This design comes from an exercise in tuning for small area on the open sky130 flow, not from production work. Only simulation tests tie the RTL to the original design; equivalence was not proved. The series may have gaps, and a smaller design here may also do less where the tests do not look.

<file path="flow/run.sh">
#!/bin/bash
# synth_recipe.tcl (not shown) runs the flow's synth.tcl, then flattens the netlist and writes it again
# the make line also repeats each setting of config.mk as NAME=value (left out here)
make -C /OpenROAD-flow-scripts/flow DESIGN_CONFIG=/design/flow/config.mk WORK_HOME=/design/flow/orfs CLKGATE_MAP_FILE= SYNTH_SCRIPT=/design/flow/synth_recipe.tcl finish
</file>
<file path="flow/design.v">
`timescale 1ns / 1ps
module ButtonController(
    input i_clk,
    input i_reset,
    input i_button,
    output o_button
    );
    parameter   PUSHED = 1'b1,
                RELEASED = 1'b0,
                TRUE = 1'b1,
                FALSE = 1'b0;
    parameter   DEBOUNCE = 100;
    reg r_prevState;
    reg [31:0] r_counter;
    reg r_button;
    assign o_button = r_button;
    always @(posedge i_clk or posedge i_reset) begin
        if (i_reset) begin
            r_prevState <= RELEASED;
            r_counter <= 0;
            r_button <= FALSE;
        end
        else begin
            if (i_button == PUSHED && r_prevState == RELEASED && r_counter < DEBOUNCE) begin
                r_counter <= r_counter + 1;
                r_button <= FALSE;
            end
            else if (i_button == PUSHED && r_prevState == RELEASED && r_counter == DEBOUNCE) begin
                r_prevState <= PUSHED;
                r_counter <= 0;
                r_button <= FALSE;
            end
            else if (i_button == RELEASED && r_prevState == PUSHED && r_counter < DEBOUNCE) begin
                r_counter <= r_counter + 1;
                r_button <= FALSE;
            end
            else if (i_button == RELEASED && r_prevState == PUSHED && r_counter == DEBOUNCE) begin
                r_prevState <= RELEASED;
                r_counter <= 0;
                r_button <= TRUE;
            end
            else begin
                r_button <= FALSE;
            end
        end
    end
endmodule
`timescale 1ns / 1ps
module ClockDivider_1Hz(
    input i_clk,
    input i_reset,
    output o_tick
    );
    reg r_clk;
    reg [31:0] r_counter;
    assign o_tick = (r_counter == 2_500 - 1) && !r_clk;
    always @(posedge i_clk or posedge i_reset) begin
        if (i_reset) begin
            r_clk <= 1'b0;
            r_counter <= 0;
        end
        else begin
            if (r_counter == 2_500 - 1) begin
                r_clk <= ~r_clk;
                r_counter <= 0;
            end
            else begin
                r_counter <= r_counter + 1;
            end
        end
    end
endmodule
`timescale 1ns / 1ps
module ClockDivider_1KHz(
    input i_clk,
    input i_reset,
    output o_tick
    );
    reg r_clk;
    reg [31:0] r_counter;
    assign o_tick = (r_counter == 50 - 1) && !r_clk;
    always @(posedge i_clk or posedge i_reset) begin
        if (i_reset) begin
            r_clk <= 1'b0;
            r_counter <= 0;
        end
        else begin
            if (r_counter == 50 - 1) begin
                r_clk <= ~r_clk;
                r_counter <= 0;
            end
            else begin
                r_counter <= r_counter + 1;
            end
        end
    end
endmodule
`timescale 1ns / 1ps
module ClockDivider_1MHz(
    input i_clk,
    input i_reset,
    output o_tick
    );
    reg r_clk;
    reg [5:0] r_counter;
    assign o_tick = (r_counter == 49) && !r_clk;
    always @(posedge i_clk or posedge i_reset) begin
        if(i_reset) begin
            r_clk <= 1'b0;
            r_counter <= 0;
        end
        else begin
            if(r_counter == 49) begin
                r_clk <= ~r_clk;
                r_counter <= 0;
            end
            else begin
                r_counter <= r_counter + 1;
            end
        end
    end
endmodule
`timescale 1ns / 1ps
module Counter_1s(
    input i_clk,
    input i_reset,
    input i_tick,
    input i_button_C,
    output [31:0] o_downCount
    );
    reg [31:0] r_downCount;
    assign o_downCount = r_downCount;
    always @(posedge i_clk or posedge i_reset) begin
        if(i_reset) r_downCount <= 0;
        else if (i_button_C)    r_downCount <= 0;
        else if (i_tick) r_downCount <= r_downCount + 1;
    end
endmodule
`timescale 1ns / 1ps
module Counter_FND(
    input i_clk,
    input i_reset,
    input i_tick,
    output [1:0] o_counter
    );
    reg [1:0] r_counter;
    assign o_counter = r_counter;
    always @(posedge i_clk or posedge i_reset) begin
        if (i_reset) begin
            r_counter <= 0;
        end
        else begin
            if (i_tick) r_counter <= r_counter + 1;
        end
    end
endmodule
`timescale 1ns / 1ps
module Counter_Fan(
    input i_clk,
    input i_reset,
    input i_tick,
    output [9:0] o_counter
    );
    reg [9:0] r_counter;
    assign o_counter = r_counter;
    always @(posedge i_clk or posedge i_reset) begin
        if(i_reset) begin
            r_counter <= 0;
        end
        else if (i_tick) begin
            if(r_counter == 999) begin
                r_counter <= 0;
            end
            else begin
                r_counter <= r_counter + 1;
            end
        end
    end
endmodule
`timescale 1ns / 1ps
module Decoder_2x4(
    input [1:0] i_digitPosition,
    output [3:0] o_Digit
    );
    reg [3:0] r_Digit;
    assign o_Digit = r_Digit;
    always @(*) begin
        case (i_digitPosition)
            2'b00 : r_Digit = 4'b1110;
            2'b01 : r_Digit = 4'b1101;
            2'b10 : r_Digit = 4'b1111;
            2'b11 : r_Digit = 4'b0111;
        endcase
    end
endmodule
`timescale 1ns / 1ps
module FSM_FAN(
    input i_clk,
    input i_reset,
    input i_button_R,
    input i_button_L,
    input i_button_D,
    output [1:0] o_fanState
    );
    parameter   S_FAN_0 = 2'b00,
                S_FAN_1 = 2'b01,
                S_FAN_2 = 2'b10,
                S_FAN_3 = 2'b11;
    reg [1:0] curState;
    reg [1:0] nextState;
    reg [1:0] r_fanState;
    assign o_fanState = r_fanState;
    always @(posedge i_clk or posedge i_reset) begin
        if(i_reset) curState <= S_FAN_0;
        else        curState <= nextState;
    end
    always @(i_button_D or i_button_R or i_button_L or curState) begin
        case (curState)
            S_FAN_0 : begin
                if(i_button_R)      nextState <= S_FAN_1;
                else                nextState <= S_FAN_0;
            end
            S_FAN_1 : begin
                if(i_button_D)      nextState <= S_FAN_0;
                else if(i_button_R) nextState <= S_FAN_2;
                else if(i_button_L) nextState <= S_FAN_0;
                else                nextState <= S_FAN_1;
            end
            S_FAN_2 : begin
                if(i_button_D)      nextState <= S_FAN_0;
                else if(i_button_R) nextState <= S_FAN_3;
                else if(i_button_L) nextState <= S_FAN_1;
                else                nextState <= S_FAN_2;
            end
            S_FAN_3 : begin
                if(i_button_D)      nextState <= S_FAN_0;
                else if(i_button_L) nextState <= S_FAN_2;
                else                nextState <= S_FAN_3;
            end
        endcase
    end
    always @(curState) begin
        case(curState)
            S_FAN_0 : r_fanState <= S_FAN_0;
            S_FAN_1 : r_fanState <= S_FAN_1;
            S_FAN_2 : r_fanState <= S_FAN_2;
            S_FAN_3 : r_fanState <= S_FAN_3;
        endcase 
    end
endmodule
`timescale 1ns / 1ps
module FSM_TIMER(
    input i_clk,
    input i_reset,
    input i_button_U,
    input i_button_C,
    input i_button_D,
    input [31:0] i_downCount,
    output [2:0] o_timerState
    );
    parameter   S_TIMER_INACTIVE    = 3'd0,    
                S_TIMER_5           = 3'd1,    
                S_TIMER_10          = 3'd2,    
                S_TIMER_15          = 3'd3,    
                S_TIMER_5_ACTIVE    = 3'd4,    
                S_TIMER_10_ACTIVE   = 3'd5,    
                S_TIMER_15_ACTIVE   = 3'd6,    
                S_TIMER_COMPLETE    = 3'd7;    
    reg [2:0] curState;
    reg [2:0] nextState;
    reg [2:0] r_timerState;
    assign o_timerState = r_timerState;
    always @(posedge i_clk or posedge i_reset) begin
        if(i_reset) curState <= S_TIMER_INACTIVE;
        else        curState <= nextState;
    end
    always @(*) begin
        case (curState)
            S_TIMER_INACTIVE : begin
                if(i_button_U)      nextState <= S_TIMER_5;
                else                nextState <= S_TIMER_INACTIVE;
            end
            S_TIMER_5 : begin
                if(i_button_U)          nextState <= S_TIMER_10;
                else if(i_button_C)     nextState <= S_TIMER_5_ACTIVE;
                else                    nextState <= S_TIMER_5;
            end
            S_TIMER_10 : begin
                if(i_button_U)          nextState <= S_TIMER_15;
                else if(i_button_C)     nextState <= S_TIMER_10_ACTIVE;
                else                    nextState <= S_TIMER_10;
            end
            S_TIMER_15 : begin
                if(i_button_U)          nextState <= S_TIMER_INACTIVE;
                else if(i_button_C)     nextState <= S_TIMER_15_ACTIVE;
                else                    nextState <= S_TIMER_15;
            end
            S_TIMER_5_ACTIVE : begin
                if(i_downCount > 4)     nextState <= S_TIMER_COMPLETE;
                else                    nextState <= S_TIMER_5_ACTIVE;
            end
            S_TIMER_10_ACTIVE : begin
                if(i_downCount > 9)    nextState <= S_TIMER_COMPLETE;
                else                    nextState <= S_TIMER_10_ACTIVE;
            end
            S_TIMER_15_ACTIVE : begin
                if(i_downCount > 14)    nextState <= S_TIMER_COMPLETE;
                else                    nextState <= S_TIMER_15_ACTIVE;
            end
            S_TIMER_COMPLETE : begin
                if(i_button_D)          nextState <= S_TIMER_INACTIVE;
                else                    nextState <= S_TIMER_COMPLETE;
            end
        endcase
    end
    always @(curState) begin
        case(curState)
            S_TIMER_INACTIVE  : r_timerState <= S_TIMER_INACTIVE;
            S_TIMER_5         : r_timerState <= S_TIMER_5;
            S_TIMER_10        : r_timerState <= S_TIMER_10;
            S_TIMER_15        : r_timerState <= S_TIMER_15;
            S_TIMER_5_ACTIVE  : r_timerState <= S_TIMER_5_ACTIVE;
            S_TIMER_10_ACTIVE : r_timerState <= S_TIMER_10_ACTIVE;
            S_TIMER_15_ACTIVE : r_timerState <= S_TIMER_15_ACTIVE;
            S_TIMER_COMPLETE  : r_timerState <= S_TIMER_COMPLETE;
        endcase
    end
endmodule
`timescale 1ns / 1ps
module ValueController(
    input [1:0] i_fanState,
    input [2:0] i_timerState,
    input [31:0] i_downCount,
    output [3:0] o_1000_value, o_100_value, o_10_value, o_1_value,
    output o_FANOnOff, o_TIMEROnOff
    );
    parameter   S_FAN_0 = 2'b00,
                S_FAN_1 = 2'b01,
                S_FAN_2 = 2'b10,
                S_FAN_3 = 2'b11;
    parameter   S_TIMER_INACTIVE    = 3'd0,    
                S_TIMER_5           = 3'd1,    
                S_TIMER_10          = 3'd2,    
                S_TIMER_15          = 3'd3,    
                S_TIMER_5_ACTIVE    = 3'd4,    
                S_TIMER_10_ACTIVE   = 3'd5,    
                S_TIMER_15_ACTIVE   = 3'd6,    
                S_TIMER_COMPLETE    = 3'd7;    
    parameter   S_FAN_OFF = 1'b0,
                S_FAN_ON  = 1'b1;
    parameter   S_TIMER_OFF = 1'b0,
                S_TIMER_ON  = 1'b1;
    reg [3:0] r_1000_value, r_100_value, r_10_value, r_1_value;
    assign o_1000_value = r_1000_value;
    assign o_100_value  = r_100_value;
    assign o_10_value   = r_10_value;
    assign o_1_value    = r_1_value;
    reg r_FANOnOff;
    assign o_FANOnOff = r_FANOnOff;
    reg r_TIMEROnOff;
    assign o_TIMEROnOff = r_TIMEROnOff;
    always @(*) begin
        r_100_value = 0;
        case(i_fanState)
            S_FAN_0 : begin
                r_1000_value = 0;
                r_FANOnOff = S_FAN_OFF;
            end
            S_FAN_1 : begin
                r_1000_value = 1;
                r_FANOnOff = S_FAN_ON;
            end
            S_FAN_2 : begin
                r_1000_value = 2;
                r_FANOnOff = S_FAN_ON;
            end
            S_FAN_3 : begin
                r_1000_value = 3;
                r_FANOnOff = S_FAN_ON;
            end
        endcase
        case(i_timerState)
            S_TIMER_INACTIVE : begin
                r_TIMEROnOff = S_TIMER_OFF;
                r_10_value = 0 / 10 % 10;
                r_1_value = 0 % 10;
            end
            S_TIMER_5 : begin
                r_TIMEROnOff = S_TIMER_OFF;
                r_10_value = 5 / 10 % 10;
                r_1_value = 5 % 10;
            end
            S_TIMER_10 : begin
                r_TIMEROnOff = S_TIMER_OFF;
                r_10_value = 10 / 10 % 10;
                r_1_value = 10 % 10;
            end
            S_TIMER_15 : begin
                r_TIMEROnOff = S_TIMER_OFF;
                r_10_value = 15 / 10 % 10;
                r_1_value = 15 % 10;
            end
            S_TIMER_5_ACTIVE : begin
                r_TIMEROnOff = S_TIMER_ON;
                r_10_value = (5 - i_downCount) / 10 % 10;
                r_1_value = (5 - i_downCount) % 10;
            end
            S_TIMER_10_ACTIVE : begin
                r_TIMEROnOff = S_TIMER_ON;
                r_10_value = (10 - i_downCount) / 10 % 10;
                r_1_value = (10 - i_downCount) % 10;
            end
            S_TIMER_15_ACTIVE : begin
                r_TIMEROnOff = S_TIMER_ON;
                r_10_value = (15 - i_downCount) / 10 % 10;
                r_1_value = (15 - i_downCount) % 10;
            end
            S_TIMER_COMPLETE : begin
                r_10_value = 0;
                r_1_value = 0;
                r_FANOnOff = S_FAN_OFF;
                r_TIMEROnOff = S_TIMER_OFF;
            end
        endcase
    end
endmodule
`timescale 1ns / 1ps
module MUX_FNDValueSel(
    input [3:0] i_1000_value, i_100_value, i_10_value, i_1_value,
    input [1:0] i_digitPosition,
    output [3:0] o_value
    );
    reg [3:0] r_value;
    assign o_value = r_value;
    always @(*) begin
        case (i_digitPosition)
            2'b00 : r_value = i_1_value;
            2'b01 : r_value = i_10_value;
            2'b10 : r_value = i_100_value;
            2'b11 : r_value = i_1000_value;
        endcase
    end
endmodule
`timescale 1ns / 1ps
module BCDToFND_Decoder(
    input [3:0] i_value,
    output [7:0] o_font
    );
    reg [7:0] r_font;
    assign o_font = r_font;
    always @(*) begin
        r_font = 8'hff;
        case (i_value)
            4'h0 : r_font = 8'hc0;
            4'h1 : r_font = 8'hf9;
            4'h2 : r_font = 8'ha4;
            4'h3 : r_font = 8'hb0;
            4'h4 : r_font = 8'h99;
            4'h5 : r_font = 8'h92;
            4'h6 : r_font = 8'h82;
            4'h7 : r_font = 8'hf8;
            4'h8 : r_font = 8'h80;
            4'h9 : r_font = 8'h98;
        endcase
    end
endmodule
`timescale 1ns / 1ps
module LightController(
    input i_FANOnOff, i_TIMEROnOff,
    input [3:0] i_1000_value,
    output [2:0] o_fanlight,
    output o_timerlight
    );
    parameter   S_FAN_OFF = 1'b0,
                S_FAN_ON  = 1'b1;
    parameter   S_TIMER_OFF = 1'b0,
                S_TIMER_ON  = 1'b1;
    reg [2:0] r_fanlight;
    assign o_fanlight = r_fanlight;
    reg r_timerlight;
    assign o_timerlight = r_timerlight;
    always @(*) begin
        case (i_FANOnOff)
            S_FAN_OFF : begin
                r_fanlight = 3'b000;
            end
            S_FAN_ON : begin
                r_fanlight = 3'b000;
                case (i_1000_value)
                    1 : r_fanlight = 3'b001;
                    2 : r_fanlight = 3'b011;
                    3 : r_fanlight = 3'b111;
                endcase
            end
        endcase
        case (i_TIMEROnOff)
            S_TIMER_OFF : begin
                r_timerlight = 1'b0;
            end
            S_TIMER_ON : begin
                r_timerlight = 1'b1;
            end
        endcase
    end
endmodule
`timescale 1ns / 1ps
module Comparator(
    input [9:0] i_counter,
    output o_fan_0, o_fan_1, o_fan_2, o_fan_3
    );
    assign o_fan_0 = (i_counter < 0)   ? 1'b1 : 1'b0;
    assign o_fan_1 = (i_counter < 222) ? 1'b1 : 1'b0;
    assign o_fan_2 = (i_counter < 444) ? 1'b1 : 1'b0;
    assign o_fan_3 = (i_counter < 666) ? 1'b1 : 1'b0;
endmodule
`timescale 1ns / 1ps
module MUX_4x1(
    input i_fan_0, i_fan_1, i_fan_2, i_fan_3,
    input i_FANOnOff,
    input [3:0] i_1000_value,
    output o_fan
    );
    parameter   S_FAN_OFF = 1'b0,
                S_FAN_ON  = 1'b1;
    reg r_fan;
    assign o_fan = r_fan;
    always @(*) begin
        r_fan = i_fan_0;
        case (i_FANOnOff)
            S_FAN_OFF : begin
                r_fan = i_fan_0;
            end
            S_FAN_ON : begin
                case(i_1000_value)
                    1 : r_fan = i_fan_1;
                    2 : r_fan = i_fan_2;
                    3 : r_fan = i_fan_3;
                endcase
            end
        endcase
    end
endmodule
`timescale 1ns / 1ps
module FanTimerTop(
    input i_clk,
    input i_reset,
    input i_button_R,
    input i_button_L,
    input i_button_D,
    input i_button_U,
    input i_button_C,
    output [3:0] o_FND_Digit,
    output [7:0] o_FND_Font,
    output [2:0] o_fanlight,
    output o_timerlight,
    output o_fan
    );
    wire w_1KHz_tick;
    ClockDivider_1KHz ClockDivider_1KHz(
        .i_clk(i_clk),
        .i_reset(i_reset),
        .o_tick(w_1KHz_tick)
    );
    wire [1:0] w_digitPosition;
    Counter_FND Counter_FND(
        .i_clk(i_clk),
        .i_reset(i_reset),
        .i_tick(w_1KHz_tick),
        .o_counter(w_digitPosition)
    );
    Decoder_2x4 Decoder_2x4(
        .i_digitPosition(w_digitPosition),
        .o_Digit(o_FND_Digit)
    );
    wire w_button_R;
    ButtonController Button_R(
        .i_clk(i_clk),
        .i_reset(i_reset),
        .i_button(i_button_R),
        .o_button(w_button_R)
    );
    wire w_button_L;
    ButtonController Button_L(
        .i_clk(i_clk),
        .i_reset(i_reset),
        .i_button(i_button_L),
        .o_button(w_button_L)
    );
    wire w_button_D;
    ButtonController Button_D(
        .i_clk(i_clk),
        .i_reset(i_reset),
        .i_button(i_button_D),
        .o_button(w_button_D)
    );
    wire w_button_U;
    ButtonController Button_U(
        .i_clk(i_clk),
        .i_reset(i_reset),
        .i_button(i_button_U),
        .o_button(w_button_U)
    );
    wire w_button_C;
    ButtonController Button_C(
        .i_clk(i_clk),
        .i_reset(i_reset),
        .i_button(i_button_C),
        .o_button(w_button_C)
    );
    wire [1:0] w_fanState;
    FSM_FAN FSM_FAN(
        .i_clk(i_clk),
        .i_reset(i_reset),
        .i_button_R(w_button_R),
        .i_button_L(w_button_L),
        .i_button_D(w_button_D),
        .o_fanState(w_fanState)
    );
    wire [31:0] w_downCount;
    wire [2:0] w_timerState;
    FSM_TIMER FSM_TIMER(
        .i_clk(i_clk),
        .i_reset(i_reset),
        .i_button_U(w_button_U),
        .i_button_C(w_button_C),
        .i_button_D(w_button_D),
        .i_downCount(w_downCount),
        .o_timerState(w_timerState)
    );
    wire w_1Hz_tick;
    ClockDivider_1Hz ClockDivider_1Hz(
        .i_clk(i_clk),
        .i_reset(i_reset),
        .o_tick(w_1Hz_tick)
    );
    Counter_1s Counter_1s(
        .i_clk(i_clk),
        .i_reset(i_reset),
        .i_tick(w_1Hz_tick),
        .i_button_C(w_button_C),
        .o_downCount(w_downCount)
    );
    wire [3:0] w_1000_value, w_100_value, w_10_value, w_1_value;
    wire w_FANOnOff, w_TIMEROnOff;
    ValueController ValueController(
        .i_fanState(w_fanState),
        .i_timerState(w_timerState),
        .i_downCount(w_downCount),
        .o_1000_value(w_1000_value), 
        .o_100_value(w_100_value), 
        .o_10_value(w_10_value), 
        .o_1_value(w_1_value),
        .o_FANOnOff(w_FANOnOff),
        .o_TIMEROnOff(w_TIMEROnOff)
    );
    wire [3:0] w_value;
    MUX_FNDValueSel MUX_FNDValueSel(
        .i_1000_value(w_1000_value), 
        .i_100_value(w_100_value), 
        .i_10_value(w_10_value), 
        .i_1_value(w_1_value),
        .i_digitPosition(w_digitPosition),
        .o_value(w_value)
    );
    BCDToFND_Decoder BCDToFND_Decoder(
        .i_value(w_value),
        .o_font(o_FND_Font)
    );
    LightController LightController(
        .i_FANOnOff(w_FANOnOff),
        .i_TIMEROnOff(w_TIMEROnOff),
        .i_1000_value(w_1000_value),
        .o_fanlight(o_fanlight),
        .o_timerlight(o_timerlight)
    );
    wire w_1MHz_tick;
    ClockDivider_1MHz ClockDivider_1MHz(
        .i_clk(i_clk),
        .i_reset(i_reset),
        .o_tick(w_1MHz_tick)
    );
    wire [9:0] w_counter;
    Counter_Fan Counter_Fan(
        .i_clk(i_clk),
        .i_reset(i_reset),
        .i_tick(w_1MHz_tick),
        .o_counter(w_counter)
    );
    wire w_fan_0, w_fan_1, w_fan_2, w_fan_3;
    Comparator Comparator(
        .i_counter(w_counter),
        .o_fan_0(w_fan_0), 
        .o_fan_1(w_fan_1), 
        .o_fan_2(w_fan_2), 
        .o_fan_3(w_fan_3)
    );
    MUX_4x1 MUX_4x1(
        .i_fan_0(w_fan_0), 
        .i_fan_1(w_fan_1), 
        .i_fan_2(w_fan_2), 
        .i_fan_3(w_fan_3),
        .i_FANOnOff(w_FANOnOff),
        .i_1000_value(w_1000_value),
        .o_fan(o_fan)
    );
endmodule
</file>
<file path="flow/config.mk">
export PLATFORM = sky130hd
export DESIGN_NAME = FanTimerTop
export DESIGN_NICKNAME = FanTimerTop
export VERILOG_FILES = /design/flow/design.v
export SDC_FILE = /design/flow/constraint.sdc
export NUM_CORES = 4
export LEC_CHECK = 0
export CAP_MARGIN = 20
export CORE_MARGIN = 2
export CORE_UTILIZATION = 40
export SLEW_MARGIN = 20
</file>
<file path="flow/constraint.sdc">
create_clock -name core_clock -period 30.0 [get_ports {i_clk}]
set_input_delay 6.0000 -clock core_clock [delete_from_list [all_inputs] [get_ports {i_clk}]]
set_output_delay 6.0000 -clock core_clock [all_outputs]
set_load 0.01 [all_outputs]
</file>
Fig. 1: run 1, met1 routing
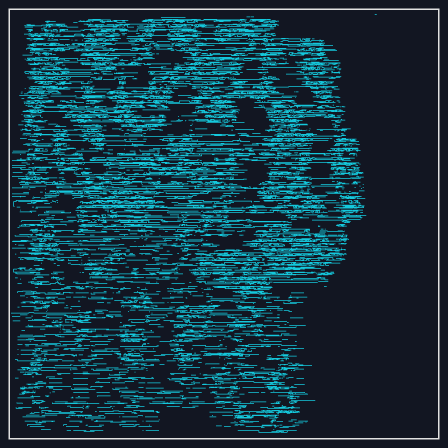
The layer holds 49% of the routed length. The wires run mostly horizontal. The longest straight run is 79.6 um. 2477 nets have wire on it. The layer carries 27.6 mm of wire.

Fig. 2: run 1, metal 2
The bar under the picture is 50 um long.
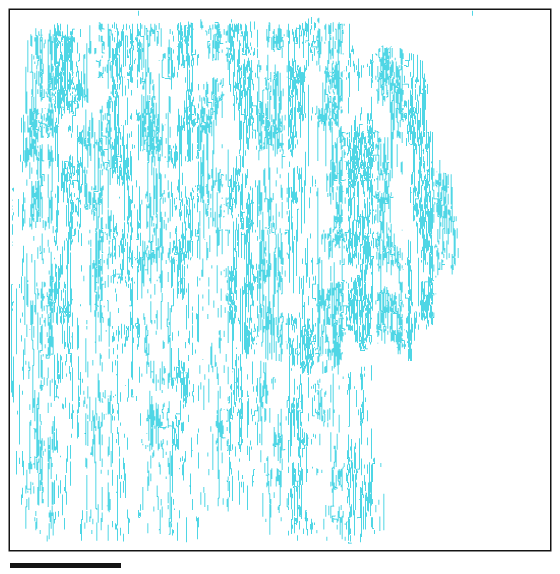
The layer carries 25.4 mm of wire. 2227 nets have wire on it. The longest straight run is 48.8 um. The layer holds 45% of the routed length.

Fig. 3: run 1, the metal 3 layer
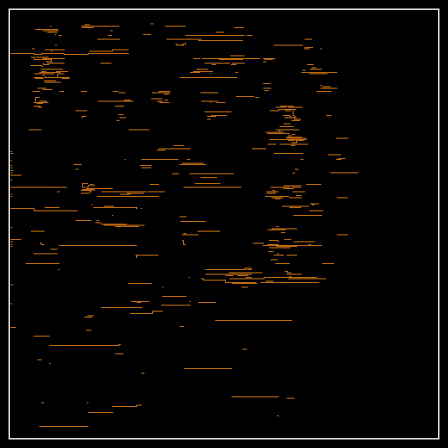
248 nets have wire on it. The layer holds 4.9% of the routed length. The wires run mostly horizontal. The longest straight run is 44.2 um.

==> flow_metrics.env, run 1 <==
export IMPL_seqCellArea_mm2=0.00731
export IMPL_start_util_pct=40.2
export IMPL_worstSkewPairLatency_ns=0.57
export IMPL_final_antenna_net_count=0
export IMPL_cts_root_buf="clkbuf_16"
export IMPL_syn_cell_area_mm2=0.0231
export IMPL_cts_sinks=292
export IMPL_path_delay_family="simple AND/OR/NAND/NOR gates"
export IMPL_multi_input_gates=2143
export IMPL_die_w_um=244
export IMPL_fillerInstances=5568
export IMPL_nets=2612
export IMPL_synthTopCellsByArea="dfrtp_1, xnor2_1, nor2_1"
export IMPL_dpl_hpwl_mm=40.4
export IMPL_slowest_delay_ns=0.88
export IMPL_syn_area_per_cell_um2=8.35
export IMPL_r2r_cells=15
export IMPL_final_cell_count_no_fill=3354
export IMPL_synth_simple_gate_area_share_pct=24.4
export IMPL_postCtsSetupBuffers=0
export IMPL_fp_dieH_um=244
export IMPL_n_tap_cell=765
export IMPL_required_ns=24.00
export IMPL_synth_largest_area_cell="dfrtp_1"
export IMPL_grt_use_total_pct=18.4
export IMPL_ioPinCount=24
export IMPL_whs_ns=0.376
export IMPL_final_common_cell="dfrtp_1"
export IMPL_relSlewSlack_pct=29.8
export IMPL_grt_max_degree=136
export IMPL_status="no timing/DRC/antenna violations"
export IMPL_yosys_area_share_adder_pct=2.36
export IMPL_synth_seq_cells=292
export IMPL_n_sequential_cell=292
export IMPL_clk_path_buf_depth=3
export IMPL_antenna_cells=0
export IMPL_dr_total_vias=20368
export IMPL_routed_wl_mm=56.6
export IMPL_synthMuxAreaShare_pct=2.22
export IMPL_viasPerCell=6.07
export IMPL_synth_top_family_by_area="compound AO/OA/AOI/OAI gates"
export IMPL_yosysTopAreaCellShare_pct=31.7
export IMPL_cts_resized=0
export IMPL_sh_seq_area_pct=30.2
export IMPL_rows=88
export IMPL_buffers_excl_clock=49
export IMPL_syn_to_final_growth_pct=4.75
export IMPL_synth_xor_area_share_pct=7.84
export IMPL_finalCritPeriodShare_pct=84.7
export IMPL_start_kind="flip-flop"
export IMPL_fin_skew_ns=0.0243
export IMPL_synth_seq_area_share_pct=31.7
export IMPL_mostFrequentLayoutCells="dfrtp_1, nor2_1, nand2_1, xnor2_1"
export IMPL_multi_input_area_mm2=0.0142
export IMPL_synth_cell_types=139
export IMPL_grt_pass1_wl_mm=95.6
export IMPL_cts_tree="yes"
export IMPL_critPathKind="flip-flop to output pin"
export IMPL_place_inst=3301
export IMPL_setup_viol_count_final=0
export IMPL_synth_compound_area_share_pct=24.8
-- run 1: flip-flops by register name (all words and copies together), names as in the netlist, 32 cells and up --
| register | cells |
|---|---|
| ClockDivider_1Hz.r_counter | 32 |
| Button_R.r_counter | 32 |
| Button_U.r_counter | 32 |
| Button_D.r_counter | 32 |
| Button_L.r_counter | 32 |
| Counter_1s.r_downCount | 32 |
| ClockDivider_1KHz.r_counter | 32 |
| Button_C.r_counter | 32 |
-- run 1: path summary, 6_finish.rpt --
check                                               from                        endpoint
setup / recovery               Counter_1s.r_downCount[1]                   o_FND_Font[3]
hold / removal                    Button_U.r_counter[11]          Button_U.r_counter[11]
setup reg to reg           ClockDivider_1Hz.r_counter[0]      Counter_1s.r_downCount[29]
hold reg to reg                   Button_U.r_counter[11]          Button_U.r_counter[11]
max in group asynchronous                        i_reset   ClockDivider_1Hz.r_counter[4]
min in group asynchronous                        i_reset  ClockDivider_1MHz.r_counter[3]
-- run 1: cells in the mapped netlist (43+ instances only) --
cell and instances:
nor3_1 123, dfrtp_1 292, xor2_1 72, and3_1 45, a21oi_1 123, nor2_1 247
a31oi_1 43, o21ai_0 107, nand2_1 232, nand4_1 62, clkbuf_1 186, o211ai_1 43
nor4_1 68, inv_1 50, nand3_1 114, xnor2_1 127
-- run 1: per-layer routing --
layer | GRT usage (%) | wire length (um) | up-vias
li1 | - | - | 9879
met1 | 27.2 | 27600 | 9762
met2 | 29.0 | 25400 | 642
met3 | 1.87 | 2770 | 85
met4 | 3.96 | 894 | 0
met5 | 0 | 0 | -
-- run 1: per-stage QoR --
step | cell area, um2 | util, % | worst slack, ns
after global placement | 23100 | 40.3 | 6.26
after floorplan | 23100 | - | 9.96
final | 24200 | 42.1 | 4.60
after global routing | 24200 | 42.1 | 2.73
after detailed placement | 23100 | 40.3 | 5.47
after CTS | 24100 | 42.1 | 4.82
Fig. 4: run 1, routing congestion
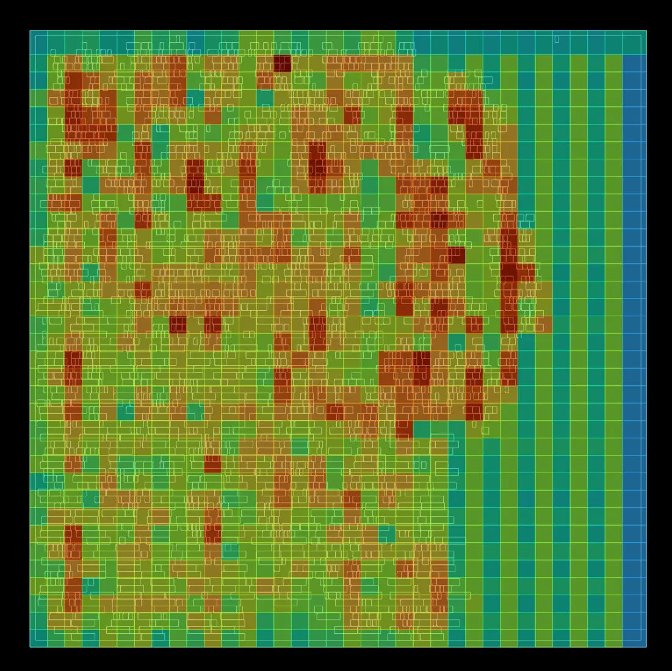

## Run 2: files that changed since run 1, shown whole
==> flow/design.v <==
`timescale 1ns / 1ps
module ButtonController(
    input i_clk,
    input i_reset,
    input i_button,
    output o_button
    );
    reg       r_state;
    reg [6:0] r_counter;
    reg       r_button;
    assign o_button = r_button;
    wire w_active = i_button ^ r_state;
    wire w_full = r_counter[6] & r_counter[5] & r_counter[2];
    always @(posedge i_clk or posedge i_reset) begin
        if (i_reset) begin
            r_state   <= 1'b0;
            r_counter <= 7'd0;
            r_button  <= 1'b0;
        end
        else begin
            r_button <= w_active & w_full & r_state;
            if (w_active) begin
                if (w_full) begin
                    r_state   <= ~r_state;
                    r_counter <= 7'd0;
                end
                else begin
                    r_counter <= r_counter + 7'd1;
                end
            end
        end
    end
endmodule
`timescale 1ns / 1ps
module FanTimerTop(
    input i_clk,
    input i_reset,
    input i_button_R,
    input i_button_L,
    input i_button_D,
    input i_button_U,
    input i_button_C,
    output [3:0] o_FND_Digit,
    output [7:0] o_FND_Font,
    output [2:0] o_fanlight,
    output o_timerlight,
    output o_fan
    );
    wire w_R, w_L, w_D, w_U, w_C;
    ButtonController Button_R(.i_clk(i_clk), .i_reset(i_reset), .i_button(i_button_R), .o_button(w_R));
    ButtonController Button_L(.i_clk(i_clk), .i_reset(i_reset), .i_button(i_button_L), .o_button(w_L));
    ButtonController Button_D(.i_clk(i_clk), .i_reset(i_reset), .i_button(i_button_D), .o_button(w_D));
    ButtonController Button_U(.i_clk(i_clk), .i_reset(i_reset), .i_button(i_button_U), .o_button(w_U));
    ButtonController Button_C(.i_clk(i_clk), .i_reset(i_reset), .i_button(i_button_C), .o_button(w_C));
    reg [5:0] r_half;
    reg       r_phase;
    reg [5:0] r_lo;
    reg [4:0] r_hi;
    wire w_half_end = r_half[5] & r_half[4] & r_half[0];        
    wire w_tick100  = w_half_end & ~r_phase;
    wire w_lo_end   = r_lo[5] & r_lo[4] & r_lo[0];              
    wire w_hi_end   = r_hi[4] & r_hi[1] & r_hi[0];              
    wire w_lo_25    = r_lo[4] & r_lo[3] & ~r_lo[2] & ~r_lo[1] & r_lo[0];
    wire w_tick1s   = w_half_end & r_phase & w_lo_25;
    always @(posedge i_clk or posedge i_reset) begin
        if (i_reset) begin
            r_half  <= 6'd0;
            r_phase <= 1'b0;
            r_lo    <= 6'd0;
            r_hi    <= 5'd0;
        end
        else begin
            if (w_half_end) begin
                r_half  <= 6'd0;
                r_phase <= ~r_phase;
            end
            else begin
                r_half <= r_half + 6'd1;
            end
            if (w_tick100) begin
                if (w_lo_end) begin
                    r_lo <= 6'd0;
                    r_hi <= w_hi_end ? 5'd0 : r_hi + 5'd1;
                end
                else begin
                    r_lo <= r_lo + 6'd1;
                end
            end
        end
    end
    wire [1:0] w_pos = {r_lo[1] ^ r_hi[0], r_lo[0]};
    reg [1:0] r_fan;
    always @(posedge i_clk or posedge i_reset) begin
        if (i_reset) r_fan <= 2'd0;
        else if (w_D && r_fan != 2'd0) r_fan <= 2'd0;
        else if (w_R && r_fan != 2'd3) r_fan <= r_fan + 2'd1;
        else if (w_L && r_fan != 2'd0) r_fan <= r_fan - 2'd1;
    end
    reg [1:0] r_set;
    reg       r_run;
    reg [3:0] r_rem;
    wire w_active   = r_run & (r_set != 2'd0);
    wire w_complete = r_run & (r_set == 2'd0);
    wire w_zero     = (r_rem == 4'd0);
    wire [1:0] w_set_up = r_set + 2'd1;
    always @(posedge i_clk or posedge i_reset) begin
        if (i_reset) begin
            r_set <= 2'd0;
            r_run <= 1'b0;
            r_rem <= 4'd0;
        end
        else if (!r_run) begin
            if (w_U) begin
                r_set <= w_set_up;
                r_rem <= {w_set_up, w_set_up};
            end
            else if (w_C && r_set != 2'd0) begin
                r_run <= 1'b1;
            end
        end
        else if (r_set != 2'd0) begin
            if (w_zero) r_set <= 2'd0;
            else if (w_C) r_rem <= {r_set, r_set};
            else if (w_tick1s) r_rem <= r_rem - 4'd1;
        end
        else begin
            if (w_D) r_run <= 1'b0;
        end
    end
    wire w_tens = r_rem[3] & (r_rem[2] | r_rem[1]);
    wire [3:0] w_ones = w_tens ? r_rem - 4'd10 : r_rem;
    reg [3:0] w_value;
    always @(*) begin
        case (w_pos)
            2'd0: w_value = w_ones;
            2'd1: w_value = {3'd0, w_tens};
            default: w_value = {2'd0, r_fan};
        endcase
    end
    reg [7:0] r_font;
    always @(*) begin
        case (w_value)
            4'h0 : r_font = 8'hc0;
            4'h1 : r_font = 8'hf9;
            4'h2 : r_font = 8'ha4;
            4'h3 : r_font = 8'hb0;
            4'h4 : r_font = 8'h99;
            4'h5 : r_font = 8'h92;
            4'h6 : r_font = 8'h82;
            4'h7 : r_font = 8'hf8;
            4'h8 : r_font = 8'h80;
            4'h9 : r_font = 8'h98;
            default: r_font = 8'hff;
        endcase
    end
    assign o_FND_Font = r_font;
    assign o_FND_Digit = {~(w_pos == 2'd3), 1'b1, ~(w_pos == 2'd1), ~(w_pos == 2'd0)};
    wire w_fan_on = ~w_complete;
    assign o_fanlight   = w_fan_on ? {r_fan[1] & r_fan[0], r_fan[1], r_fan[1] | r_fan[0]} : 3'b000;
    assign o_timerlight = w_active;
    wire w_lt222 = (r_hi < 5'd4)  | ((r_hi == 5'd4)  & (r_lo < 6'd22));
    wire w_lt444 = (r_hi < 5'd8)  | ((r_hi == 5'd8)  & (r_lo < 6'd44));
    wire w_lt666 = (r_hi < 5'd13) | ((r_hi == 5'd13) & (r_lo < 6'd16));
    reg w_pwm;
    always @(*) begin
        case (r_fan)
            2'd0: w_pwm = 1'b0;
            2'd1: w_pwm = w_lt222;
            2'd2: w_pwm = w_lt444;
            default: w_pwm = w_lt666;
        endcase
    end
    assign o_fan = w_fan_on & w_pwm;
endmodule
==> flow/config.mk <==
export PLATFORM = sky130hd
export DESIGN_NAME = FanTimerTop
export DESIGN_NICKNAME = FanTimerTop
export VERILOG_FILES = /design/flow/design.v
export SDC_FILE = /design/flow/constraint.sdc
export NUM_CORES = 4
export LEC_CHECK = 0
export ABC_AREA = 1
export CAP_MARGIN = 20
export CORE_MARGIN = 2
export CORE_UTILIZATION = 40
export SLEW_MARGIN = 20
Fig. 5: run 2, routing congestion
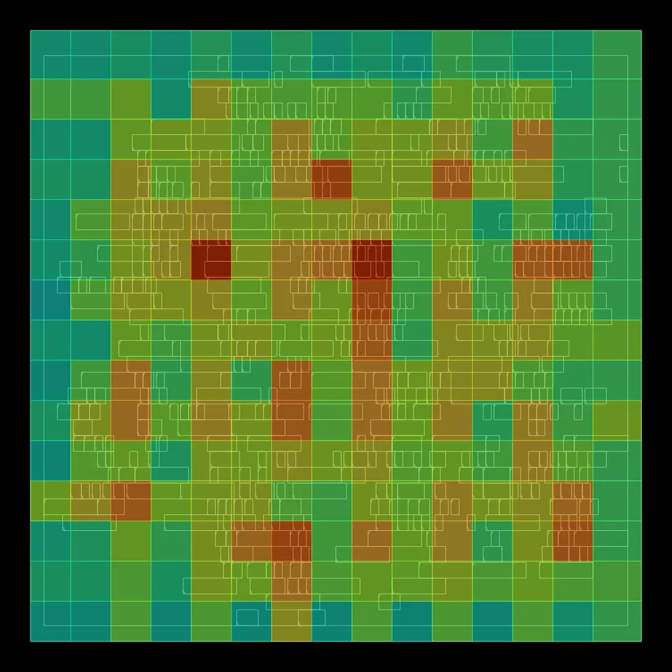
Tot GR Track Use: 14.3%
met1 Resource Use GR: 18.3%
met2 usage: 24.0%

Fig. 6: run 2, gate families picked out
The bar under the picture is 20 um long.
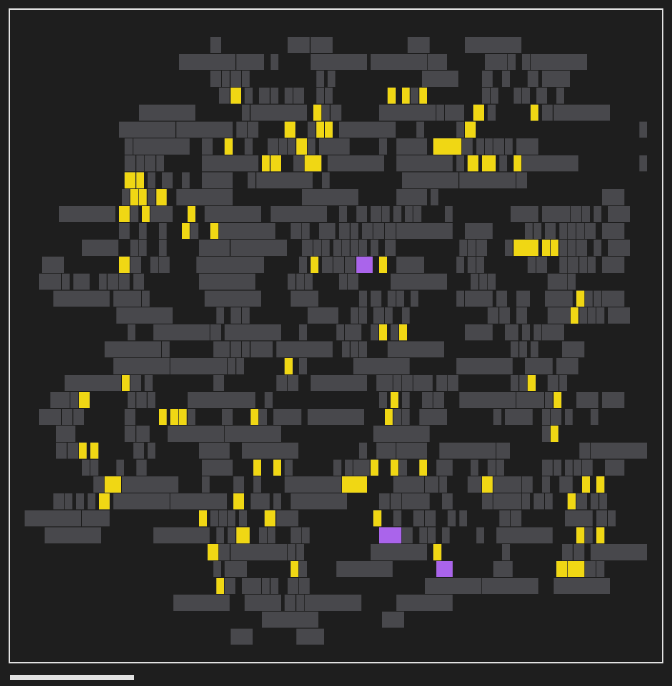
Key: yellow = nor cells [cells 79, where widely spread]; purple = non-inverting ao/oa cells [cells 3]

==> run 2 against run 1 <==
  * Worst setup slack improved by 17 ns
  * Largest cell class unchanged
  * Count of clock-buffer cells in the layout is 29 lower
  * Global-route usage shrank 4.1 points
  * Sequential share of layout area up 8.4 points
  * Highest routed layer unchanged
  * Cell area down 81%
  * Still clean on timing, DRC and antenna
  * Non-clock buffer count shrank 27
==> flow_metrics.env, run 2 <==
export IMPL_relSlewSlack_pct=40.3
export IMPL_synth_edf_count=0
export IMPL_start_util_pct=41.5
export IMPL_ioPinCount=24
export IMPL_final_common_cell="nand2_1"
export IMPL_cts_resized=0
export IMPL_syn_cell_area_mm2=0.00407
export IMPL_drc=0
export IMPL_r2r_cells=8
export IMPL_min_to="r_lo[5]"
export IMPL_synthTopCellsByArea="dfrtp_1, nand2_1, inv_1"
export IMPL_fp_dieH_um=105
export IMPL_gp_congestion=0.876
export IMPL_fillerInstances=993
export IMPL_antenna_cells=0
export IMPL_place_area_mm2=0.00444
export IMPL_synthFlopType="dfrtp_1"
export IMPL_clkTransAtPathRegs_ns=0.09
export IMPL_grt_max_degree=73
export IMPL_routed_wl_mm=7.25
export IMPL_start_kind="flip-flop"
export IMPL_postLayoutCoreUtil_pct=47.5
export IMPL_synth_most_common_cell="nand2_1"
export IMPL_clk_path_buf_depth=2
export IMPL_hp_start="r_lo[5]"
export IMPL_synth_cell_types=33
export IMPL_reg2reg_to="r_set[0]"
export IMPL_r2r_start="r_set[0]"
export IMPL_nets=585
export IMPL_worstSkewPairLatency_ns=0.34
export IMPL_final_antenna_net_count=0
export IMPL_crit_start="r_rem[1]"
export IMPL_mostFrequentLayoutCells="nand2_1, inv_1, dfrtp_1, nor2_1, nand3_1"
export IMPL_dpl_hpwl_mm=5.48
export IMPL_cts_root_buf="clkbuf_8"
export IMPL_required_ns=24.00
export IMPL_cts_tree="yes"
export IMPL_grt_pass1_wl_mm=13.1
export IMPL_finalCritPeriodShare_pct=29.0
export IMPL_critPathKind="flip-flop to output pin"
export IMPL_ff2ff_setup_slack_ns=28.33
export IMPL_synth_largest_area_cell="dfrtp_1"
export IMPL_dr_total_vias=3240
export IMPL_synth_seq_cells=72
export IMPL_cts_sinks=72
export IMPL_whs_ns=0.507
export IMPL_rows=36
export IMPL_end_kind="output pin"
export IMPL_syn_area_per_cell_um2=7.76
export IMPL_fin_skew_ns=0.0162
export IMPL_syn_to_final_growth_pct=14.5
export IMPL_yosysTopAreaCellShare_pct=44.2
export IMPL_status="no timing/DRC/antenna violations"
export IMPL_finalInstanceArea_mm2=0.00466
export IMPL_slowest_delay_ns=0.53
export IMPL_die_w_um=105
export IMPL_synth_seq_area_share_pct=44.2
export IMPL_viasPerCell=4.67
export IMPL_yosys_top_cells_count="nand2_1, inv_1, dfrtp_1"
export IMPL_setup_viol_count_final=0
export IMPL_worstPathCellList="inv_1 -> ha_1 -> inv_1 -> ha_1 -> inv_1 -> nand2_1 -> nand2_1 -> nand3_1 -> nand2_2 -> ha_1 -> nor2_1 -> nor2_1 -> nand2_1 -> nand2_1 -> clkdlybuf4s50_1"
export IMPL_postCtsSetupBuffers=0
export IMPL_antenna_found_initial=0
run 2: worst max path at each step:
stage,slack [ns],depth (start not counted),endpoint
4_1_cts,21.24,15,o_FND_Font[6]
5_1_grt,21.00,15,o_FND_Font[6]
3_3_place_gp,21.73,15,o_FND_Font[5]
2_1_floorplan,22.18,1,Button_C.r_button
3_5_place_dp,21.63,15,o_FND_Font[6]
6_report,21.29,15,o_FND_Font[6]
run 2: per-layer routing:
metal / global-route usage [%] / vias to the layer above / share of wire [%]
met2: 24.0 / 33 / 46
met4: 4.76 / 0 / 1.6
li1: - / 1720 / -
met3: 3.12 / 8 / 3.0
met1: 18.3 / 1479 / 49
met5: 0 / - / 0
run 2: cell type report:
class                      instances  area, um2  area share, %
sequential                        72       1800           38.6
inverter                          93        349           7.49
timing repair buffer              22        218           4.67
clock inverter                     5       80.1           1.72
multi-input combinational        358       1910           40.9
tap                              133        166           3.57
clock buffer                      11        141           3.03
run 2: critical path, delay by kind of cell (launching register included):
kind          cells  cell delay (ns)
fa+ha+maj         3             0.60
buf+inv           4             0.80
simple gates      8             0.58
flops             1             0.40
run 2: kinds of logic after synthesis:
logic type,count (synthesis),synth area share (%)
XOR/XNOR,11,2.92
buffers and inverters,96,9.06
AND/OR/NAND/NOR,252,27.6
flip-flops,72,44.2
other,1,0.0920
AO/OA/AOI/OAI,71,9.37
adder cells (fa/ha/maj),22,6.76
run 2: stage by stage:
stage          setup WS (ns)  cells
6_report               21.29    694
5_1_grt                21.00    694
4_1_cts                21.24    694
3_5_place_dp           21.63    678
3_3_place_gp           21.73    678
2_1_floorplan          22.18    526
Fig. 7: run 2, metal 2
The bar under the picture is 20 um long.
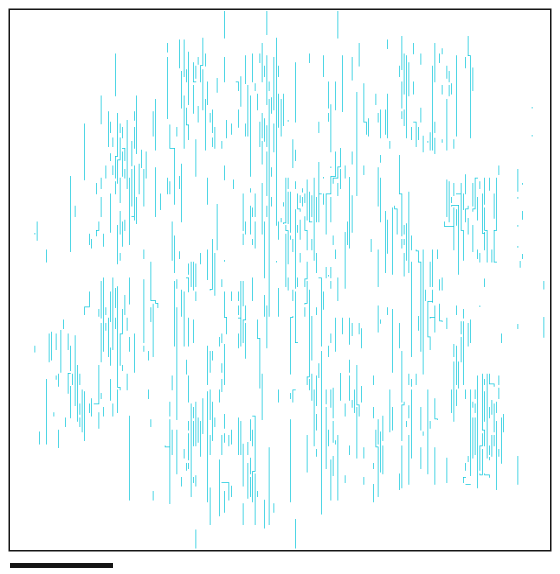

--- run 3 (changed files replaced; the others as in run 2) ---
==> flow/design.v <==
module ButtonController(input i_clk, input i_reset, input i_button, output o_button);
    reg r_state; reg [6:0] c; reg r_button;
    assign o_button = r_button;
    wire a = i_button ^ r_state;
    wire term = ~c[0] & ~c[1] & ~c[2] & ~c[3] & c[6];
    wire fb = ~(c[6] ^ c[3]);
    wire [6:0] nx = {c[5], c[4] ^ term, c[3:0], fb};
    always @(posedge i_clk or posedge i_reset)
        if (i_reset) begin r_state <= 0; c <= 0; r_button <= 0; end
        else begin
            r_button <= a & term & r_state;
            r_state <= r_state ^ (a & term);
            if (a) c <= nx;
        end
endmodule
`timescale 1ns / 1ps
module FanTimerTop(
    input i_clk,
    input i_reset,
    input i_button_R,
    input i_button_L,
    input i_button_D,
    input i_button_U,
    input i_button_C,
    output [3:0] o_FND_Digit,
    output [7:0] o_FND_Font,
    output [2:0] o_fanlight,
    output o_timerlight,
    output o_fan
    );
    wire w_R, w_L, w_D, w_U, w_C;
    ButtonController Button_R(.i_clk(i_clk), .i_reset(i_reset), .i_button(i_button_R), .o_button(w_R));
    ButtonController Button_L(.i_clk(i_clk), .i_reset(i_reset), .i_button(i_button_L), .o_button(w_L));
    ButtonController Button_D(.i_clk(i_clk), .i_reset(i_reset), .i_button(i_button_D), .o_button(w_D));
    ButtonController Button_U(.i_clk(i_clk), .i_reset(i_reset), .i_button(i_button_U), .o_button(w_U));
    ButtonController Button_C(.i_clk(i_clk), .i_reset(i_reset), .i_button(i_button_C), .o_button(w_C));
    wire [1:0] w_pos;
    wire w_tick1s, w_lt222, w_lt444, w_lt666;
    TimeBase TimeBase(.i_clk(i_clk), .i_reset(i_reset), .o_pos(w_pos), .o_tick1s(w_tick1s),
                      .o_lt222(w_lt222), .o_lt444(w_lt444), .o_lt666(w_lt666));
    wire [1:0] w_fan;
    FanLevel FanLevel(.i_clk(i_clk), .i_reset(i_reset), .i_R(w_R), .i_L(w_L), .i_D(w_D), .o_fan(w_fan));
    wire w_active, w_complete;
    wire [3:0] w_rem;
    Timer Timer(.i_clk(i_clk), .i_reset(i_reset), .i_U(w_U), .i_C(w_C), .i_D(w_D), .i_tick(w_tick1s),
                .o_active(w_active), .o_complete(w_complete), .o_rem(w_rem));
    Display Display(.i_pos(w_pos), .i_rem(w_rem), .i_fan(w_fan), .o_digit(o_FND_Digit), .o_font(o_FND_Font));
    wire w_fan_on = ~w_complete;
    assign o_fanlight   = w_fan_on ? {w_fan[1] & w_fan[0], w_fan[1], w_fan[1] | w_fan[0]} : 3'b000;
    assign o_timerlight = w_active;
    reg w_pwm;
    always @(*) begin
        case (w_fan)
            2'd0: w_pwm = 1'b0;
            2'd1: w_pwm = w_lt222;
            2'd2: w_pwm = w_lt444;
            default: w_pwm = w_lt666;
        endcase
    end
    assign o_fan = w_fan_on & w_pwm;
endmodule
module TimeBase(
    input i_clk,
    input i_reset,
    output [1:0] o_pos,
    output o_tick1s,
    output o_lt222, o_lt444, o_lt666
    );
    reg [5:0] r_half;
    reg       r_phase;
    reg [5:0] r_lo;
    reg [4:0] r_hi;
    wire w_half_end = ~r_half[0] & r_half[2] & ~r_half[3] & r_half[5];
    wire w_half_fb  = r_half[0] ^ r_half[5];
    wire w_tick100  = w_half_end & ~r_phase;
    wire w_lo_end   = r_lo[5] & r_lo[4] & r_lo[0];              
    wire w_hi_end   = r_hi[4] & r_hi[1] & r_hi[0];              
    wire w_lo_25    = r_lo[4] & r_lo[3] & ~r_lo[2] & ~r_lo[1] & r_lo[0];
    assign o_tick1s = w_half_end & r_phase & w_lo_25;
    always @(posedge i_clk or posedge i_reset) begin
        if (i_reset) begin
            r_half  <= 6'd9;
            r_phase <= 1'b0;
            r_lo    <= 6'd0;
            r_hi    <= 5'd0;
        end
        else begin
            r_half <= {r_half[4:2], r_half[1] ^ w_half_end, r_half[0], w_half_fb};
            if (w_half_end) r_phase <= ~r_phase;
            if (w_tick100) begin
                if (w_lo_end) begin
                    r_lo <= 6'd0;
                    r_hi <= w_hi_end ? 5'd0 : r_hi + 5'd1;
                end
                else begin
                    r_lo <= r_lo + 6'd1;
                end
            end
        end
    end
    assign o_pos   = {r_lo[1] ^ r_hi[0], r_lo[0]};
    assign o_lt222 = (r_hi < 5'd4)  | ((r_hi == 5'd4)  & (r_lo < 6'd22));
    assign o_lt444 = (r_hi < 5'd8)  | ((r_hi == 5'd8)  & (r_lo < 6'd44));
    assign o_lt666 = (r_hi < 5'd13) | ((r_hi == 5'd13) & (r_lo < 6'd16));
endmodule
module FanLevel(
    input i_clk,
    input i_reset,
    input i_R, i_L, i_D,
    output [1:0] o_fan
    );
    reg [1:0] r_fan;
    assign o_fan = r_fan;
    always @(posedge i_clk or posedge i_reset) begin
        if (i_reset) r_fan <= 2'd0;
        else if (i_D && r_fan != 2'd0) r_fan <= 2'd0;
        else if (i_R && r_fan != 2'd3) r_fan <= r_fan + 2'd1;
        else if (i_L && r_fan != 2'd0) r_fan <= r_fan - 2'd1;
    end
endmodule
module Timer(
    input i_clk,
    input i_reset,
    input i_U, i_C, i_D, i_tick,
    output o_active, o_complete,
    output [3:0] o_rem
    );
    reg [1:0] r_set;
    reg       r_run;
    reg [3:0] r_rem;
    wire w_set   = r_set[1] | r_set[0];
    wire w_zero  = ~(r_rem[3] | r_rem[2] | r_rem[1] | r_rem[0]);
    wire [1:0] w_set_up = r_set + 2'd1;
    assign o_active   = r_run & w_set;
    assign o_complete = r_run & ~w_set;
    assign o_rem      = r_rem;
    always @(posedge i_clk or posedge i_reset) begin
        if (i_reset) begin
            r_set <= 2'd0;
            r_run <= 1'b0;
            r_rem <= 4'd0;
        end
        else if (!r_run) begin
            if (i_U) begin
                r_set <= w_set_up;
                r_rem <= {w_set_up, w_set_up};
            end
            else if (i_C && w_set) begin
                r_run <= 1'b1;
            end
        end
        else if (w_set) begin
            if (w_zero) r_set <= 2'd0;
            else if (i_C) r_rem <= {r_set, r_set};
            else if (i_tick) r_rem <= r_rem - 4'd1;
        end
        else begin
            if (i_D) r_run <= 1'b0;
        end
    end
endmodule
module Display(
    input [1:0] i_pos,
    input [3:0] i_rem,
    input [1:0] i_fan,
    output [3:0] o_digit,
    output [7:0] o_font
    );
    wire w_tens = i_rem[3] & (i_rem[2] | i_rem[1]);
    wire [3:0] w_ones = {i_rem[3] & ~w_tens, i_rem[2] & (i_rem[1] | ~w_tens), i_rem[1] ^ w_tens, i_rem[0]};
    wire [3:0] w_value = i_pos[1] ? {2'd0, i_fan} : (i_pos[0] ? {3'd0, w_tens} : w_ones);
    reg [7:0] r_font;
    always @(*) begin
        case (w_value)
            4'h0 : r_font = 8'hc0;
            4'h1 : r_font = 8'hf9;
            4'h2 : r_font = 8'ha4;
            4'h3 : r_font = 8'hb0;
            4'h4 : r_font = 8'h99;
            4'h5 : r_font = 8'h92;
            4'h6 : r_font = 8'h82;
            4'h7 : r_font = 8'hf8;
            4'h8 : r_font = 8'h80;
            4'h9 : r_font = 8'h98;
            default: r_font = 8'hff;
        endcase
    end
    assign o_font  = r_font;
    assign o_digit = {~(i_pos[1] & i_pos[0]), 1'b1, i_pos[1] | ~i_pos[0], i_pos[1] | i_pos[0]};
endmodule
Fig. 8: run 3, metal 2
The bar under the picture is 20 um long.
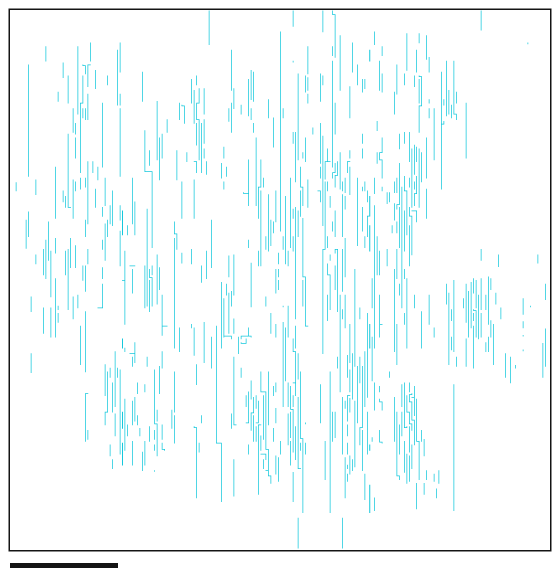
via count: 2757
WL final: 6.48 mm
met2 usage: 23.4%

==> run 3 against run 2 <==
  * Area after synthesis down 8.6%
  * Clock skew down 0.0013 ns
  * Sequential share of layout area up 3.6 points
  * Still clean on timing, DRC and antenna
  * Worst hold slack worse by 0.15 ns
  * Global-route usage up 0.079 points
  * Synthesized cell count down 16%
  * Fmax down 2.1%
  * Final cell count down 16%
  * Via count down 15%
  * Critical path type unchanged
==> flow_metrics.env, run 3 <==
export IMPL_yosysTopAreaCellShare_pct=47.1
export IMPL_final_cell_count_no_fill=584
export IMPL_drc=0
export IMPL_place_port_buffers=21
export IMPL_grt_use_total_pct=14.4
export IMPL_cts_tree="yes"
export IMPL_syn_cell_area_mm2=0.00372
export IMPL_grt_max_degree=73
export IMPL_synth_cell_types=34
export IMPL_clkTransAtPathRegs_ns=0.08
export IMPL_grt_pass1_wl_mm=11.5
export IMPL_numCtsBuffers=9
export IMPL_nets=491
export IMPL_path_max_fanout=6
export IMPL_antenna_cells=0
export IMPL_drv_slew=0
export IMPL_rows=35
export IMPL_relSlewSlack_pct=41.5
export IMPL_fillerInstances=879
export IMPL_synth_seq_area_share_pct=48.5
export IMPL_synth_edf_count=0
export IMPL_tns_ns=0
export IMPL_postCtsSetupBuffers=0
export IMPL_yosys_top_cells_count="nand2_1, dfrtp_1, inv_1"
export IMPL_dpl_hpwl_mm=4.77
export IMPL_syn_area_per_cell_um2=8.44
export IMPL_end_kind="output pin"
export IMPL_drtIter0Drc=99
export IMPL_status="no timing/DRC/antenna violations"
export IMPL_gp_congestion=0.804
export IMPL_setup_ws_ns=21.10
export IMPL_clk_path_buf_depth=2
export IMPL_syn_to_final_growth_pct=14.7
export IMPL_final_antenna_net_count=0
export IMPL_start_kind="flip-flop"
export IMPL_critPathKind="flip-flop to output pin"
export IMPL_fp_dieH_um=100
export IMPL_place_inst=568
export IMPL_mostFrequentLayoutCells="nand2_1, dfrtp_1, inv_1, nor2_1, o21ai_0"
export IMPL_synth_largest_area_cell="dfrtp_1"
export IMPL_whs_ns=0.354
export IMPL_antenna_found_initial=0
export IMPL_final_common_cell="nand2_1"
export IMPL_cts_sinks=72
export IMPL_place_area_mm2=0.00405
export IMPL_required_ns=24.00
export IMPL_synth_most_common_cell="nand2_1"
export IMPL_synthTopCellsByArea="dfrtp_1, nand2_1, inv_1"
export IMPL_synth_seq_cells=72
export IMPL_preCtsSetupSlack_ns=21.48
export IMPL_fin_skew_ns=0.0148
export IMPL_cts_resized=0
export IMPL_cts_htree_levels=3
export IMPL_worstSkewPairLatency_ns=0.35
export IMPL_r2r_cells=8
export IMPL_finalInstanceArea_mm2=0.00427
export IMPL_start_util_pct=40.7
export IMPL_cts_root_buf="clkbuf_8"
export IMPL_die_w_um=100
export IMPL_setup_viol_count_final=0
export IMPL_ioPinCount=24
export IMPL_viasPerCell=4.72
export IMPL_finalCritPeriodShare_pct=29.7
Fig. 9: run 3, routing congestion
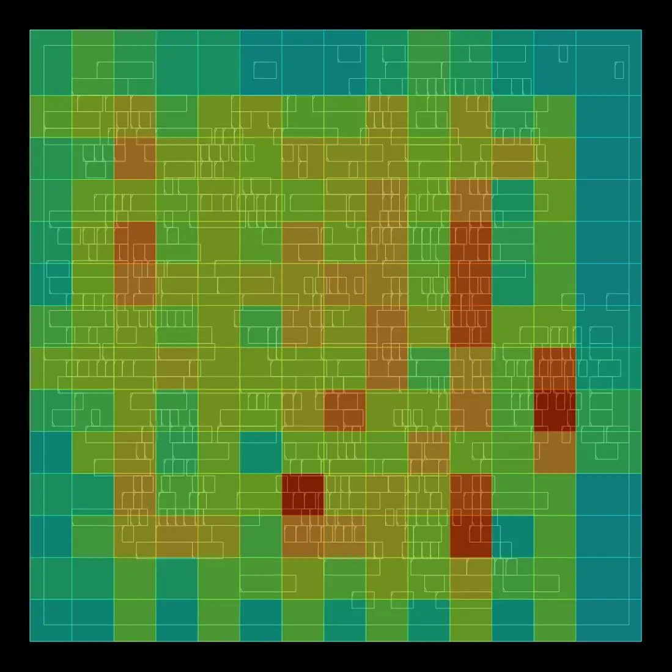
met3 Track Usage GR: 3.12%
gr busiest metal: met2
drt wl/cell: 11.1 um
fin util: 46.6%

-- run 3: critical path: stages, from the launching register on --
cell	delay [ns]
dfrtp_1	0.42
nor2_1	0.25
nor2_1	0.11
ha_1	0.29
inv_1	0.06
a22oi_4	0.22
inv_1	0.09
ha_1	0.28
or2_1	0.24
nand3_1	0.07
nand2_1	0.05
clkdlybuf4s50_1	0.47
-- run 3: per-layer routing --
| metal | vias to the layer above | GRT usage, % | share of wire [%] | wire length (um) |
|---|---|---|---|---|
| li1 | 1455 | - | - | - |
| met1 | 1261 | 18.4 | 49 | 3200 |
| met2 | 34 | 23.4 | 46 | 2970 |
| met3 | 7 | 3.12 | 3.0 | 192 |
| met4 | 0 | 6.74 | 1.7 | 110 |
| met5 | - | 0 | 0 | 0 |
-- run 3: cell type report --
cell class | instances | area (um2) | area share (%)
Clock inverter | 5 | 78.8 | 1.85
Timing Repair Buffer | 22 | 218 | 5.10
Tap cell | 111 | 139 | 3.25
Inverter | 65 | 244 | 5.72
Sequential cell | 72 | 1800 | 42.3
Multi-Input combinational cell | 298 | 1640 | 38.5
Clock buffer | 11 | 141 | 3.31
-- run 3: path summary, 6_finish.rpt --
check | start | endpoint | slack, ns
max | Timer.r_rem[2] | o_FND_Font[3] | 21.10
min | TimeBase.r_half[4] | TimeBase.r_half[5] | 0.35
min reg2reg | TimeBase.r_half[4] | TimeBase.r_half[5] | 0.35
max reg2reg | Timer.r_set[0] | Timer.r_rem[1] | 28.53
max in group asynchronous | i_reset | TimeBase.r_half[2] | 23.19
min in group asynchronous | i_reset | Button_C.c[2] | 6.25
-- run 3: cells by family (layout without fill, tap and decap cells) --
| kind of cell | after synthesis | in the layout | synth area share, % |
|---|---|---|---|
| AND/OR/NAND/NOR | 180 | 180 | 22.2 |
| AO/OA/AOI/OAI | 79 | 79 | 11.3 |
| flip-flops | 72 | 72 | 48.5 |
| buffers and inverters | 72 | 103 | 7.50 |
| XOR/XNOR | 19 | 19 | 4.47 |
| adder cells (fa/ha/maj) | 16 | 16 | 5.38 |
| multiplexers | 2 | 2 | 0.605 |
| other | 1 | 2 | 0.101 |
Fig. 10: run 3, gate families picked out
The bar under the picture is 20 um long.
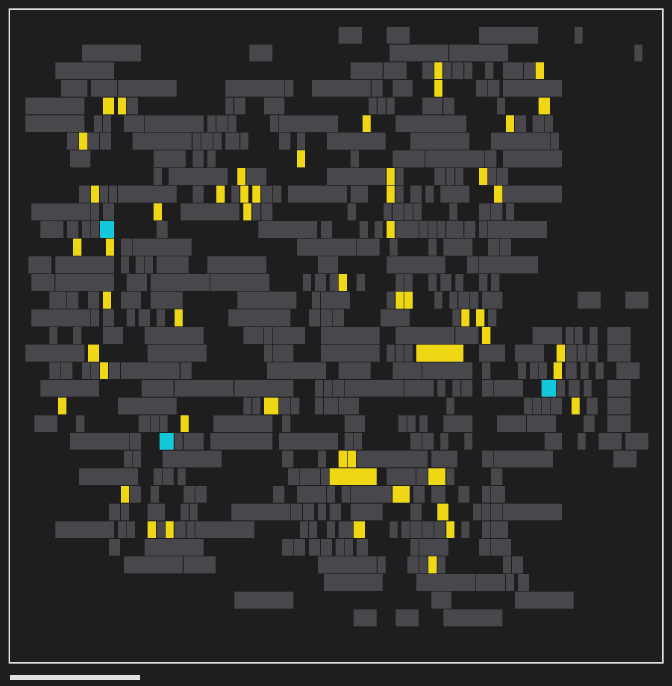

==> run 4: changes to the inputs <==
==> flow/flow/run.sh (new file) <==
#!/bin/bash
# Own layout flow: the standard ORFS flow (standard.sh) with three changes:
#  - synthesis: the ABC area script is flow/abc_area.script (deeper area
#    optimisation) and adders are left to ABC instead of half/full-adder cells;
#    everything before ABC, and so every register, is the standard synthesis's;
#  - ports are buffered with sky130_fd_sc_hd__buf_1;
#  - clock tree synthesis inserts no dummy loads.
# Each make run's full output goes to a log file here; ORFS's own per-step logs
# are under orfs/logs.
set -euo pipefail
W=$(pwd)
OVL="$W/scripts_ovl"
mkdir -p "$OVL"
for f in "$FLOW_HOME"/scripts/*; do ln -sfn "$f" "$OVL/"; done
rm -f "$OVL/abc_area.script"
cp "$W/flow/abc_area.script" "$OVL/abc_area.script"

bash standard.sh SCRIPTS_DIR="$OVL" ABC_AREA=1 ADDER_MAP_FILE= synth > "$W/make_synth.log" 2>&1

bash standard.sh \
  BUFFER_PORTS_ARGS="-buffer_cell sky130_fd_sc_hd__buf_1" \
  CTS_ARGS="-sink_clustering_enable -repair_clock_nets -dont_use_dummy_load" \
  finish > "$W/make_layout.log" 2>&1
==> flow/flow/abc_area.script (new file) <==
strash
&get -n
&deepsyn -T 30 -S 2
&put
dch -f
amap
topo
==> flow/standard.sh (new file) <==
#!/bin/bash
# synth_recipe.tcl (not shown) runs the flow's synth.tcl, then flattens the netlist and writes it again
# the make line also repeats each setting of config.mk as NAME=value (left out here)
make -C /OpenROAD-flow-scripts/flow DESIGN_CONFIG=/design/flow/config.mk WORK_HOME=/design/flow/orfs CLKGATE_MAP_FILE= SYNTH_SCRIPT=/design/flow/synth_recipe.tcl "${@:-finish}"
removed: flow/run.sh
Fig. 11: run 4, gate families picked out
The bar under the picture is 20 um long.
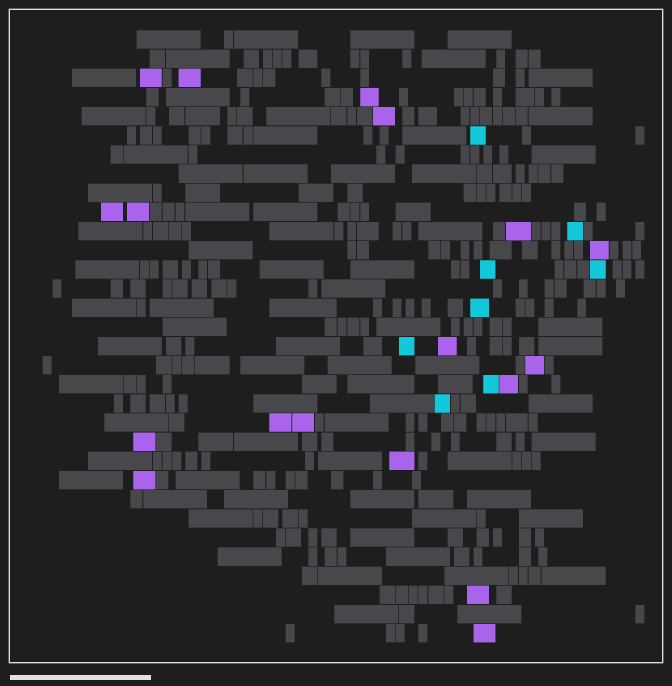
Key: purple = non-inverting ao/oa cells [cells 18]; cyan = and/or cells [cells 8, where east]

Fig. 12: run 4, routing congestion
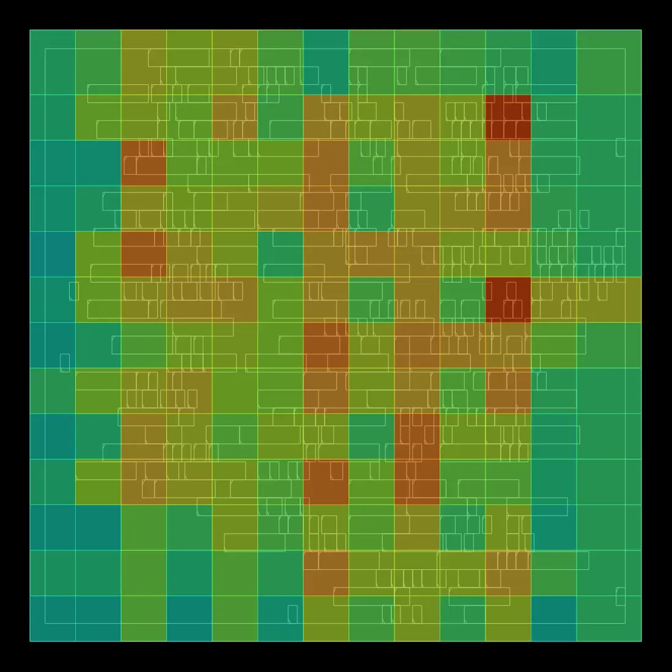
drt wl/cell: 11.5 um
met2 usage: 21.3%

==> run 4 against run 3 <==
  * Count of clock-buffer cells in the layout down 2
  * Global-route usage down 0.13 points
  * Wire length down 15%
  * Still clean on timing, DRC and antenna
  * Highest routed layer unchanged
  * Cell area shrank 19%
==> flow_metrics.env, run 4 <==
export IMPL_postLayoutCoreUtil_pct=45.3
export IMPL_setup_viol_count_final=0
export IMPL_synth_largest_area_cell="dfrtp_1"
export IMPL_synth_most_common_cell="dfrtp_1"
export IMPL_slowest_stage="o22ai_1"
export IMPL_dr_total_vias=2380
export IMPL_preCtsSetupSlack_ns=21.64
export IMPL_yosys_area_share_adder_pct=0
export IMPL_fin_skew_ns=0.0237
export IMPL_numCtsBuffers=9
export IMPL_syn_area_per_cell_um2=9.10
export IMPL_yosys_top_cells_count="dfrtp_1, clkinv_1, nor2_1"
export IMPL_synth_simple_gate_area_share_pct=14.8
export IMPL_synth_cell_types=28
export IMPL_critPathKind="flip-flop to output pin"
export IMPL_r2r_start="TimeBase.r_half[0]"
export IMPL_clkTransAtPathRegs_ns=0.06
export IMPL_nets=384
export IMPL_tns_ns=0
export IMPL_finalCritPeriodShare_pct=29.0
export IMPL_path_delay_family="compound AO/OA/AOI/OAI gates"
export IMPL_critPathBufInv=3
export IMPL_required_ns=24.00
export IMPL_fp_dieH_um=92.6
export IMPL_clk_path_buf_depth=2
export IMPL_antenna_found_initial=0
export IMPL_synth_top_family_by_area="compound AO/OA/AOI/OAI gates"
export IMPL_reg2reg_to="TimeBase.r_hi[3]"
export IMPL_worstSkewPairLatency_ns=0.33
export IMPL_cts_root_buf="clkbuf_8"
export IMPL_path_max_fanout=5
export IMPL_status="no timing/DRC/antenna violations"
export IMPL_slowest_delay_ns=0.37
export IMPL_rows=32
export IMPL_drtIter0Drc=68
export IMPL_yosysTopAreaCellShare_pct=55.8
export IMPL_mostFrequentLayoutCells="dfrtp_1, clkinv_1, nor2_1, o22ai_1, nand2_1"
export IMPL_gp_congestion=0.753
export IMPL_viasPerCell=4.99
export IMPL_crit_start="TimeBase.r_lo[1]"
run 4: changes by cell type after synthesis, moves of 11 or more:
cell      before  now
clkinv_1       0   68
nand2_1       89   27
inv_1         61    0
o22ai_1        0   29
o21ai_0       43   19
nand3_1       23    3
xor2_1        18    0
ha_1          16    0
o22a_1         0   11
run 4: worst max-delay path by stage:
stage / end / cells past startpoint
finish: o_FND_Font[5] / 11
global route: o_FND_Font[5] / 11
CTS: o_FND_Font[5] / 11
detailed placement: o_FND_Font[5] / 11
global placement: o_FND_Font[5] / 11
floorplan: o_FND_Font[5] / 10
run 4: area by class of cell:
cell class | instances | area (um2) | area share (%)
clock buffers | 9 | 124 | 3.57
inverters | 68 | 255 | 7.36
multi-input cells | 204 | 1070 | 30.9
flip-flops and latches | 72 | 1800 | 52.0
well taps | 102 | 128 | 3.68
repair buffers | 22 | 86.3 | 2.49
run 4: cell families after synthesis:
logic type / count (synthesis)
simple gates: 107
compound gates: 95
flops: 72
buf+inv: 70
other cells: 1
run 4: metal layers:
layer,vias up,global-route usage [%],part of all wire [%]
met2,46,21.3,45
met3,6,3.82,4.4
li1,1243,-,-
met1,1085,19.7,49
met4,0,5.97,1.5
met5,-,0,0
==> run 5: changes to the inputs <==
--- a/flow/flow/run.sh
+++ b/flow/flow/run.sh
@@ -20,4 +20,4 @@
 bash standard.sh \
   BUFFER_PORTS_ARGS="-buffer_cell sky130_fd_sc_hd__buf_1" \
-  CTS_ARGS="-sink_clustering_enable -repair_clock_nets -dont_use_dummy_load" \
+  CTS_ARGS="-sink_clustering_enable -repair_clock_nets -dont_use_dummy_load -buf_list {sky130_fd_sc_hd__clkbuf_2 sky130_fd_sc_hd__clkbuf_4 sky130_fd_sc_hd__clkbuf_8} -sink_clustering_size 24" \
   finish > "$W/make_layout.log" 2>&1
Fig. 13: run 5, the metal 3 layer
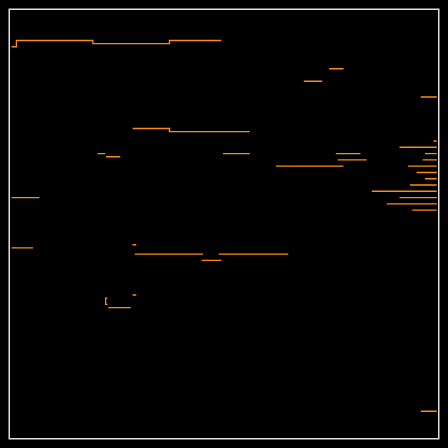
28 nets have wire on it. The longest straight run is 17.2 um. The wires run mostly horizontal. The layer holds 4.4% of the routed length. The layer carries 240 um of wire.

==> run 5 against run 4 <==
  * Worst setup slack stayed put
  * Non-clock buffer count stayed put
  * Cell area stayed put
  * Clock skew stayed put
  * Global-route usage stayed put
  * Worst hold slack stayed put
  * Wire length stayed put
  * Register-to-register slack hardly changed
  * Critical path depth stayed put
  * Critical endpoint unchanged
==> flow_metrics.env, run 5 <==
export IMPL_status="no timing/DRC/antenna violations"
export IMPL_antenna_found_initial=0
export IMPL_clkTransAtPathRegs_ns=0.06
export IMPL_wl_per_cell_um=11.5
export IMPL_finalCritPeriodShare_pct=29.0
export IMPL_required_ns=24.00
export IMPL_critPathKind="flip-flop to output pin"
export IMPL_rows=32
export IMPL_worstSkewPairLatency_ns=0.33
export IMPL_clk_path_buf_depth=2
export IMPL_viasPerCell=4.99
export IMPL_grt_pass1_wl_mm=9.58
export IMPL_r2r_start="TimeBase.r_half[0]"
export IMPL_path_max_fanout=5
export IMPL_grt_use_total_pct=14.3
export IMPL_nets=384
export IMPL_yosys_top_cells_count="dfrtp_1, clkinv_1, nor2_1"
export IMPL_r2r_cells=11
export IMPL_setup_viol_count_final=0
export IMPL_synth_largest_area_cell="dfrtp_1"
export IMPL_fp_dieH_um=92.6
export IMPL_seqCellArea_mm2=0.00180
export IMPL_die_w_um=92.6
export IMPL_fin_skew_ns=0.0237
export IMPL_numCtsBuffers=9
export IMPL_reg2reg_to="TimeBase.r_hi[3]"
export IMPL_gp_congestion=0.753
export IMPL_yosysTopAreaCellShare_pct=55.8
export IMPL_multi_input_area_mm2=0.00107
export IMPL_mostFrequentLayoutCells="dfrtp_1, clkinv_1, nor2_1, o22ai_1, nand2_1"
export IMPL_synth_cell_types=28
export IMPL_dr_pass1_iters=4
export IMPL_synth_most_common_cell="dfrtp_1"
export IMPL_cts_root_buf="clkbuf_8"
export IMPL_tns_ns=0
export IMPL_postLayoutCoreUtil_pct=45.3
export IMPL_syn_area_per_cell_um2=9.10
Fig. 14: run 5, met1 routing
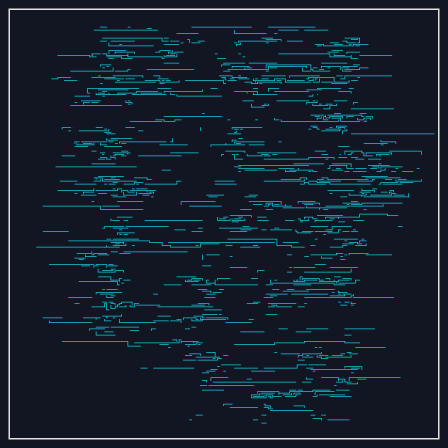
met1 Resource Use GR: 19.7%
WL final: 5.48 mm

==> run 5: cell counts in the layout (fill, tap and decap cells not counted) <==
No cell type changed its count.
==> run 5: worst max-delay path, stage by stage, from the launching register on <==
cell and delay (ns):
dfrtp_1 0.35, clkinv_1 0.13, o22ai_1 0.37, or2_0 0.21, a21oi_1 0.05, a221oi_1 0.33
clkinv_1 0.22, nor2_1 0.16, and2_0 0.16, a21oi_1 0.09, o21ai_0 0.17, buf_1 0.17
==> run 5: worst max path at each step <==
stage | from | to | slack, ns | depth (start not counted)
floorplan | TimeBase.r_lo[1] | o_FND_Font[5] | 21.87 | 10
global placement | TimeBase.r_lo[1] | o_FND_Font[5] | 21.81 | 11
detailed placement | TimeBase.r_lo[1] | o_FND_Font[5] | 21.64 | 11
CTS | TimeBase.r_lo[1] | o_FND_Font[5] | 21.27 | 11
global route | TimeBase.r_lo[1] | o_FND_Font[5] | 20.97 | 11
finish | TimeBase.r_lo[1] | o_FND_Font[5] | 21.29 | 11
==> run 5: logic make-up after synthesis <==
group	Yosys count	share of synthesized area [%]
other	1	0.119
AOI/OAI and AO/OA	95	19.0
buffers and inverters	70	8.61
DFF	72	57.5
and+or+nand+nor	107	14.8
==> run 5: layer usage <==
layer	vias to the layer above	track usage [%]	wire (um)
met4	0	5.97	83
met1	1085	19.7	2690
met2	46	21.3	2460
met3	6	3.82	239
met5	-	0	0
li1	1243	-	-
==> run 5: final cells by class <==
| class | instances | share of cell area (%) |
|---|---|---|
| Inverter | 68 | 7.36 |
| Multi-Input combinational cell | 204 | 30.9 |
| Clock buffer | 9 | 3.57 |
| Timing Repair Buffer | 22 | 2.49 |
| Sequential cell | 72 | 52.0 |
| Tap cell | 102 | 3.68 |
==> run 5: metrics by stage <==
step / instances / area [um2] / hold WS [ns]
floorplan: 346 / 3140 / 0.331
detailed placement: 468 / 3340 / 0.346
global route: 477 / 3470 / 0.363
finish: 477 / 3470 / 0.336
CTS: 477 / 3470 / 0.337
global placement: 468 / 3340 / 0.336
Fig. 15: run 5, metal 2
The bar under the picture is 20 um long.
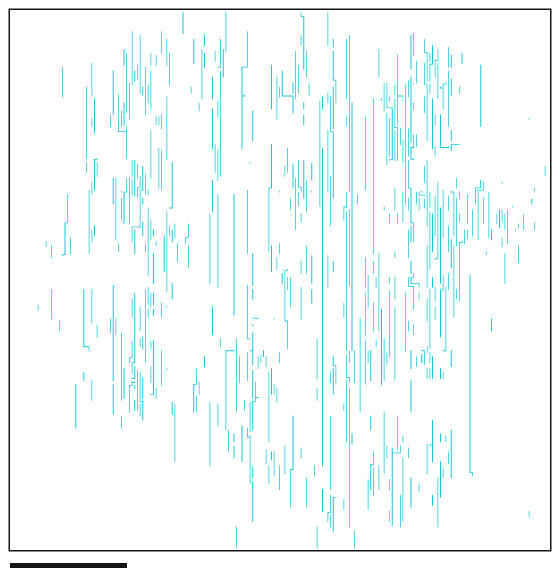

==> run 6: changes to the inputs <==
--- a/flow/flow/run.sh
+++ b/flow/flow/run.sh
@@ -20,4 +20,4 @@
 bash standard.sh \
   BUFFER_PORTS_ARGS="-buffer_cell sky130_fd_sc_hd__buf_1" \
-  CTS_ARGS="-sink_clustering_enable -repair_clock_nets -dont_use_dummy_load -buf_list {sky130_fd_sc_hd__clkbuf_2 sky130_fd_sc_hd__clkbuf_4 sky130_fd_sc_hd__clkbuf_8} -sink_clustering_size 24" \
+  CTS_ARGS="-sink_clustering_enable -repair_clock_nets -dont_use_dummy_load -buf_list sky130_fd_sc_hd__clkbuf_4 -sink_clustering_size 18" \
   finish > "$W/make_layout.log" 2>&1
Fig. 16: run 6, metal 2
The bar under the picture is 20 um long.
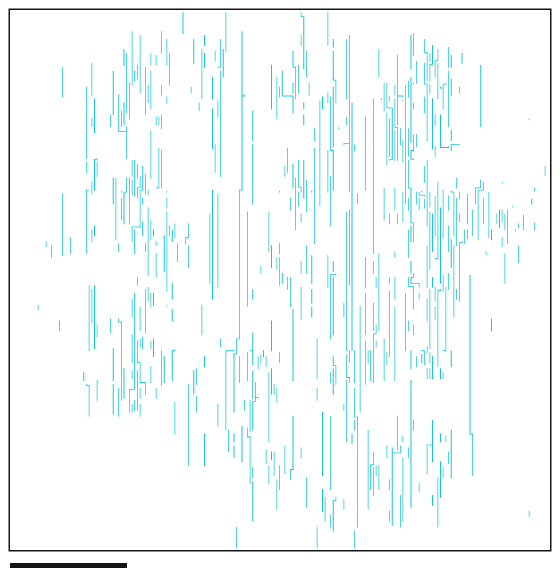
The longest straight run is 42.5 um. 327 nets have wire on it. The wires run mostly vertical. The layer holds 45% of the routed length. The layer carries 2460 um of wire.
met2 usage: 21.4%
via count: 2389
WL final: 5.48 mm

Fig. 17: run 6, gate families picked out
The bar under the picture is 20 um long.
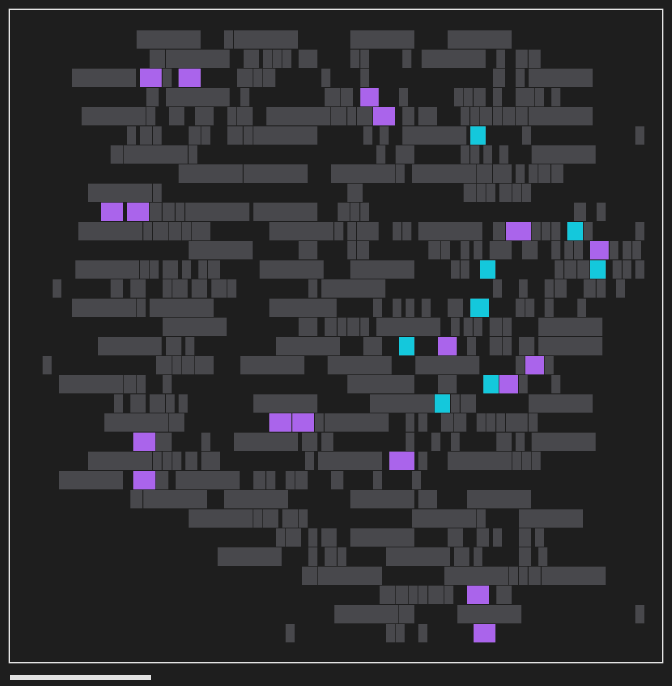
fin cells: 477
fraction of area in multi-input gates: 31.4%
most common cell after layout, fill and taps aside: dfrtp_1

==> run 6 against run 5 <==
  * Utilization is 0.74 points lower
  * Worst hold slack better by 0.0025 ns
  * Critical path depth stayed put
  * Critical endpoint unchanged
  * Critical path type unchanged
  * Area after synthesis stayed put
  * Die area stayed put
  * Final cell count stayed put
  * Global-route usage is 0.18 points higher
  * Wire length hardly changed
  * Worst setup slack worse by 0.080 ns
==> flow_metrics.env, run 6 <==
export IMPL_status="no timing/DRC/antenna violations"
export IMPL_syn_cell_area_mm2=0.00314
export IMPL_required_ns=24.00
export IMPL_grt_pass1_wl_mm=9.62
export IMPL_r2r_cells=11
export IMPL_r2r_start="TimeBase.r_half[0]"
export IMPL_numCtsBuffers=9
export IMPL_clkTransAtPathRegs_ns=0.10
export IMPL_fmax_ghz=0.114
export IMPL_worstSkewPairLatency_ns=0.40
export IMPL_gp_congestion=0.753
export IMPL_synth_most_common_cell="dfrtp_1"
export IMPL_hold_path_depth=0
export IMPL_synth_largest_area_cell="dfrtp_1"
export IMPL_fin_skew_ns=0.0383
export IMPL_ioPinCount=24
export IMPL_path_max_fanout=5
export IMPL_cts_root_buf="clkbuf_4"
export IMPL_synthTopCellsByArea="dfrtp_1, clkinv_1, nor2_1"
export IMPL_wl_per_cell_um=11.5
export IMPL_synth_seq_area_share_pct=57.5
export IMPL_ff2ff_setup_slack_ns=27.60
export IMPL_timing_max_cap_violations=0
export IMPL_start_util_pct=41.1
export IMPL_ctsHoldBuffers=0
export IMPL_dr_pass1_iters=4
export IMPL_mostFrequentLayoutCells="dfrtp_1, clkinv_1, nor2_1, o22ai_1, nand2_1"
export IMPL_nets=384
export IMPL_tightest_slew_ns=0.869
export IMPL_synth_cell_types=28
export IMPL_yosysTopAreaCellShare_pct=55.8
export IMPL_syn_area_per_cell_um2=9.10
export IMPL_place_inst=468
export IMPL_min_to="TimeBase.r_half[5]"
export IMPL_tns_ns=0
export IMPL_syn_to_final_growth_pct=8.61
export IMPL_core_area_mm2=0.00765
export IMPL_finalCritPeriodShare_pct=29.3
export IMPL_yosys_top_cells_count="dfrtp_1, clkinv_1, nor2_1"
export IMPL_fp_dieH_um=92.6
export IMPL_viasPerCell=5.01
export IMPL_postLayoutCoreUtil_pct=44.6
export IMPL_setup_viol_count_final=0
export IMPL_clk_path_buf_depth=2
export IMPL_antenna_found_initial=0
export IMPL_antenna_cells=0
export IMPL_die_w_um=92.6
export IMPL_worst_ep_arrival_time_ns=2.79
export IMPL_grt_use_total_pct=14.4
export IMPL_rows=32
export IMPL_reg2reg_to="TimeBase.r_hi[3]"
export IMPL_critPathKind="flip-flop to output pin"
-- run 6: cell count changes in the layout (fill, tap and decap cells not counted) --
cell | before | now
clkbuf_4 | 0 | 9
clkbuf_8 | 9 | 0
-- run 6: per-layer routing --
layer | routed length (um) | global-route usage [%] | vias to the layer above
met1 | 2690 | 19.7 | 1086
met3 | 218 | 3.58 | 8
met2 | 2460 | 21.4 | 43
li1 | - | - | 1252
met4 | 110 | 7.46 | 0
met5 | 0 | 0 | -
-- run 6: cells by family after synthesis --
kind of cell | share of synthesized area, %
AND/OR/NAND/NOR | 14.8
other | 0.119
flip-flops | 57.5
buffers and inverters | 8.61
AO/OA/AOI/OAI | 19.0
-- run 6: worst max path at each step --
stage | from | to | slack, ns | cells after the start
floorplan | TimeBase.r_lo[1] | o_FND_Font[5] | 21.87 | 10
global placement | TimeBase.r_lo[1] | o_FND_Font[5] | 21.81 | 11
detailed placement | TimeBase.r_lo[1] | o_FND_Font[5] | 21.64 | 11
CTS | TimeBase.r_lo[1] | o_FND_Font[5] | 21.18 | 11
global route | TimeBase.r_lo[1] | o_FND_Font[5] | 20.87 | 11
finish | TimeBase.r_lo[1] | o_FND_Font[5] | 21.21 | 11
-- run 6: final cells by class --
cell class | count | area [um2] | area share [%]
sequential | 72 | 1800 | 52.9
clock buffer | 9 | 67.6 | 1.98
multi-input combinational | 204 | 1070 | 31.4
timing repair buffer | 22 | 86.3 | 2.53
inverter | 68 | 255 | 7.48
tap | 102 | 128 | 3.74
-- run 6: metrics by stage --
stage,cell area [um2],hold slack (ns),setup WS [ns]
global route,3410,0.365,20.87
detailed placement,3340,0.346,21.64
CTS,3410,0.336,21.18
global placement,3340,0.336,21.81
floorplan,3140,0.331,21.87
finish,3410,0.339,21.21
-- run 6: critical path: stages (launching register included) --
cell and delay (ns):
dfrtp_1 0.36, clkinv_1 0.13, o22ai_1 0.37, or2_0 0.21, a21oi_1 0.05, a221oi_1 0.33
clkinv_1 0.22, nor2_1 0.16, and2_0 0.16, a21oi_1 0.09, o21ai_0 0.17, buf_1 0.17
==> run 7: changes to the inputs <==
--- a/flow/flow/run.sh
+++ b/flow/flow/run.sh
@@ -20,4 +20,4 @@
 bash standard.sh \
   BUFFER_PORTS_ARGS="-buffer_cell sky130_fd_sc_hd__buf_1" \
-  CTS_ARGS="-sink_clustering_enable -repair_clock_nets -dont_use_dummy_load -buf_list sky130_fd_sc_hd__clkbuf_4 -sink_clustering_size 18" \
+  CTS_ARGS="-sink_clustering_enable -repair_clock_nets -dont_use_dummy_load -buf_list sky130_fd_sc_hd__clkbuf_8 -sink_clustering_size 36" \
   finish > "$W/make_layout.log" 2>&1
==> run 7 against run 6 <==
  * Still clean on timing, DRC and antenna
  * Synthesized cell count unchanged
  * Clock skew down 0.015 ns
  * Fmax up 0.92%
  * Via count down 0.38%
  * Final cell count unchanged
  * Wire length about the same
  * Count of clock-buffer cells in the layout unchanged
  * Critical path depth unchanged
  * Area after synthesis unchanged
  * Die area unchanged
==> flow_metrics.env, run 7 <==
export IMPL_mostFrequentLayoutCells="dfrtp_1, clkinv_1, nor2_1, o22ai_1, nand2_1"
export IMPL_rsz0062_at_grt="false"
export IMPL_setup_ws_ns=21.29
export IMPL_synthFlopType="dfrtp_1"
export IMPL_gp_congestion=0.753
export IMPL_fin_crit_ns=8.71
export IMPL_routed_wl_mm=5.48
export IMPL_antenna_found_initial=0
export IMPL_core_area_mm2=0.00765
export IMPL_nets=384
export IMPL_tns_ns=0
export IMPL_drc=0
export IMPL_syn_cell_area_mm2=0.00314
export IMPL_status="no timing/DRC/antenna violations"
export IMPL_synth_most_common_cell="dfrtp_1"
export IMPL_cts_root_buf="clkbuf_8"
export IMPL_grt_pass1_wl_mm=9.58
export IMPL_worst_ep_arrival_time_ns=2.71
export IMPL_hold_class="flip-flop to flip-flop"
export IMPL_whs_ns=0.336
export IMPL_synth_seq_area_share_pct=57.5
export IMPL_syn_area_per_cell_um2=9.10
export IMPL_fp_dieH_um=92.6
export IMPL_grt_use_total_pct=14.3
export IMPL_syn_to_final_growth_pct=10.4
export IMPL_die_w_um=92.6
export IMPL_synth_largest_area_cell="dfrtp_1"
export IMPL_worstPathCellList="clkinv_1 -> o22ai_1 -> or2_0 -> a21oi_1 -> a221oi_1 -> clkinv_1 -> nor2_1 -> and2_0 -> a21oi_1 -> o21ai_0 -> buf_1"
export IMPL_finalCritPeriodShare_pct=29.0
export IMPL_clkTransAtPathRegs_ns=0.06
export IMPL_start_util_pct=41.1
export IMPL_clk_path_buf_depth=2
export IMPL_final_common_cell="dfrtp_1"
export IMPL_grt_overflow=0
export IMPL_preCtsSetupSlack_ns=21.64
export IMPL_fin_skew_ns=0.0237
export IMPL_tightest_slew_ns=0.866
export IMPL_yosysTopAreaCellShare_pct=55.8
export IMPL_die_area_mm2=0.00858
export IMPL_synth_cell_types=28
export IMPL_ioPinCount=24
export IMPL_setup_viol_count_final=0
export IMPL_rows=32
export IMPL_slowest_stage="o22ai_1"
export IMPL_timing_max_cap_violations=0
export IMPL_antenna_cells=0
export IMPL_yosys_top_cells_count="dfrtp_1, clkinv_1, nor2_1"
export IMPL_worstSkewPairLatency_ns=0.33
export IMPL_required_ns=24.00
export IMPL_synthTopCellsByArea="dfrtp_1, clkinv_1, nor2_1"
export IMPL_dr_total_vias=2380
export IMPL_slowest_delay_ns=0.37
export IMPL_dr_pass1_iters=4
export IMPL_path_max_fanout=5
export IMPL_fmax_ghz=0.115
export IMPL_wl_per_cell_um=11.5
export IMPL_numCtsBuffers=9
export IMPL_ctsHoldBuffers=0
export IMPL_viasPerCell=4.99
export IMPL_critPathKind="flip-flop to output pin"
==> run 7: layer usage <==
layer	GRT usage, %	share of wire [%]	vias up
li1	-	-	1243
met1	19.7	49	1085
met2	21.3	45	46
met3	3.82	4.4	6
met4	5.97	1.5	0
met5	0	0	-
==> run 7: worst paths after layout <==
check	startpoint	end	slack, ns	depth (start not counted)
max	TimeBase.r_lo[1]	o_FND_Font[5]	21.29	11
min	TimeBase.r_half[4]	TimeBase.r_half[5]	0.34	0
max reg2reg	TimeBase.r_half[0]	TimeBase.r_hi[3]	27.58	11
min reg2reg	TimeBase.r_half[4]	TimeBase.r_half[5]	0.34	0
max in group asynchronous	i_reset	FanLevel.r_fan[0]	23.52	3
min in group asynchronous	i_reset	asynchronous set/reset pin	5.90	3
==> run 7: per-stage QoR <==
step / area, um2 / utilization (%) / cells
final: 3470 / 45.3 / 477
after global routing: 3470 / 45.3 / 477
after CTS: 3470 / 45.3 / 477
after detailed placement: 3340 / 43.7 / 468
after global placement: 3340 / 43.7 / 468
after floorplan: 3140 / - / 346
==> run 7: worst max-delay path, delay by kind of cell (launching register included) <==
| family | cells | cell delay [ns] |
|---|---|---|
| AOI/OAI and AO/OA | 5 | 1.01 |
| and+or+nand+nor | 3 | 0.53 |
| buffers and inverters | 3 | 0.52 |
| DFF | 1 | 0.35 |
==> run 7: layout make-up <==
| class | instances | area [um2] | share of cell area, % |
|---|---|---|---|
| clock buffers | 9 | 124 | 3.57 |
| well taps | 102 | 128 | 3.68 |
| repair buffers | 22 | 86.3 | 2.49 |
| multi-input cells | 204 | 1070 | 30.9 |
| flip-flops and latches | 72 | 1800 | 52.0 |
| inverters | 68 | 255 | 7.36 |
==> run 7: cell families after synthesis <==
| group | count (synthesis) | share of synthesized area (%) |
|---|---|---|
| AND/OR/NAND/NOR | 107 | 14.8 |
| AO/OA/AOI/OAI | 95 | 19.0 |
| buffers and inverters | 70 | 8.61 |
| flip-flops | 72 | 57.5 |
| other | 1 | 0.119 |
==> run 8: changes to the inputs <==
--- a/flow/design.v
+++ b/flow/design.v
@@ -10,5 +10,5 @@
         else begin
             r_button <= a & term & r_state;
-            r_state <= r_state ^ (a & term);
+            if (a & term) r_state <= ~r_state;
             if (a) c <= nx;
         end
--- a/flow/flow/run.sh
+++ b/flow/flow/run.sh
@@ -5,5 +5,5 @@
 #    everything before ABC, and so every register, is the standard synthesis's;
 #  - ports are buffered with sky130_fd_sc_hd__buf_1;
-#  - clock tree synthesis inserts no dummy loads.
+#  - clock tree synthesis uses clkbuf_4 buffers and inserts no dummy loads.
 # Each make run's full output goes to a log file here; ORFS's own per-step logs
 # are under orfs/logs.
@@ -20,4 +20,4 @@
 bash standard.sh \
   BUFFER_PORTS_ARGS="-buffer_cell sky130_fd_sc_hd__buf_1" \
-  CTS_ARGS="-sink_clustering_enable -repair_clock_nets -dont_use_dummy_load -buf_list sky130_fd_sc_hd__clkbuf_8 -sink_clustering_size 36" \
+  CTS_ARGS="-sink_clustering_enable -repair_clock_nets -dont_use_dummy_load -buf_list sky130_fd_sc_hd__clkbuf_4 -sink_clustering_size 18" \
   finish > "$W/make_layout.log" 2>&1
Fig. 18: run 8, metal 2
The bar under the picture is 20 um long.
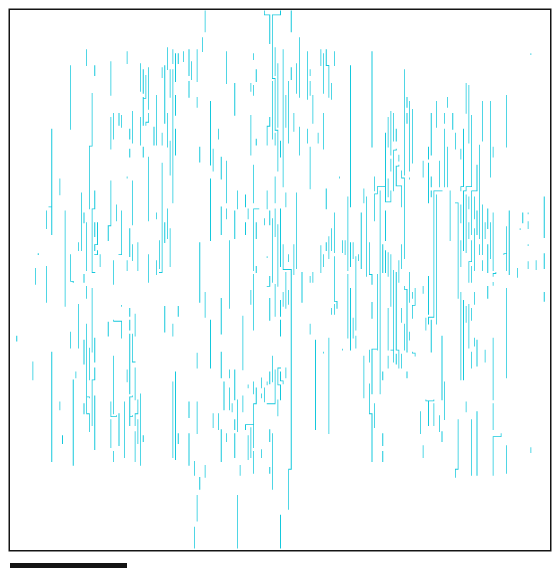
The layer holds 45% of the routed length. 305 nets have wire on it. The longest straight run is 34.7 um. The wires run mostly vertical. The layer carries 2450 um of wire.
WL final: 5.46 mm
via count: 2303
met2 usage: 22.5%

Fig. 19: run 8, met1 routing
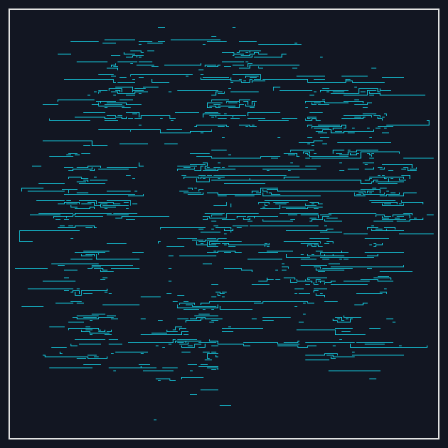
met1 Resource Use GR: 17.7%

==> run 8 against run 7 <==
  * Wire length decreased by 0.27%
  * Die area decreased by 0.68%
  * Critical endpoint is now o_FND_Font[1]
  * Sequential cell count unchanged
  * Non-clock buffer count unchanged
  * Worst hold slack improved by 0.030 ns
  * Critical path type unchanged
  * Final cell count decreased by 1.5%
==> flow_metrics.env, run 8 <==
export IMPL_fin_crit_ns=8.68
export IMPL_viasPerCell=4.90
export IMPL_place_inst=461
export IMPL_syn_to_final_growth_pct=8.67
export IMPL_clkTransAtPathRegs_ns=0.10
export IMPL_worst_ep_arrival_time_ns=2.68
export IMPL_path_max_fanout=4
export IMPL_required_ns=24.00
export IMPL_whs_ns=0.366
export IMPL_die_area_mm2=0.00852
export IMPL_yosysTopAreaCellShare_pct=56.2
export IMPL_antenna_cells=0
export IMPL_core_area_mm2=0.00765
export IMPL_cts_resized=0
export IMPL_grt_use_total_pct=14.2
export IMPL_synth_seq_area_share_pct=57.9
export IMPL_rsz0062_at_grt="false"
export IMPL_antenna_found_initial=0
export IMPL_clk_path_buf_depth=2
export IMPL_grt_pass1_wl_mm=9.40
export IMPL_tightest_slew_ns=0.861
export IMPL_final_cell_count_no_fill=470
export IMPL_postLayoutCoreUtil_pct=44.3
export IMPL_yosys_top_cells_count="dfrtp_1, clkinv_1, nor2_1"
export IMPL_final_common_cell="dfrtp_1"
export IMPL_timing_max_cap_violations=0
export IMPL_r2r_cells=10
export IMPL_die_w_um=92.3
export IMPL_synth_seq_cells=72
export IMPL_finalCritPeriodShare_pct=28.9
export IMPL_mostFrequentLayoutCells="dfrtp_1, clkinv_1, nor2_1, o22ai_1"
export IMPL_status="no timing/DRC/antenna violations"
export IMPL_fmax_ghz=0.115
export IMPL_r2r_start="TimeBase.r_half[5]"
export IMPL_worstSkewPairLatency_ns=0.40
export IMPL_reg2reg_to="TimeBase.r_hi[3]"
export IMPL_critPathKind="flip-flop to output pin"
export IMPL_start_util_pct=40.8
export IMPL_cts_tree="yes"
export IMPL_fin_skew_ns=0.0283
export IMPL_grt_pass1_vias=2123
export IMPL_synthTopCellsByArea="dfrtp_1, clkinv_1, nor2_1"
export IMPL_drc=0
export IMPL_cts_htree_levels=3
export IMPL_synthCells=338
export IMPL_ff2ff_setup_slack_ns=27.31
export IMPL_cts_root_buf="clkbuf_4"
export IMPL_synth_cell_types=30
export IMPL_final_antenna_net_count=0
export IMPL_synth_largest_area_cell="dfrtp_1"
export IMPL_drv_slew=0
export IMPL_wl_per_cell_um=11.6
export IMPL_syn_area_per_cell_um2=9.22
export IMPL_yosysWarnings=6
export IMPL_numCtsBuffers=9
export IMPL_gp_congestion=0.798
export IMPL_finalInstanceArea_mm2=0.00339
export IMPL_cp_endpoint="o_FND_Font[1]"
export IMPL_hold_class="flip-flop to flip-flop"
export IMPL_dr_pass1_iters=4
export IMPL_tns_ns=0
export IMPL_setup_viol_count_final=0
export IMPL_ys_async_sr_fraction_pct=100
export IMPL_synthFlopType="dfrtp_1"
export IMPL_nets=377
export IMPL_rows=32
export IMPL_crit_start="TimeBase.r_hi[0]"
export IMPL_setup_ws_ns=21.32
export IMPL_place_area_mm2=0.00332
export IMPL_preCtsSetupSlack_ns=21.79
export IMPL_grt_overflow=0
export IMPL_fp_dieH_um=92.3
export IMPL_syn_cell_area_mm2=0.00312
export IMPL_ctsHoldBuffers=0
export IMPL_ioPinCount=24
export IMPL_synth_most_common_cell="dfrtp_1"
[run 8: changes by cell type after synthesis, moves of 2 or more]
cell and change:
clkinv_1 -5, nand2_1 -4, a21oi_1 +3, nor2b_1 +3
o21ai_0 -3, a221oi_1 -2, o31ai_1 +2
[run 8: critical path, stage by stage (launching register included)]
cell,delay [ns]
dfrtp_1,0.41
clkinv_1,0.14
o22ai_1,0.30
clkinv_1,0.14
nand2_1,0.15
or3_1,0.17
a32oi_1,0.14
nor2b_1,0.17
o21ai_0,0.27
clkinv_1,0.13
nor2_1,0.10
buf_1,0.15
[run 8: final cells by class]
type | instances | area [um2]
inverters | 63 | 236
well taps | 102 | 128
clock buffers | 9 | 67.6
repair buffers | 22 | 86.3
fillers | 747 | 4260
multi-input cells | 202 | 1070
flip-flops and latches | 72 | 1800
[run 8: metal layers]
layer | up-vias | routed length, um | track usage (%)
met4 | 0 | 102 | 4.85
met1 | 1046 | 2680 | 17.7
met2 | 32 | 2450 | 22.5
li1 | 1216 | - | -
met3 | 9 | 226 | 5.53
met5 | - | 0 | 0
[run 8: worst min path at each step]
stage,from,to,cells past startpoint
after floorplan,TimeBase.r_half[4],TimeBase.r_half[5],0
after CTS,TimeBase.r_half[4],TimeBase.r_half[5],0
after global routing,TimeBase.r_half[4],TimeBase.r_half[5],0
after global placement,TimeBase.r_half[4],TimeBase.r_half[5],0
after detailed placement,TimeBase.r_half[4],TimeBase.r_half[5],0
final,TimeBase.r_half[4],TimeBase.r_half[5],0
[run 8: kinds of logic (layout without fill, tap and decap cells)]
kind of cell	count (synthesis)	in the layout	share of synthesized area, %
AND/OR/NAND/NOR	107	107	15.2
AO/OA/AOI/OAI	93	93	18.7
flip-flops	72	72	57.9
buffers and inverters	65	94	8.07
other	1	2	0.120
Fig. 20: run 8, routing congestion
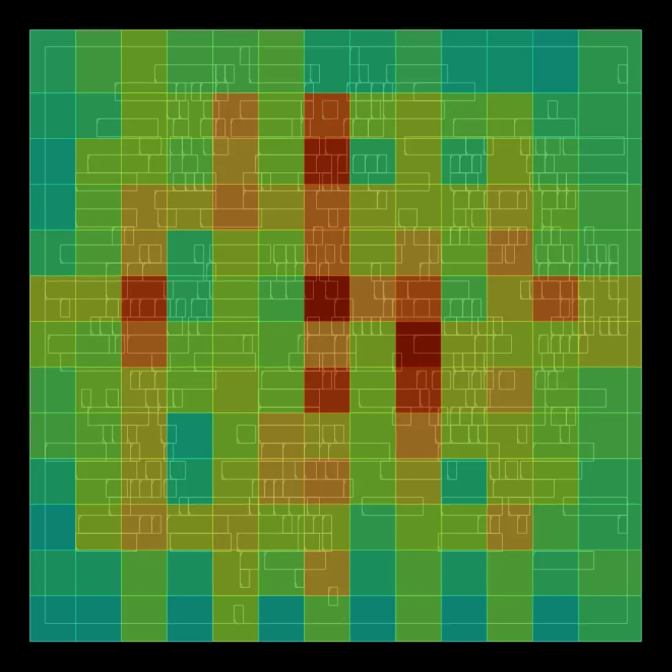

==> run 9: changes to the inputs <==
--- a/flow/design.v
+++ b/flow/design.v
@@ -127,35 +127,30 @@
     );
     reg [1:0] r_set;
-    reg       r_run;
     reg [3:0] r_rem;
-    wire w_set   = r_set[1] | r_set[0];
-    wire w_zero  = ~(r_rem[3] | r_rem[2] | r_rem[1] | r_rem[0]);
-    wire [1:0] w_set_up = r_set + 2'd1;
-    assign o_active   = r_run & w_set;
-    assign o_complete = r_run & ~w_set;
-    assign o_rem      = r_rem;
+    wire w_active = r_set[1] | r_set[0];
+    wire w_zero   = ~(r_rem[3] | r_rem[2] | r_rem[1] | r_rem[0]);
+    wire w_complete = ~w_active & r_rem[0] & ~r_rem[2];
+    wire [1:0] w_next = r_rem[3:2] + 2'd1;
+    assign o_active   = w_active;
+    assign o_complete = w_complete;
+    assign o_rem      = {r_rem[3:1], r_rem[0] & ~w_complete};
     always @(posedge i_clk or posedge i_reset) begin
         if (i_reset) begin
             r_set <= 2'd0;
-            r_run <= 1'b0;
             r_rem <= 4'd0;
         end
-        else if (!r_run) begin
-            if (i_U) begin
-                r_set <= w_set_up;
-                r_rem <= {w_set_up, w_set_up};
+        else if (w_active) begin
+            if (w_zero) begin
+                r_set <= 2'd0;
+                r_rem <= 4'd1;
             end
-            else if (i_C && w_set) begin
-                r_run <= 1'b1;
-            end
-        end
-        else if (w_set) begin
-            if (w_zero) r_set <= 2'd0;
             else if (i_C) r_rem <= {r_set, r_set};
             else if (i_tick) r_rem <= r_rem - 4'd1;
         end
-        else begin
-            if (i_D) r_run <= 1'b0;
+        else if (w_complete) begin
+            if (i_D) r_rem <= 4'd0;
         end
+        else if (i_U) r_rem <= {w_next, w_next};
+        else if (i_C) r_set <= r_rem[3:2];
     end
 endmodule
Fig. 21: run 9, routing congestion
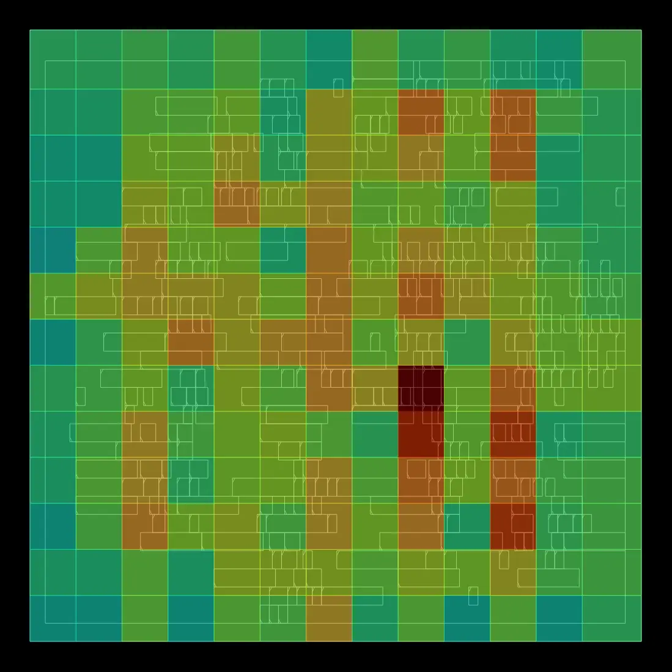
met3 Track Usage GR: 3.29%
drt wl/cell: 11.5 um
met1 Resource Use GR: 19.1%
fin util: 45.6%

==> run 9 against run 8 <==
  * Critical endpoint is now o_FND_Font[0]
  * Global-route usage fell by 0.059 points
  * Clock skew rose by 0.0041 ns
  * Area after synthesis down 1.4%
  * Cell area down 1.4%
  * Highest routed layer unchanged
  * Worst setup slack better by 0.43 ns
  * Wire length shrank 2.9%
==> flow_metrics.env, run 9 <==
export IMPL_status="no timing/DRC/antenna violations"
export IMPL_whs_ns=0.339
export IMPL_synth_seq_area_share_pct=57.9
export IMPL_place_area_mm2=0.00327
export IMPL_hp_start="TimeBase.r_half[4]"
export IMPL_r2r_start="TimeBase.r_half[5]"
export IMPL_clk_path_buf_depth=2
export IMPL_synth_simple_gate_area_share_pct=12.7
export IMPL_layout_drive_gt1_share_pct=3.58
export IMPL_tns_ns=0
export IMPL_fillerInstances=707
export IMPL_hold_viol=0
export IMPL_r2r_cells=12
export IMPL_drc=0
export IMPL_worst_ep_arrival_time_ns=2.25
export IMPL_cts_tree="yes"
export IMPL_die_w_um=91.7
export IMPL_synth_xor_area_share_pct=0
export IMPL_syn_area_per_cell_um2=9.23
export IMPL_required_ns=24.00
export IMPL_timing_max_cap_violations=0
export IMPL_grt_overflow=0
export IMPL_postCtsSetupBuffers=0
export IMPL_worstPathCellList="clkinv_1 -> o22ai_1 -> nor2_1 -> clkinv_1 -> nor2_1 -> a22oi_1 -> clkinv_1 -> nor2_1 -> nand2_1 -> nor2_1 -> buf_1"
export IMPL_viasPerCell=5.05
export IMPL_start_kind="flip-flop"
export IMPL_cts_resized=0
export IMPL_synth_largest_area_cell="dfrtp_1"
export IMPL_core_area_mm2=0.00733
export IMPL_finalInstanceArea_mm2=0.00334
export IMPL_ioPinCount=24
export IMPL_drtIter0Drc=75
export IMPL_finalCritPeriodShare_pct=27.5
export IMPL_worstSkewPairLatency_ns=0.40
export IMPL_end_kind="output pin"
export IMPL_reg2reg_to="TimeBase.r_hi[4]"
export IMPL_antenna_cells=0
export IMPL_met1_length_mm=2.71
export IMPL_synth_edf_count=0
export IMPL_gp_congestion=0.818
export IMPL_cts_sinks=71
export IMPL_grt_max_degree=72
export IMPL_synth_cell_types=29
export IMPL_rows=31
export IMPL_ys_async_sr_fraction_pct=100
export IMPL_ff2ff_setup_slack_ns=27.11
export IMPL_wl_met3_um=219
export IMPL_final_antenna_net_count=0
export IMPL_dr_pass1_iters=4
export IMPL_die_area_mm2=0.00840
export IMPL_fin_skew_ns=0.0325
export IMPL_slowest_delay_ns=0.35
export IMPL_wl_met2_mm=2.30
export IMPL_dpl_hpwl_mm=3.81
export IMPL_nets=372
export IMPL_min_to="TimeBase.r_half[5]"
export IMPL_path_max_fanout=5
export IMPL_hold_class="flip-flop to flip-flop"
export IMPL_yosys_top_cells_count="dfrtp_1, clkinv_1, nor2_1"
export IMPL_cts_htree_levels=3
export IMPL_critPathKind="flip-flop to output pin"
export IMPL_synth_compound_area_share_pct=21.3
export IMPL_synth_seq_cells=71
export IMPL_relSlewSlack_pct=42.8
export IMPL_synthMuxAreaShare_pct=0
export IMPL_ctsHoldBuffers=0
export IMPL_place_port_buffers=21
export IMPL_hold_path_depth=0
export IMPL_synthCells=333
export IMPL_rsz0062_at_grt="false"
export IMPL_top_layer="met4"
export IMPL_grt_pass1_wl_mm=9.43
export IMPL_setup_viol_count_final=0
export IMPL_final_common_cell="dfrtp_1"
export IMPL_grt_use_total_pct=14.1
export IMPL_synthFlopType="dfrtp_1"
export IMPL_mostFrequentLayoutCells="dfrtp_1, clkinv_1, nor2_1, o22ai_1"
export IMPL_synth_top_family_by_area="compound AO/OA/AOI/OAI gates"
export IMPL_grt_pass1_vias=2149
export IMPL_fp_dieH_um=91.7
export IMPL_cts_root_buf="clkbuf_4"
export IMPL_yosysWarnings=6
export IMPL_clkTransAtPathRegs_ns=0.09
export IMPL_crit_top_cell="nor2_1"
export IMPL_start_util_pct=41.9
export IMPL_antenna_found_initial=0
export IMPL_yosys_area_share_adder_pct=0
export IMPL_fmax_ghz=0.121
export IMPL_fin_crit_ns=8.25
export IMPL_tightest_slew_ns=0.857
export IMPL_slowest_stage="dfrtp_1"
export IMPL_synth_most_common_cell="dfrtp_1"
export IMPL_drv_slew=0
export IMPL_yosysTopAreaCellShare_pct=56.2
export IMPL_synthTopCellsByArea="dfrtp_1, clkinv_1, o22ai_1"
export IMPL_syn_to_final_growth_pct=8.67
export IMPL_syn_cell_area_mm2=0.00307
export IMPL_numCtsBuffers=9
Fig. 22: run 9, met1 routing
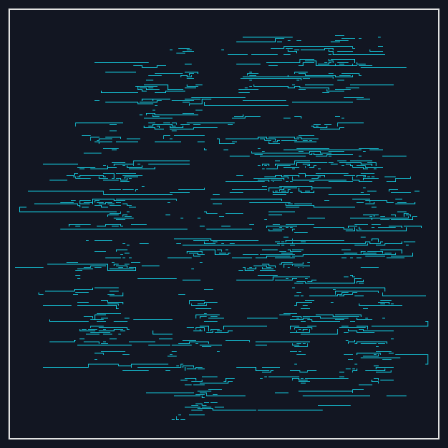
WL final: 5.30 mm
via count: 2333

-- run 9: final cells by class --
type / count / area, um2 / area share [%]
Timing Repair Buffer: 22 / 86.3 / 2.58
Inverter: 61 / 229 / 6.85
Multi-Input combinational cell: 200 / 1050 / 31.6
Clock buffer: 9 / 67.6 / 2.02
Tap cell: 99 / 124 / 3.71
Sequential cell: 71 / 1780 / 53.3
-- run 9: worst max-delay path by stage --
stage | start | endpoint | slack [ns] | cells past startpoint
global placement | TimeBase.r_lo[1] | o_FND_Font[0] | 22.21 | 11
global route | TimeBase.r_lo[1] | o_FND_Font[0] | 21.39 | 11
detailed placement | TimeBase.r_lo[1] | o_FND_Font[0] | 22.14 | 11
floorplan | TimeBase.r_lo[1] | o_FND_Font[0] | 22.35 | 10
CTS | TimeBase.r_lo[1] | o_FND_Font[0] | 21.71 | 11
finish | TimeBase.r_lo[1] | o_FND_Font[0] | 21.75 | 11
-- run 9: layer usage --
metal	global-route usage, %	vias up
met5	0	-
met4	7.32	0
met3	3.29	7
met2	21.1	38
met1	19.1	1067
li1	-	1221
-- run 9: logic make-up (layout without fill, tap and decap cells) --
family / count (synthesis) / after routing
compound gates: 106 / 106
simple gates: 92 / 92
flops: 71 / 71
buf+inv: 63 / 92
other cells: 1 / 2
-- run 9: critical path, delay by kind of cell, from the launching register on --
kind / cells / cell delay, ns
buf+inv: 4 / 0.50
simple gates: 5 / 0.45
compound gates: 2 / 0.59
flops: 1 / 0.35
-- run 9: metrics by stage --
step	setup WS (ns)	instances	utilization, %
5_1_grt	21.39	462	45.6
3_3_place_gp	22.21	453	44.6
3_5_place_dp	22.14	453	44.6
6_report	21.75	462	45.6
4_1_cts	21.71	462	45.6
2_1_floorplan	22.35	334	-
Fig. 23: run 9, metal 4
The bar under the picture is 20 um long.
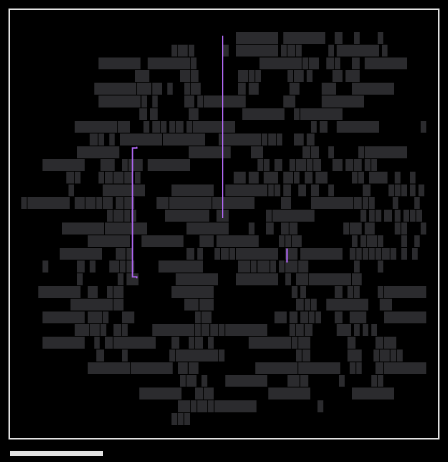

==> run 10: changes to the inputs <==
--- a/flow/design.v
+++ b/flow/design.v
@@ -1,16 +1,29 @@
-module ButtonController(input i_clk, input i_reset, input i_button, output o_button);
-    reg r_state; reg [6:0] c; reg r_button;
-    assign o_button = r_button;
-    wire a = i_button ^ r_state;
-    wire term = ~c[0] & ~c[1] & ~c[2] & ~c[3] & c[6];
-    wire fb = ~(c[6] ^ c[3]);
-    wire [6:0] nx = {c[5], c[4] ^ term, c[3:0], fb};
-    always @(posedge i_clk or posedge i_reset)
-        if (i_reset) begin r_state <= 0; c <= 0; r_button <= 0; end
+`timescale 1ns / 1ps
+module ButtonController(
+    input i_clk,
+    input i_reset,
+    input i_button,
+    output o_button
+    );
+    reg       r_state;
+    reg [6:0] c;
+    wire w_active = i_button ^ r_state;
+    wire w_term   = ~c[0] & c[1] & c[2] & c[3] & c[4] & ~c[6];
+    wire w_pulse  = ~c[0] & ~c[1] & c[2] & c[3] & c[4] & c[5];
+    wire w_jump   = w_term & ~r_state;
+    wire w_fb     = (c[0] ^ c[6]);
+    wire [6:0] w_step = {c[5], c[4], c[3], c[2], (c[1] ^ w_jump), c[0], w_fb};
+    assign o_button = w_pulse;
+    always @(posedge i_clk or posedge i_reset) begin
+        if (i_reset) begin
+            r_state <= 1'b0;
+            c       <= 7'd120;
+        end
         else begin
-            r_button <= a & term & r_state;
-            if (a & term) r_state <= ~r_state;
-            if (a) c <= nx;
+            if (w_active & w_term) r_state <= ~r_state;
+            if (w_pulse) c <= w_active ? 7'd113 : 7'd120;
+            else if (w_active) c <= w_step;
         end
+    end
 endmodule
 `timescale 1ns / 1ps
Fig. 24: run 10, metal 4
The bar under the picture is 20 um long.
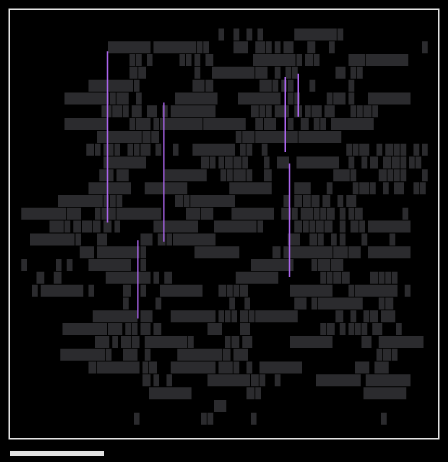
The wires run mostly vertical. 4 nets have wire on it. The longest straight run is 36.0 um. The layer carries 130 um of wire.

==> run 10 against run 9 <==
  * Still clean on timing, DRC and antenna
  * Utilization down 0.53 points
  * Cell area down 1.7%
  * Worst setup slack worse by 0.61 ns
  * Wire length up 4.1%
  * Fmax down 6.9%
  * Worst hold slack better by 0.024 ns
  * Critical path type unchanged
  * Critical endpoint is now o_FND_Font[5]
  * Largest cell class unchanged
==> flow_metrics.env, run 10 <==
export IMPL_status="no timing/DRC/antenna violations"
export IMPL_start_kind="flip-flop"
export IMPL_die_w_um=90.9
export IMPL_path_delay_family="compound AO/OA/AOI/OAI gates"
export IMPL_yosysTopAreaCellShare_pct=36.5
export IMPL_slowest_delay_ns=0.51
export IMPL_fin_skew_ns=0.0260
export IMPL_ioPinCount=24
export IMPL_mostFrequentLayoutCells="nor2_1, clkinv_1, dfrtp_1, nand2_1, o21ai_0"
export IMPL_end_kind="output pin"
export IMPL_syn_cell_area_mm2=0.00302
export IMPL_hold_viol=0
export IMPL_place_port_buffers=21
export IMPL_cts_resized=0
export IMPL_rsz0062_at_grt="false"
export IMPL_gp_congestion=0.845
export IMPL_ctsHoldBuffers=0
export IMPL_ys_async_sr_fraction_pct=100
export IMPL_final_common_cell="nor2_1"
export IMPL_grt_overflow=0
export IMPL_tns_ns=0
export IMPL_yosysWarnings=6
export IMPL_postLayoutCoreUtil_pct=45.0
export IMPL_layout_drive_gt1_share_pct=8.80
export IMPL_met1_usage_pct=19.7
export IMPL_dpl_hpwl_mm=4.04
export IMPL_hold_class="flip-flop to flip-flop"
export IMPL_drc=0
export IMPL_drtIter0Drc=125
export IMPL_die_area_mm2=0.00826
export IMPL_synth_seq_area_share_pct=55.6
export IMPL_cts_tree="yes"
export IMPL_rows=31
export IMPL_postCtsSetupBuffers=0
export IMPL_synth_xor_area_share_pct=0
export IMPL_synth_largest_area_cell="dfrtp_1"
export IMPL_whs_ns=0.363
export IMPL_setup_viol_count_final=0
export IMPL_place_inst=465
export IMPL_core_area_mm2=0.00729
export IMPL_required_ns=24.00
export IMPL_synth_simple_gate_area_share_pct=16.9
export IMPL_antenna_cells=0
export IMPL_timing_max_cap_violations=0
export IMPL_critPathKind="flip-flop to output pin"
export IMPL_tightest_slew_ns=0.811
export IMPL_synth_top_family_by_area="compound AO/OA/AOI/OAI gates"
export IMPL_grt_busiest_layer="met2"
export IMPL_cts_sinks=66
export IMPL_syn_area_per_cell_um2=8.75
export IMPL_finalCritPeriodShare_pct=29.5
export IMPL_synthMuxAreaShare_pct=0
export IMPL_fillerInstances=754
export IMPL_worstSkewPairLatency_ns=0.40
export IMPL_synthCells=345
export IMPL_routed_wl_mm=5.52
export IMPL_synth_edf_count=0
export IMPL_yosys_area_share_adder_pct=0
export IMPL_fp_dieH_um=90.9
export IMPL_antenna_found_initial=0
export IMPL_nets=384
export IMPL_clkTransAtPathRegs_ns=0.11
export IMPL_final_antenna_net_count=0
export IMPL_numCtsBuffers=9
export IMPL_grt_pass1_vias=2250
export IMPL_grt_pass1_wl_mm=9.90
export IMPL_drv_slew=0
export IMPL_synth_seq_cells=66
export IMPL_synthTopCellsByArea="dfrtp_1, dfstp_2, nor2_1"
export IMPL_cts_htree_levels=3
export IMPL_clk_path_buf_depth=2
export IMPL_synth_cell_types=26
export IMPL_path_max_fanout=5
export IMPL_slowest_stage="a222oi_1"
export IMPL_synthFlopType="dfrtp_1"
export IMPL_viasPerCell=5.04
export IMPL_dr_pass1_iters=4
export IMPL_synth_compound_area_share_pct=19.8
export IMPL_grt_max_degree=67
export IMPL_cts_root_buf="clkbuf_4"
export IMPL_fin_crit_ns=8.86
export IMPL_worstPathCellList="nor2_1 -> clkinv_1 -> nor3_1 -> nor2_1 -> a222oi_1 -> clkinv_1 -> o21ai_0 -> clkinv_1 -> buf_1"
export IMPL_start_util_pct=41.4
export IMPL_dr_total_vias=2389
export IMPL_final_cell_count_no_fill=474
export IMPL_relSlewSlack_pct=45.9
export IMPL_syn_to_final_growth_pct=8.83
export IMPL_grt_use_total_pct=14.8
export IMPL_wl_per_cell_um=11.7
export IMPL_gr_usage_met3_pct=3.84
export IMPL_critPathBufInv=4
export IMPL_grt_use_met2_pct=22.7
export IMPL_yosys_top_cells_count="nor2_1, clkinv_1, dfrtp_1"
export IMPL_crit_top_cell="clkinv_1"
export IMPL_worst_ep_arrival_time_ns=2.86
export IMPL_fmax_ghz=0.113
export IMPL_synth_most_common_cell="nor2_1"
Fig. 25: run 10, the metal 3 layer
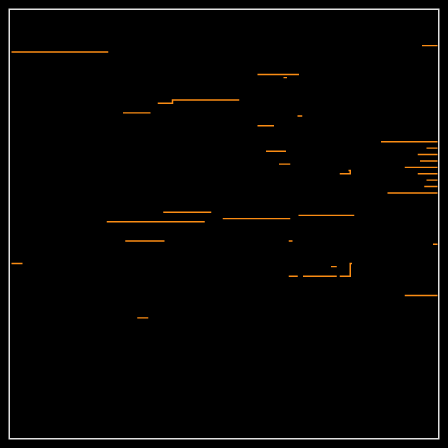
The layer holds 3.7% of the routed length. 24 nets have wire on it. The wires run mostly horizontal.

-- run 10: area by class of cell --
class	count	area, um2	share of cell area, %
clock buffers	9	67.6	2.06
inverters	57	214	6.51
multi-input cells	221	1110	33.9
flip-flops and latches	66	1680	51.1
well taps	99	124	3.77
repair buffers	22	86.3	2.63
-- run 10: cells by family (layout without fill, tap and decap cells) --
| kind of cell | count (synthesis) | after routing |
|---|---|---|
| AOI/OAI and AO/OA | 96 | 96 |
| buffers and inverters | 59 | 88 |
| DFF | 66 | 66 |
| other | 1 | 2 |
| and+or+nand+nor | 123 | 123 |
-- run 10: final timing paths --
kind / endpoint / start / slack (ns) / depth (start not counted)
worst max-delay path: o_FND_Font[5] / Timer.r_set[0] / 21.14 / 9
worst min-delay path: TimeBase.r_half[5] / TimeBase.r_half[4] / 0.36 / 0
worst max register to register: TimeBase.r_hi[4] / TimeBase.r_half[5] / 26.62 / 13
worst min register to register: TimeBase.r_half[5] / TimeBase.r_half[4] / 0.36 / 0
max in group asynchronous: Button_D.r_state / i_reset / 23.65 / 3
min in group asynchronous: Button_R.r_state / i_reset / 5.79 / 3
-- run 10: metrics by stage --
stage / instance area, um2 / setup slack, ns
floorplan: 3020 / 21.91
global placement: 3220 / 21.78
detailed placement: 3220 / 21.60
CTS: 3280 / 21.13
global route: 3280 / 20.69
finish: 3280 / 21.14
-- run 10: layer usage --
| layer | up-vias | part of all wire [%] |
|---|---|---|
| li1 | 1239 | - |
| met1 | 1093 | 50 |
| met2 | 42 | 43 |
| met3 | 15 | 3.7 |
| met4 | 0 | 2.3 |
| met5 | - | 0 |

## Gallery

The metal 3 layer.
picture 1
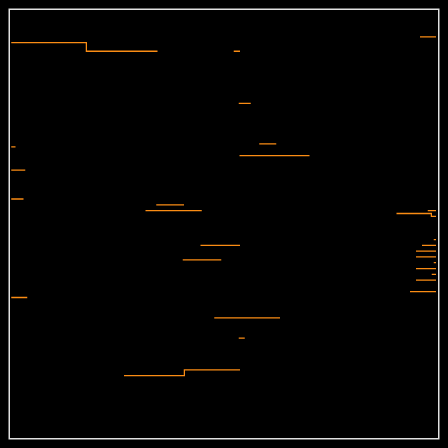
picture 2
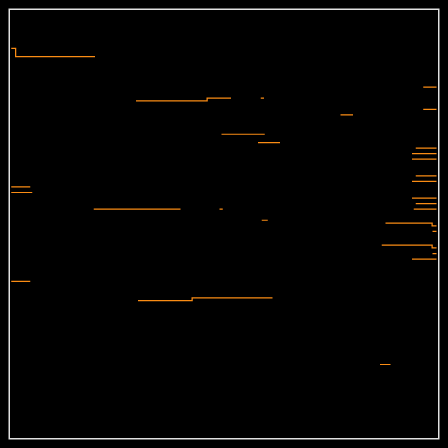
picture 3
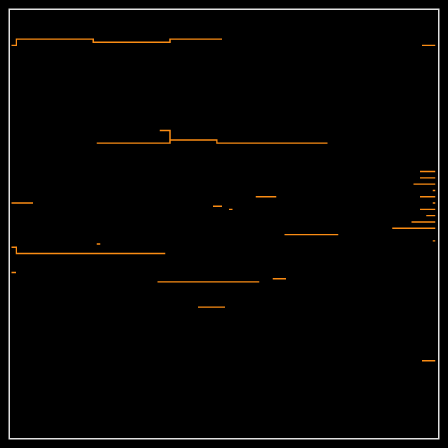
Picture 2 is run 2.
Picture 3 is run 8.
Picture 1 is run 3.

Key to picture 2:
24 nets have wire on it. The layer holds 3.0% of the routed length. The longest straight run is 20.9 um. The layer carries 218 um of wire.


==> gallery <==
Met1 routing.
Plate I
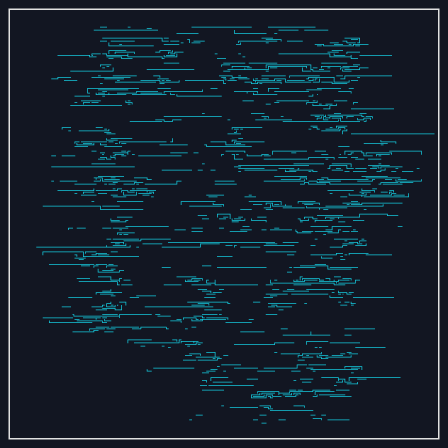
Plate II
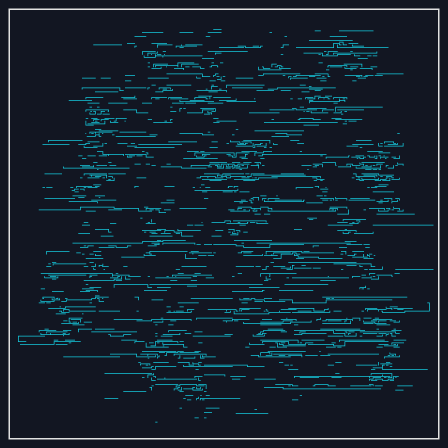
Plate III
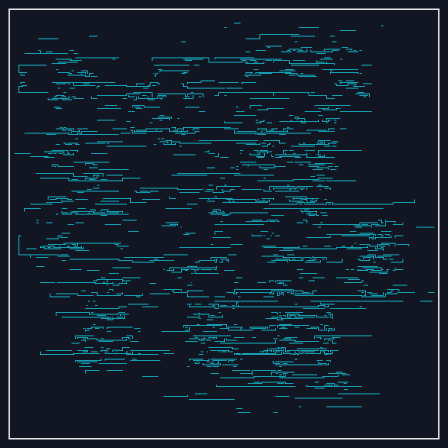
Plate IV
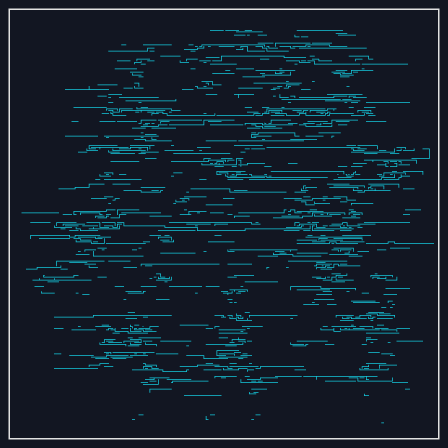
Plate III comes from run 3.
Plate I comes from run 6.
Plate II comes from run 2.
Plate IV comes from run 10.

[static timing again, ports no longer ideal]
The flow's constraints put no driver on any port. The routed layouts listed below were extracted and timed again, unchanged, in two steps. Step 1, drivers: a clkbuf_16 drives i_clk and a buf_2 each remaining input, both assumed. Step 2 moves the port delays by t, midway between the first and last clock arrival at a register: inputs arrive t later, outputs are due t later. That takes back most of the time a late clock gives input paths. a / b / c = ideal / step 1 / step 2; a / b = the first two.
run | t (ns) | slack for setup (ns) | worst slew at a driven data input, ns
run 1 | 0.618 | 4.603 / 4.544 / 5.162 | 0.08
run 2 | 0.367 | 21.288 / 21.257 / 21.624 | 0.03
run 3 | 0.371 | 21.104 / 21.074 / 21.445 | 0.03
run 4 | 0.352 | 21.285 / 21.251 / 21.603 | 0.03
run 5 | 0.352 | 21.285 / 21.251 / 21.603 | 0.03
run 6 | 0.414 | 21.205 / 21.175 / 21.589 | 0.03
run 7 | 0.352 | 21.285 / 21.251 / 21.603 | 0.03
run 8 | 0.417 | 21.325 / 21.294 / 21.712 | 0.03
run 9 | 0.410 | 21.752 / 21.724 / 22.134 | 0.03
run 10 | 0.418 | 21.138 / 21.110 / 21.528 | 0.03
After both steps every run listed still meets setup and hold.
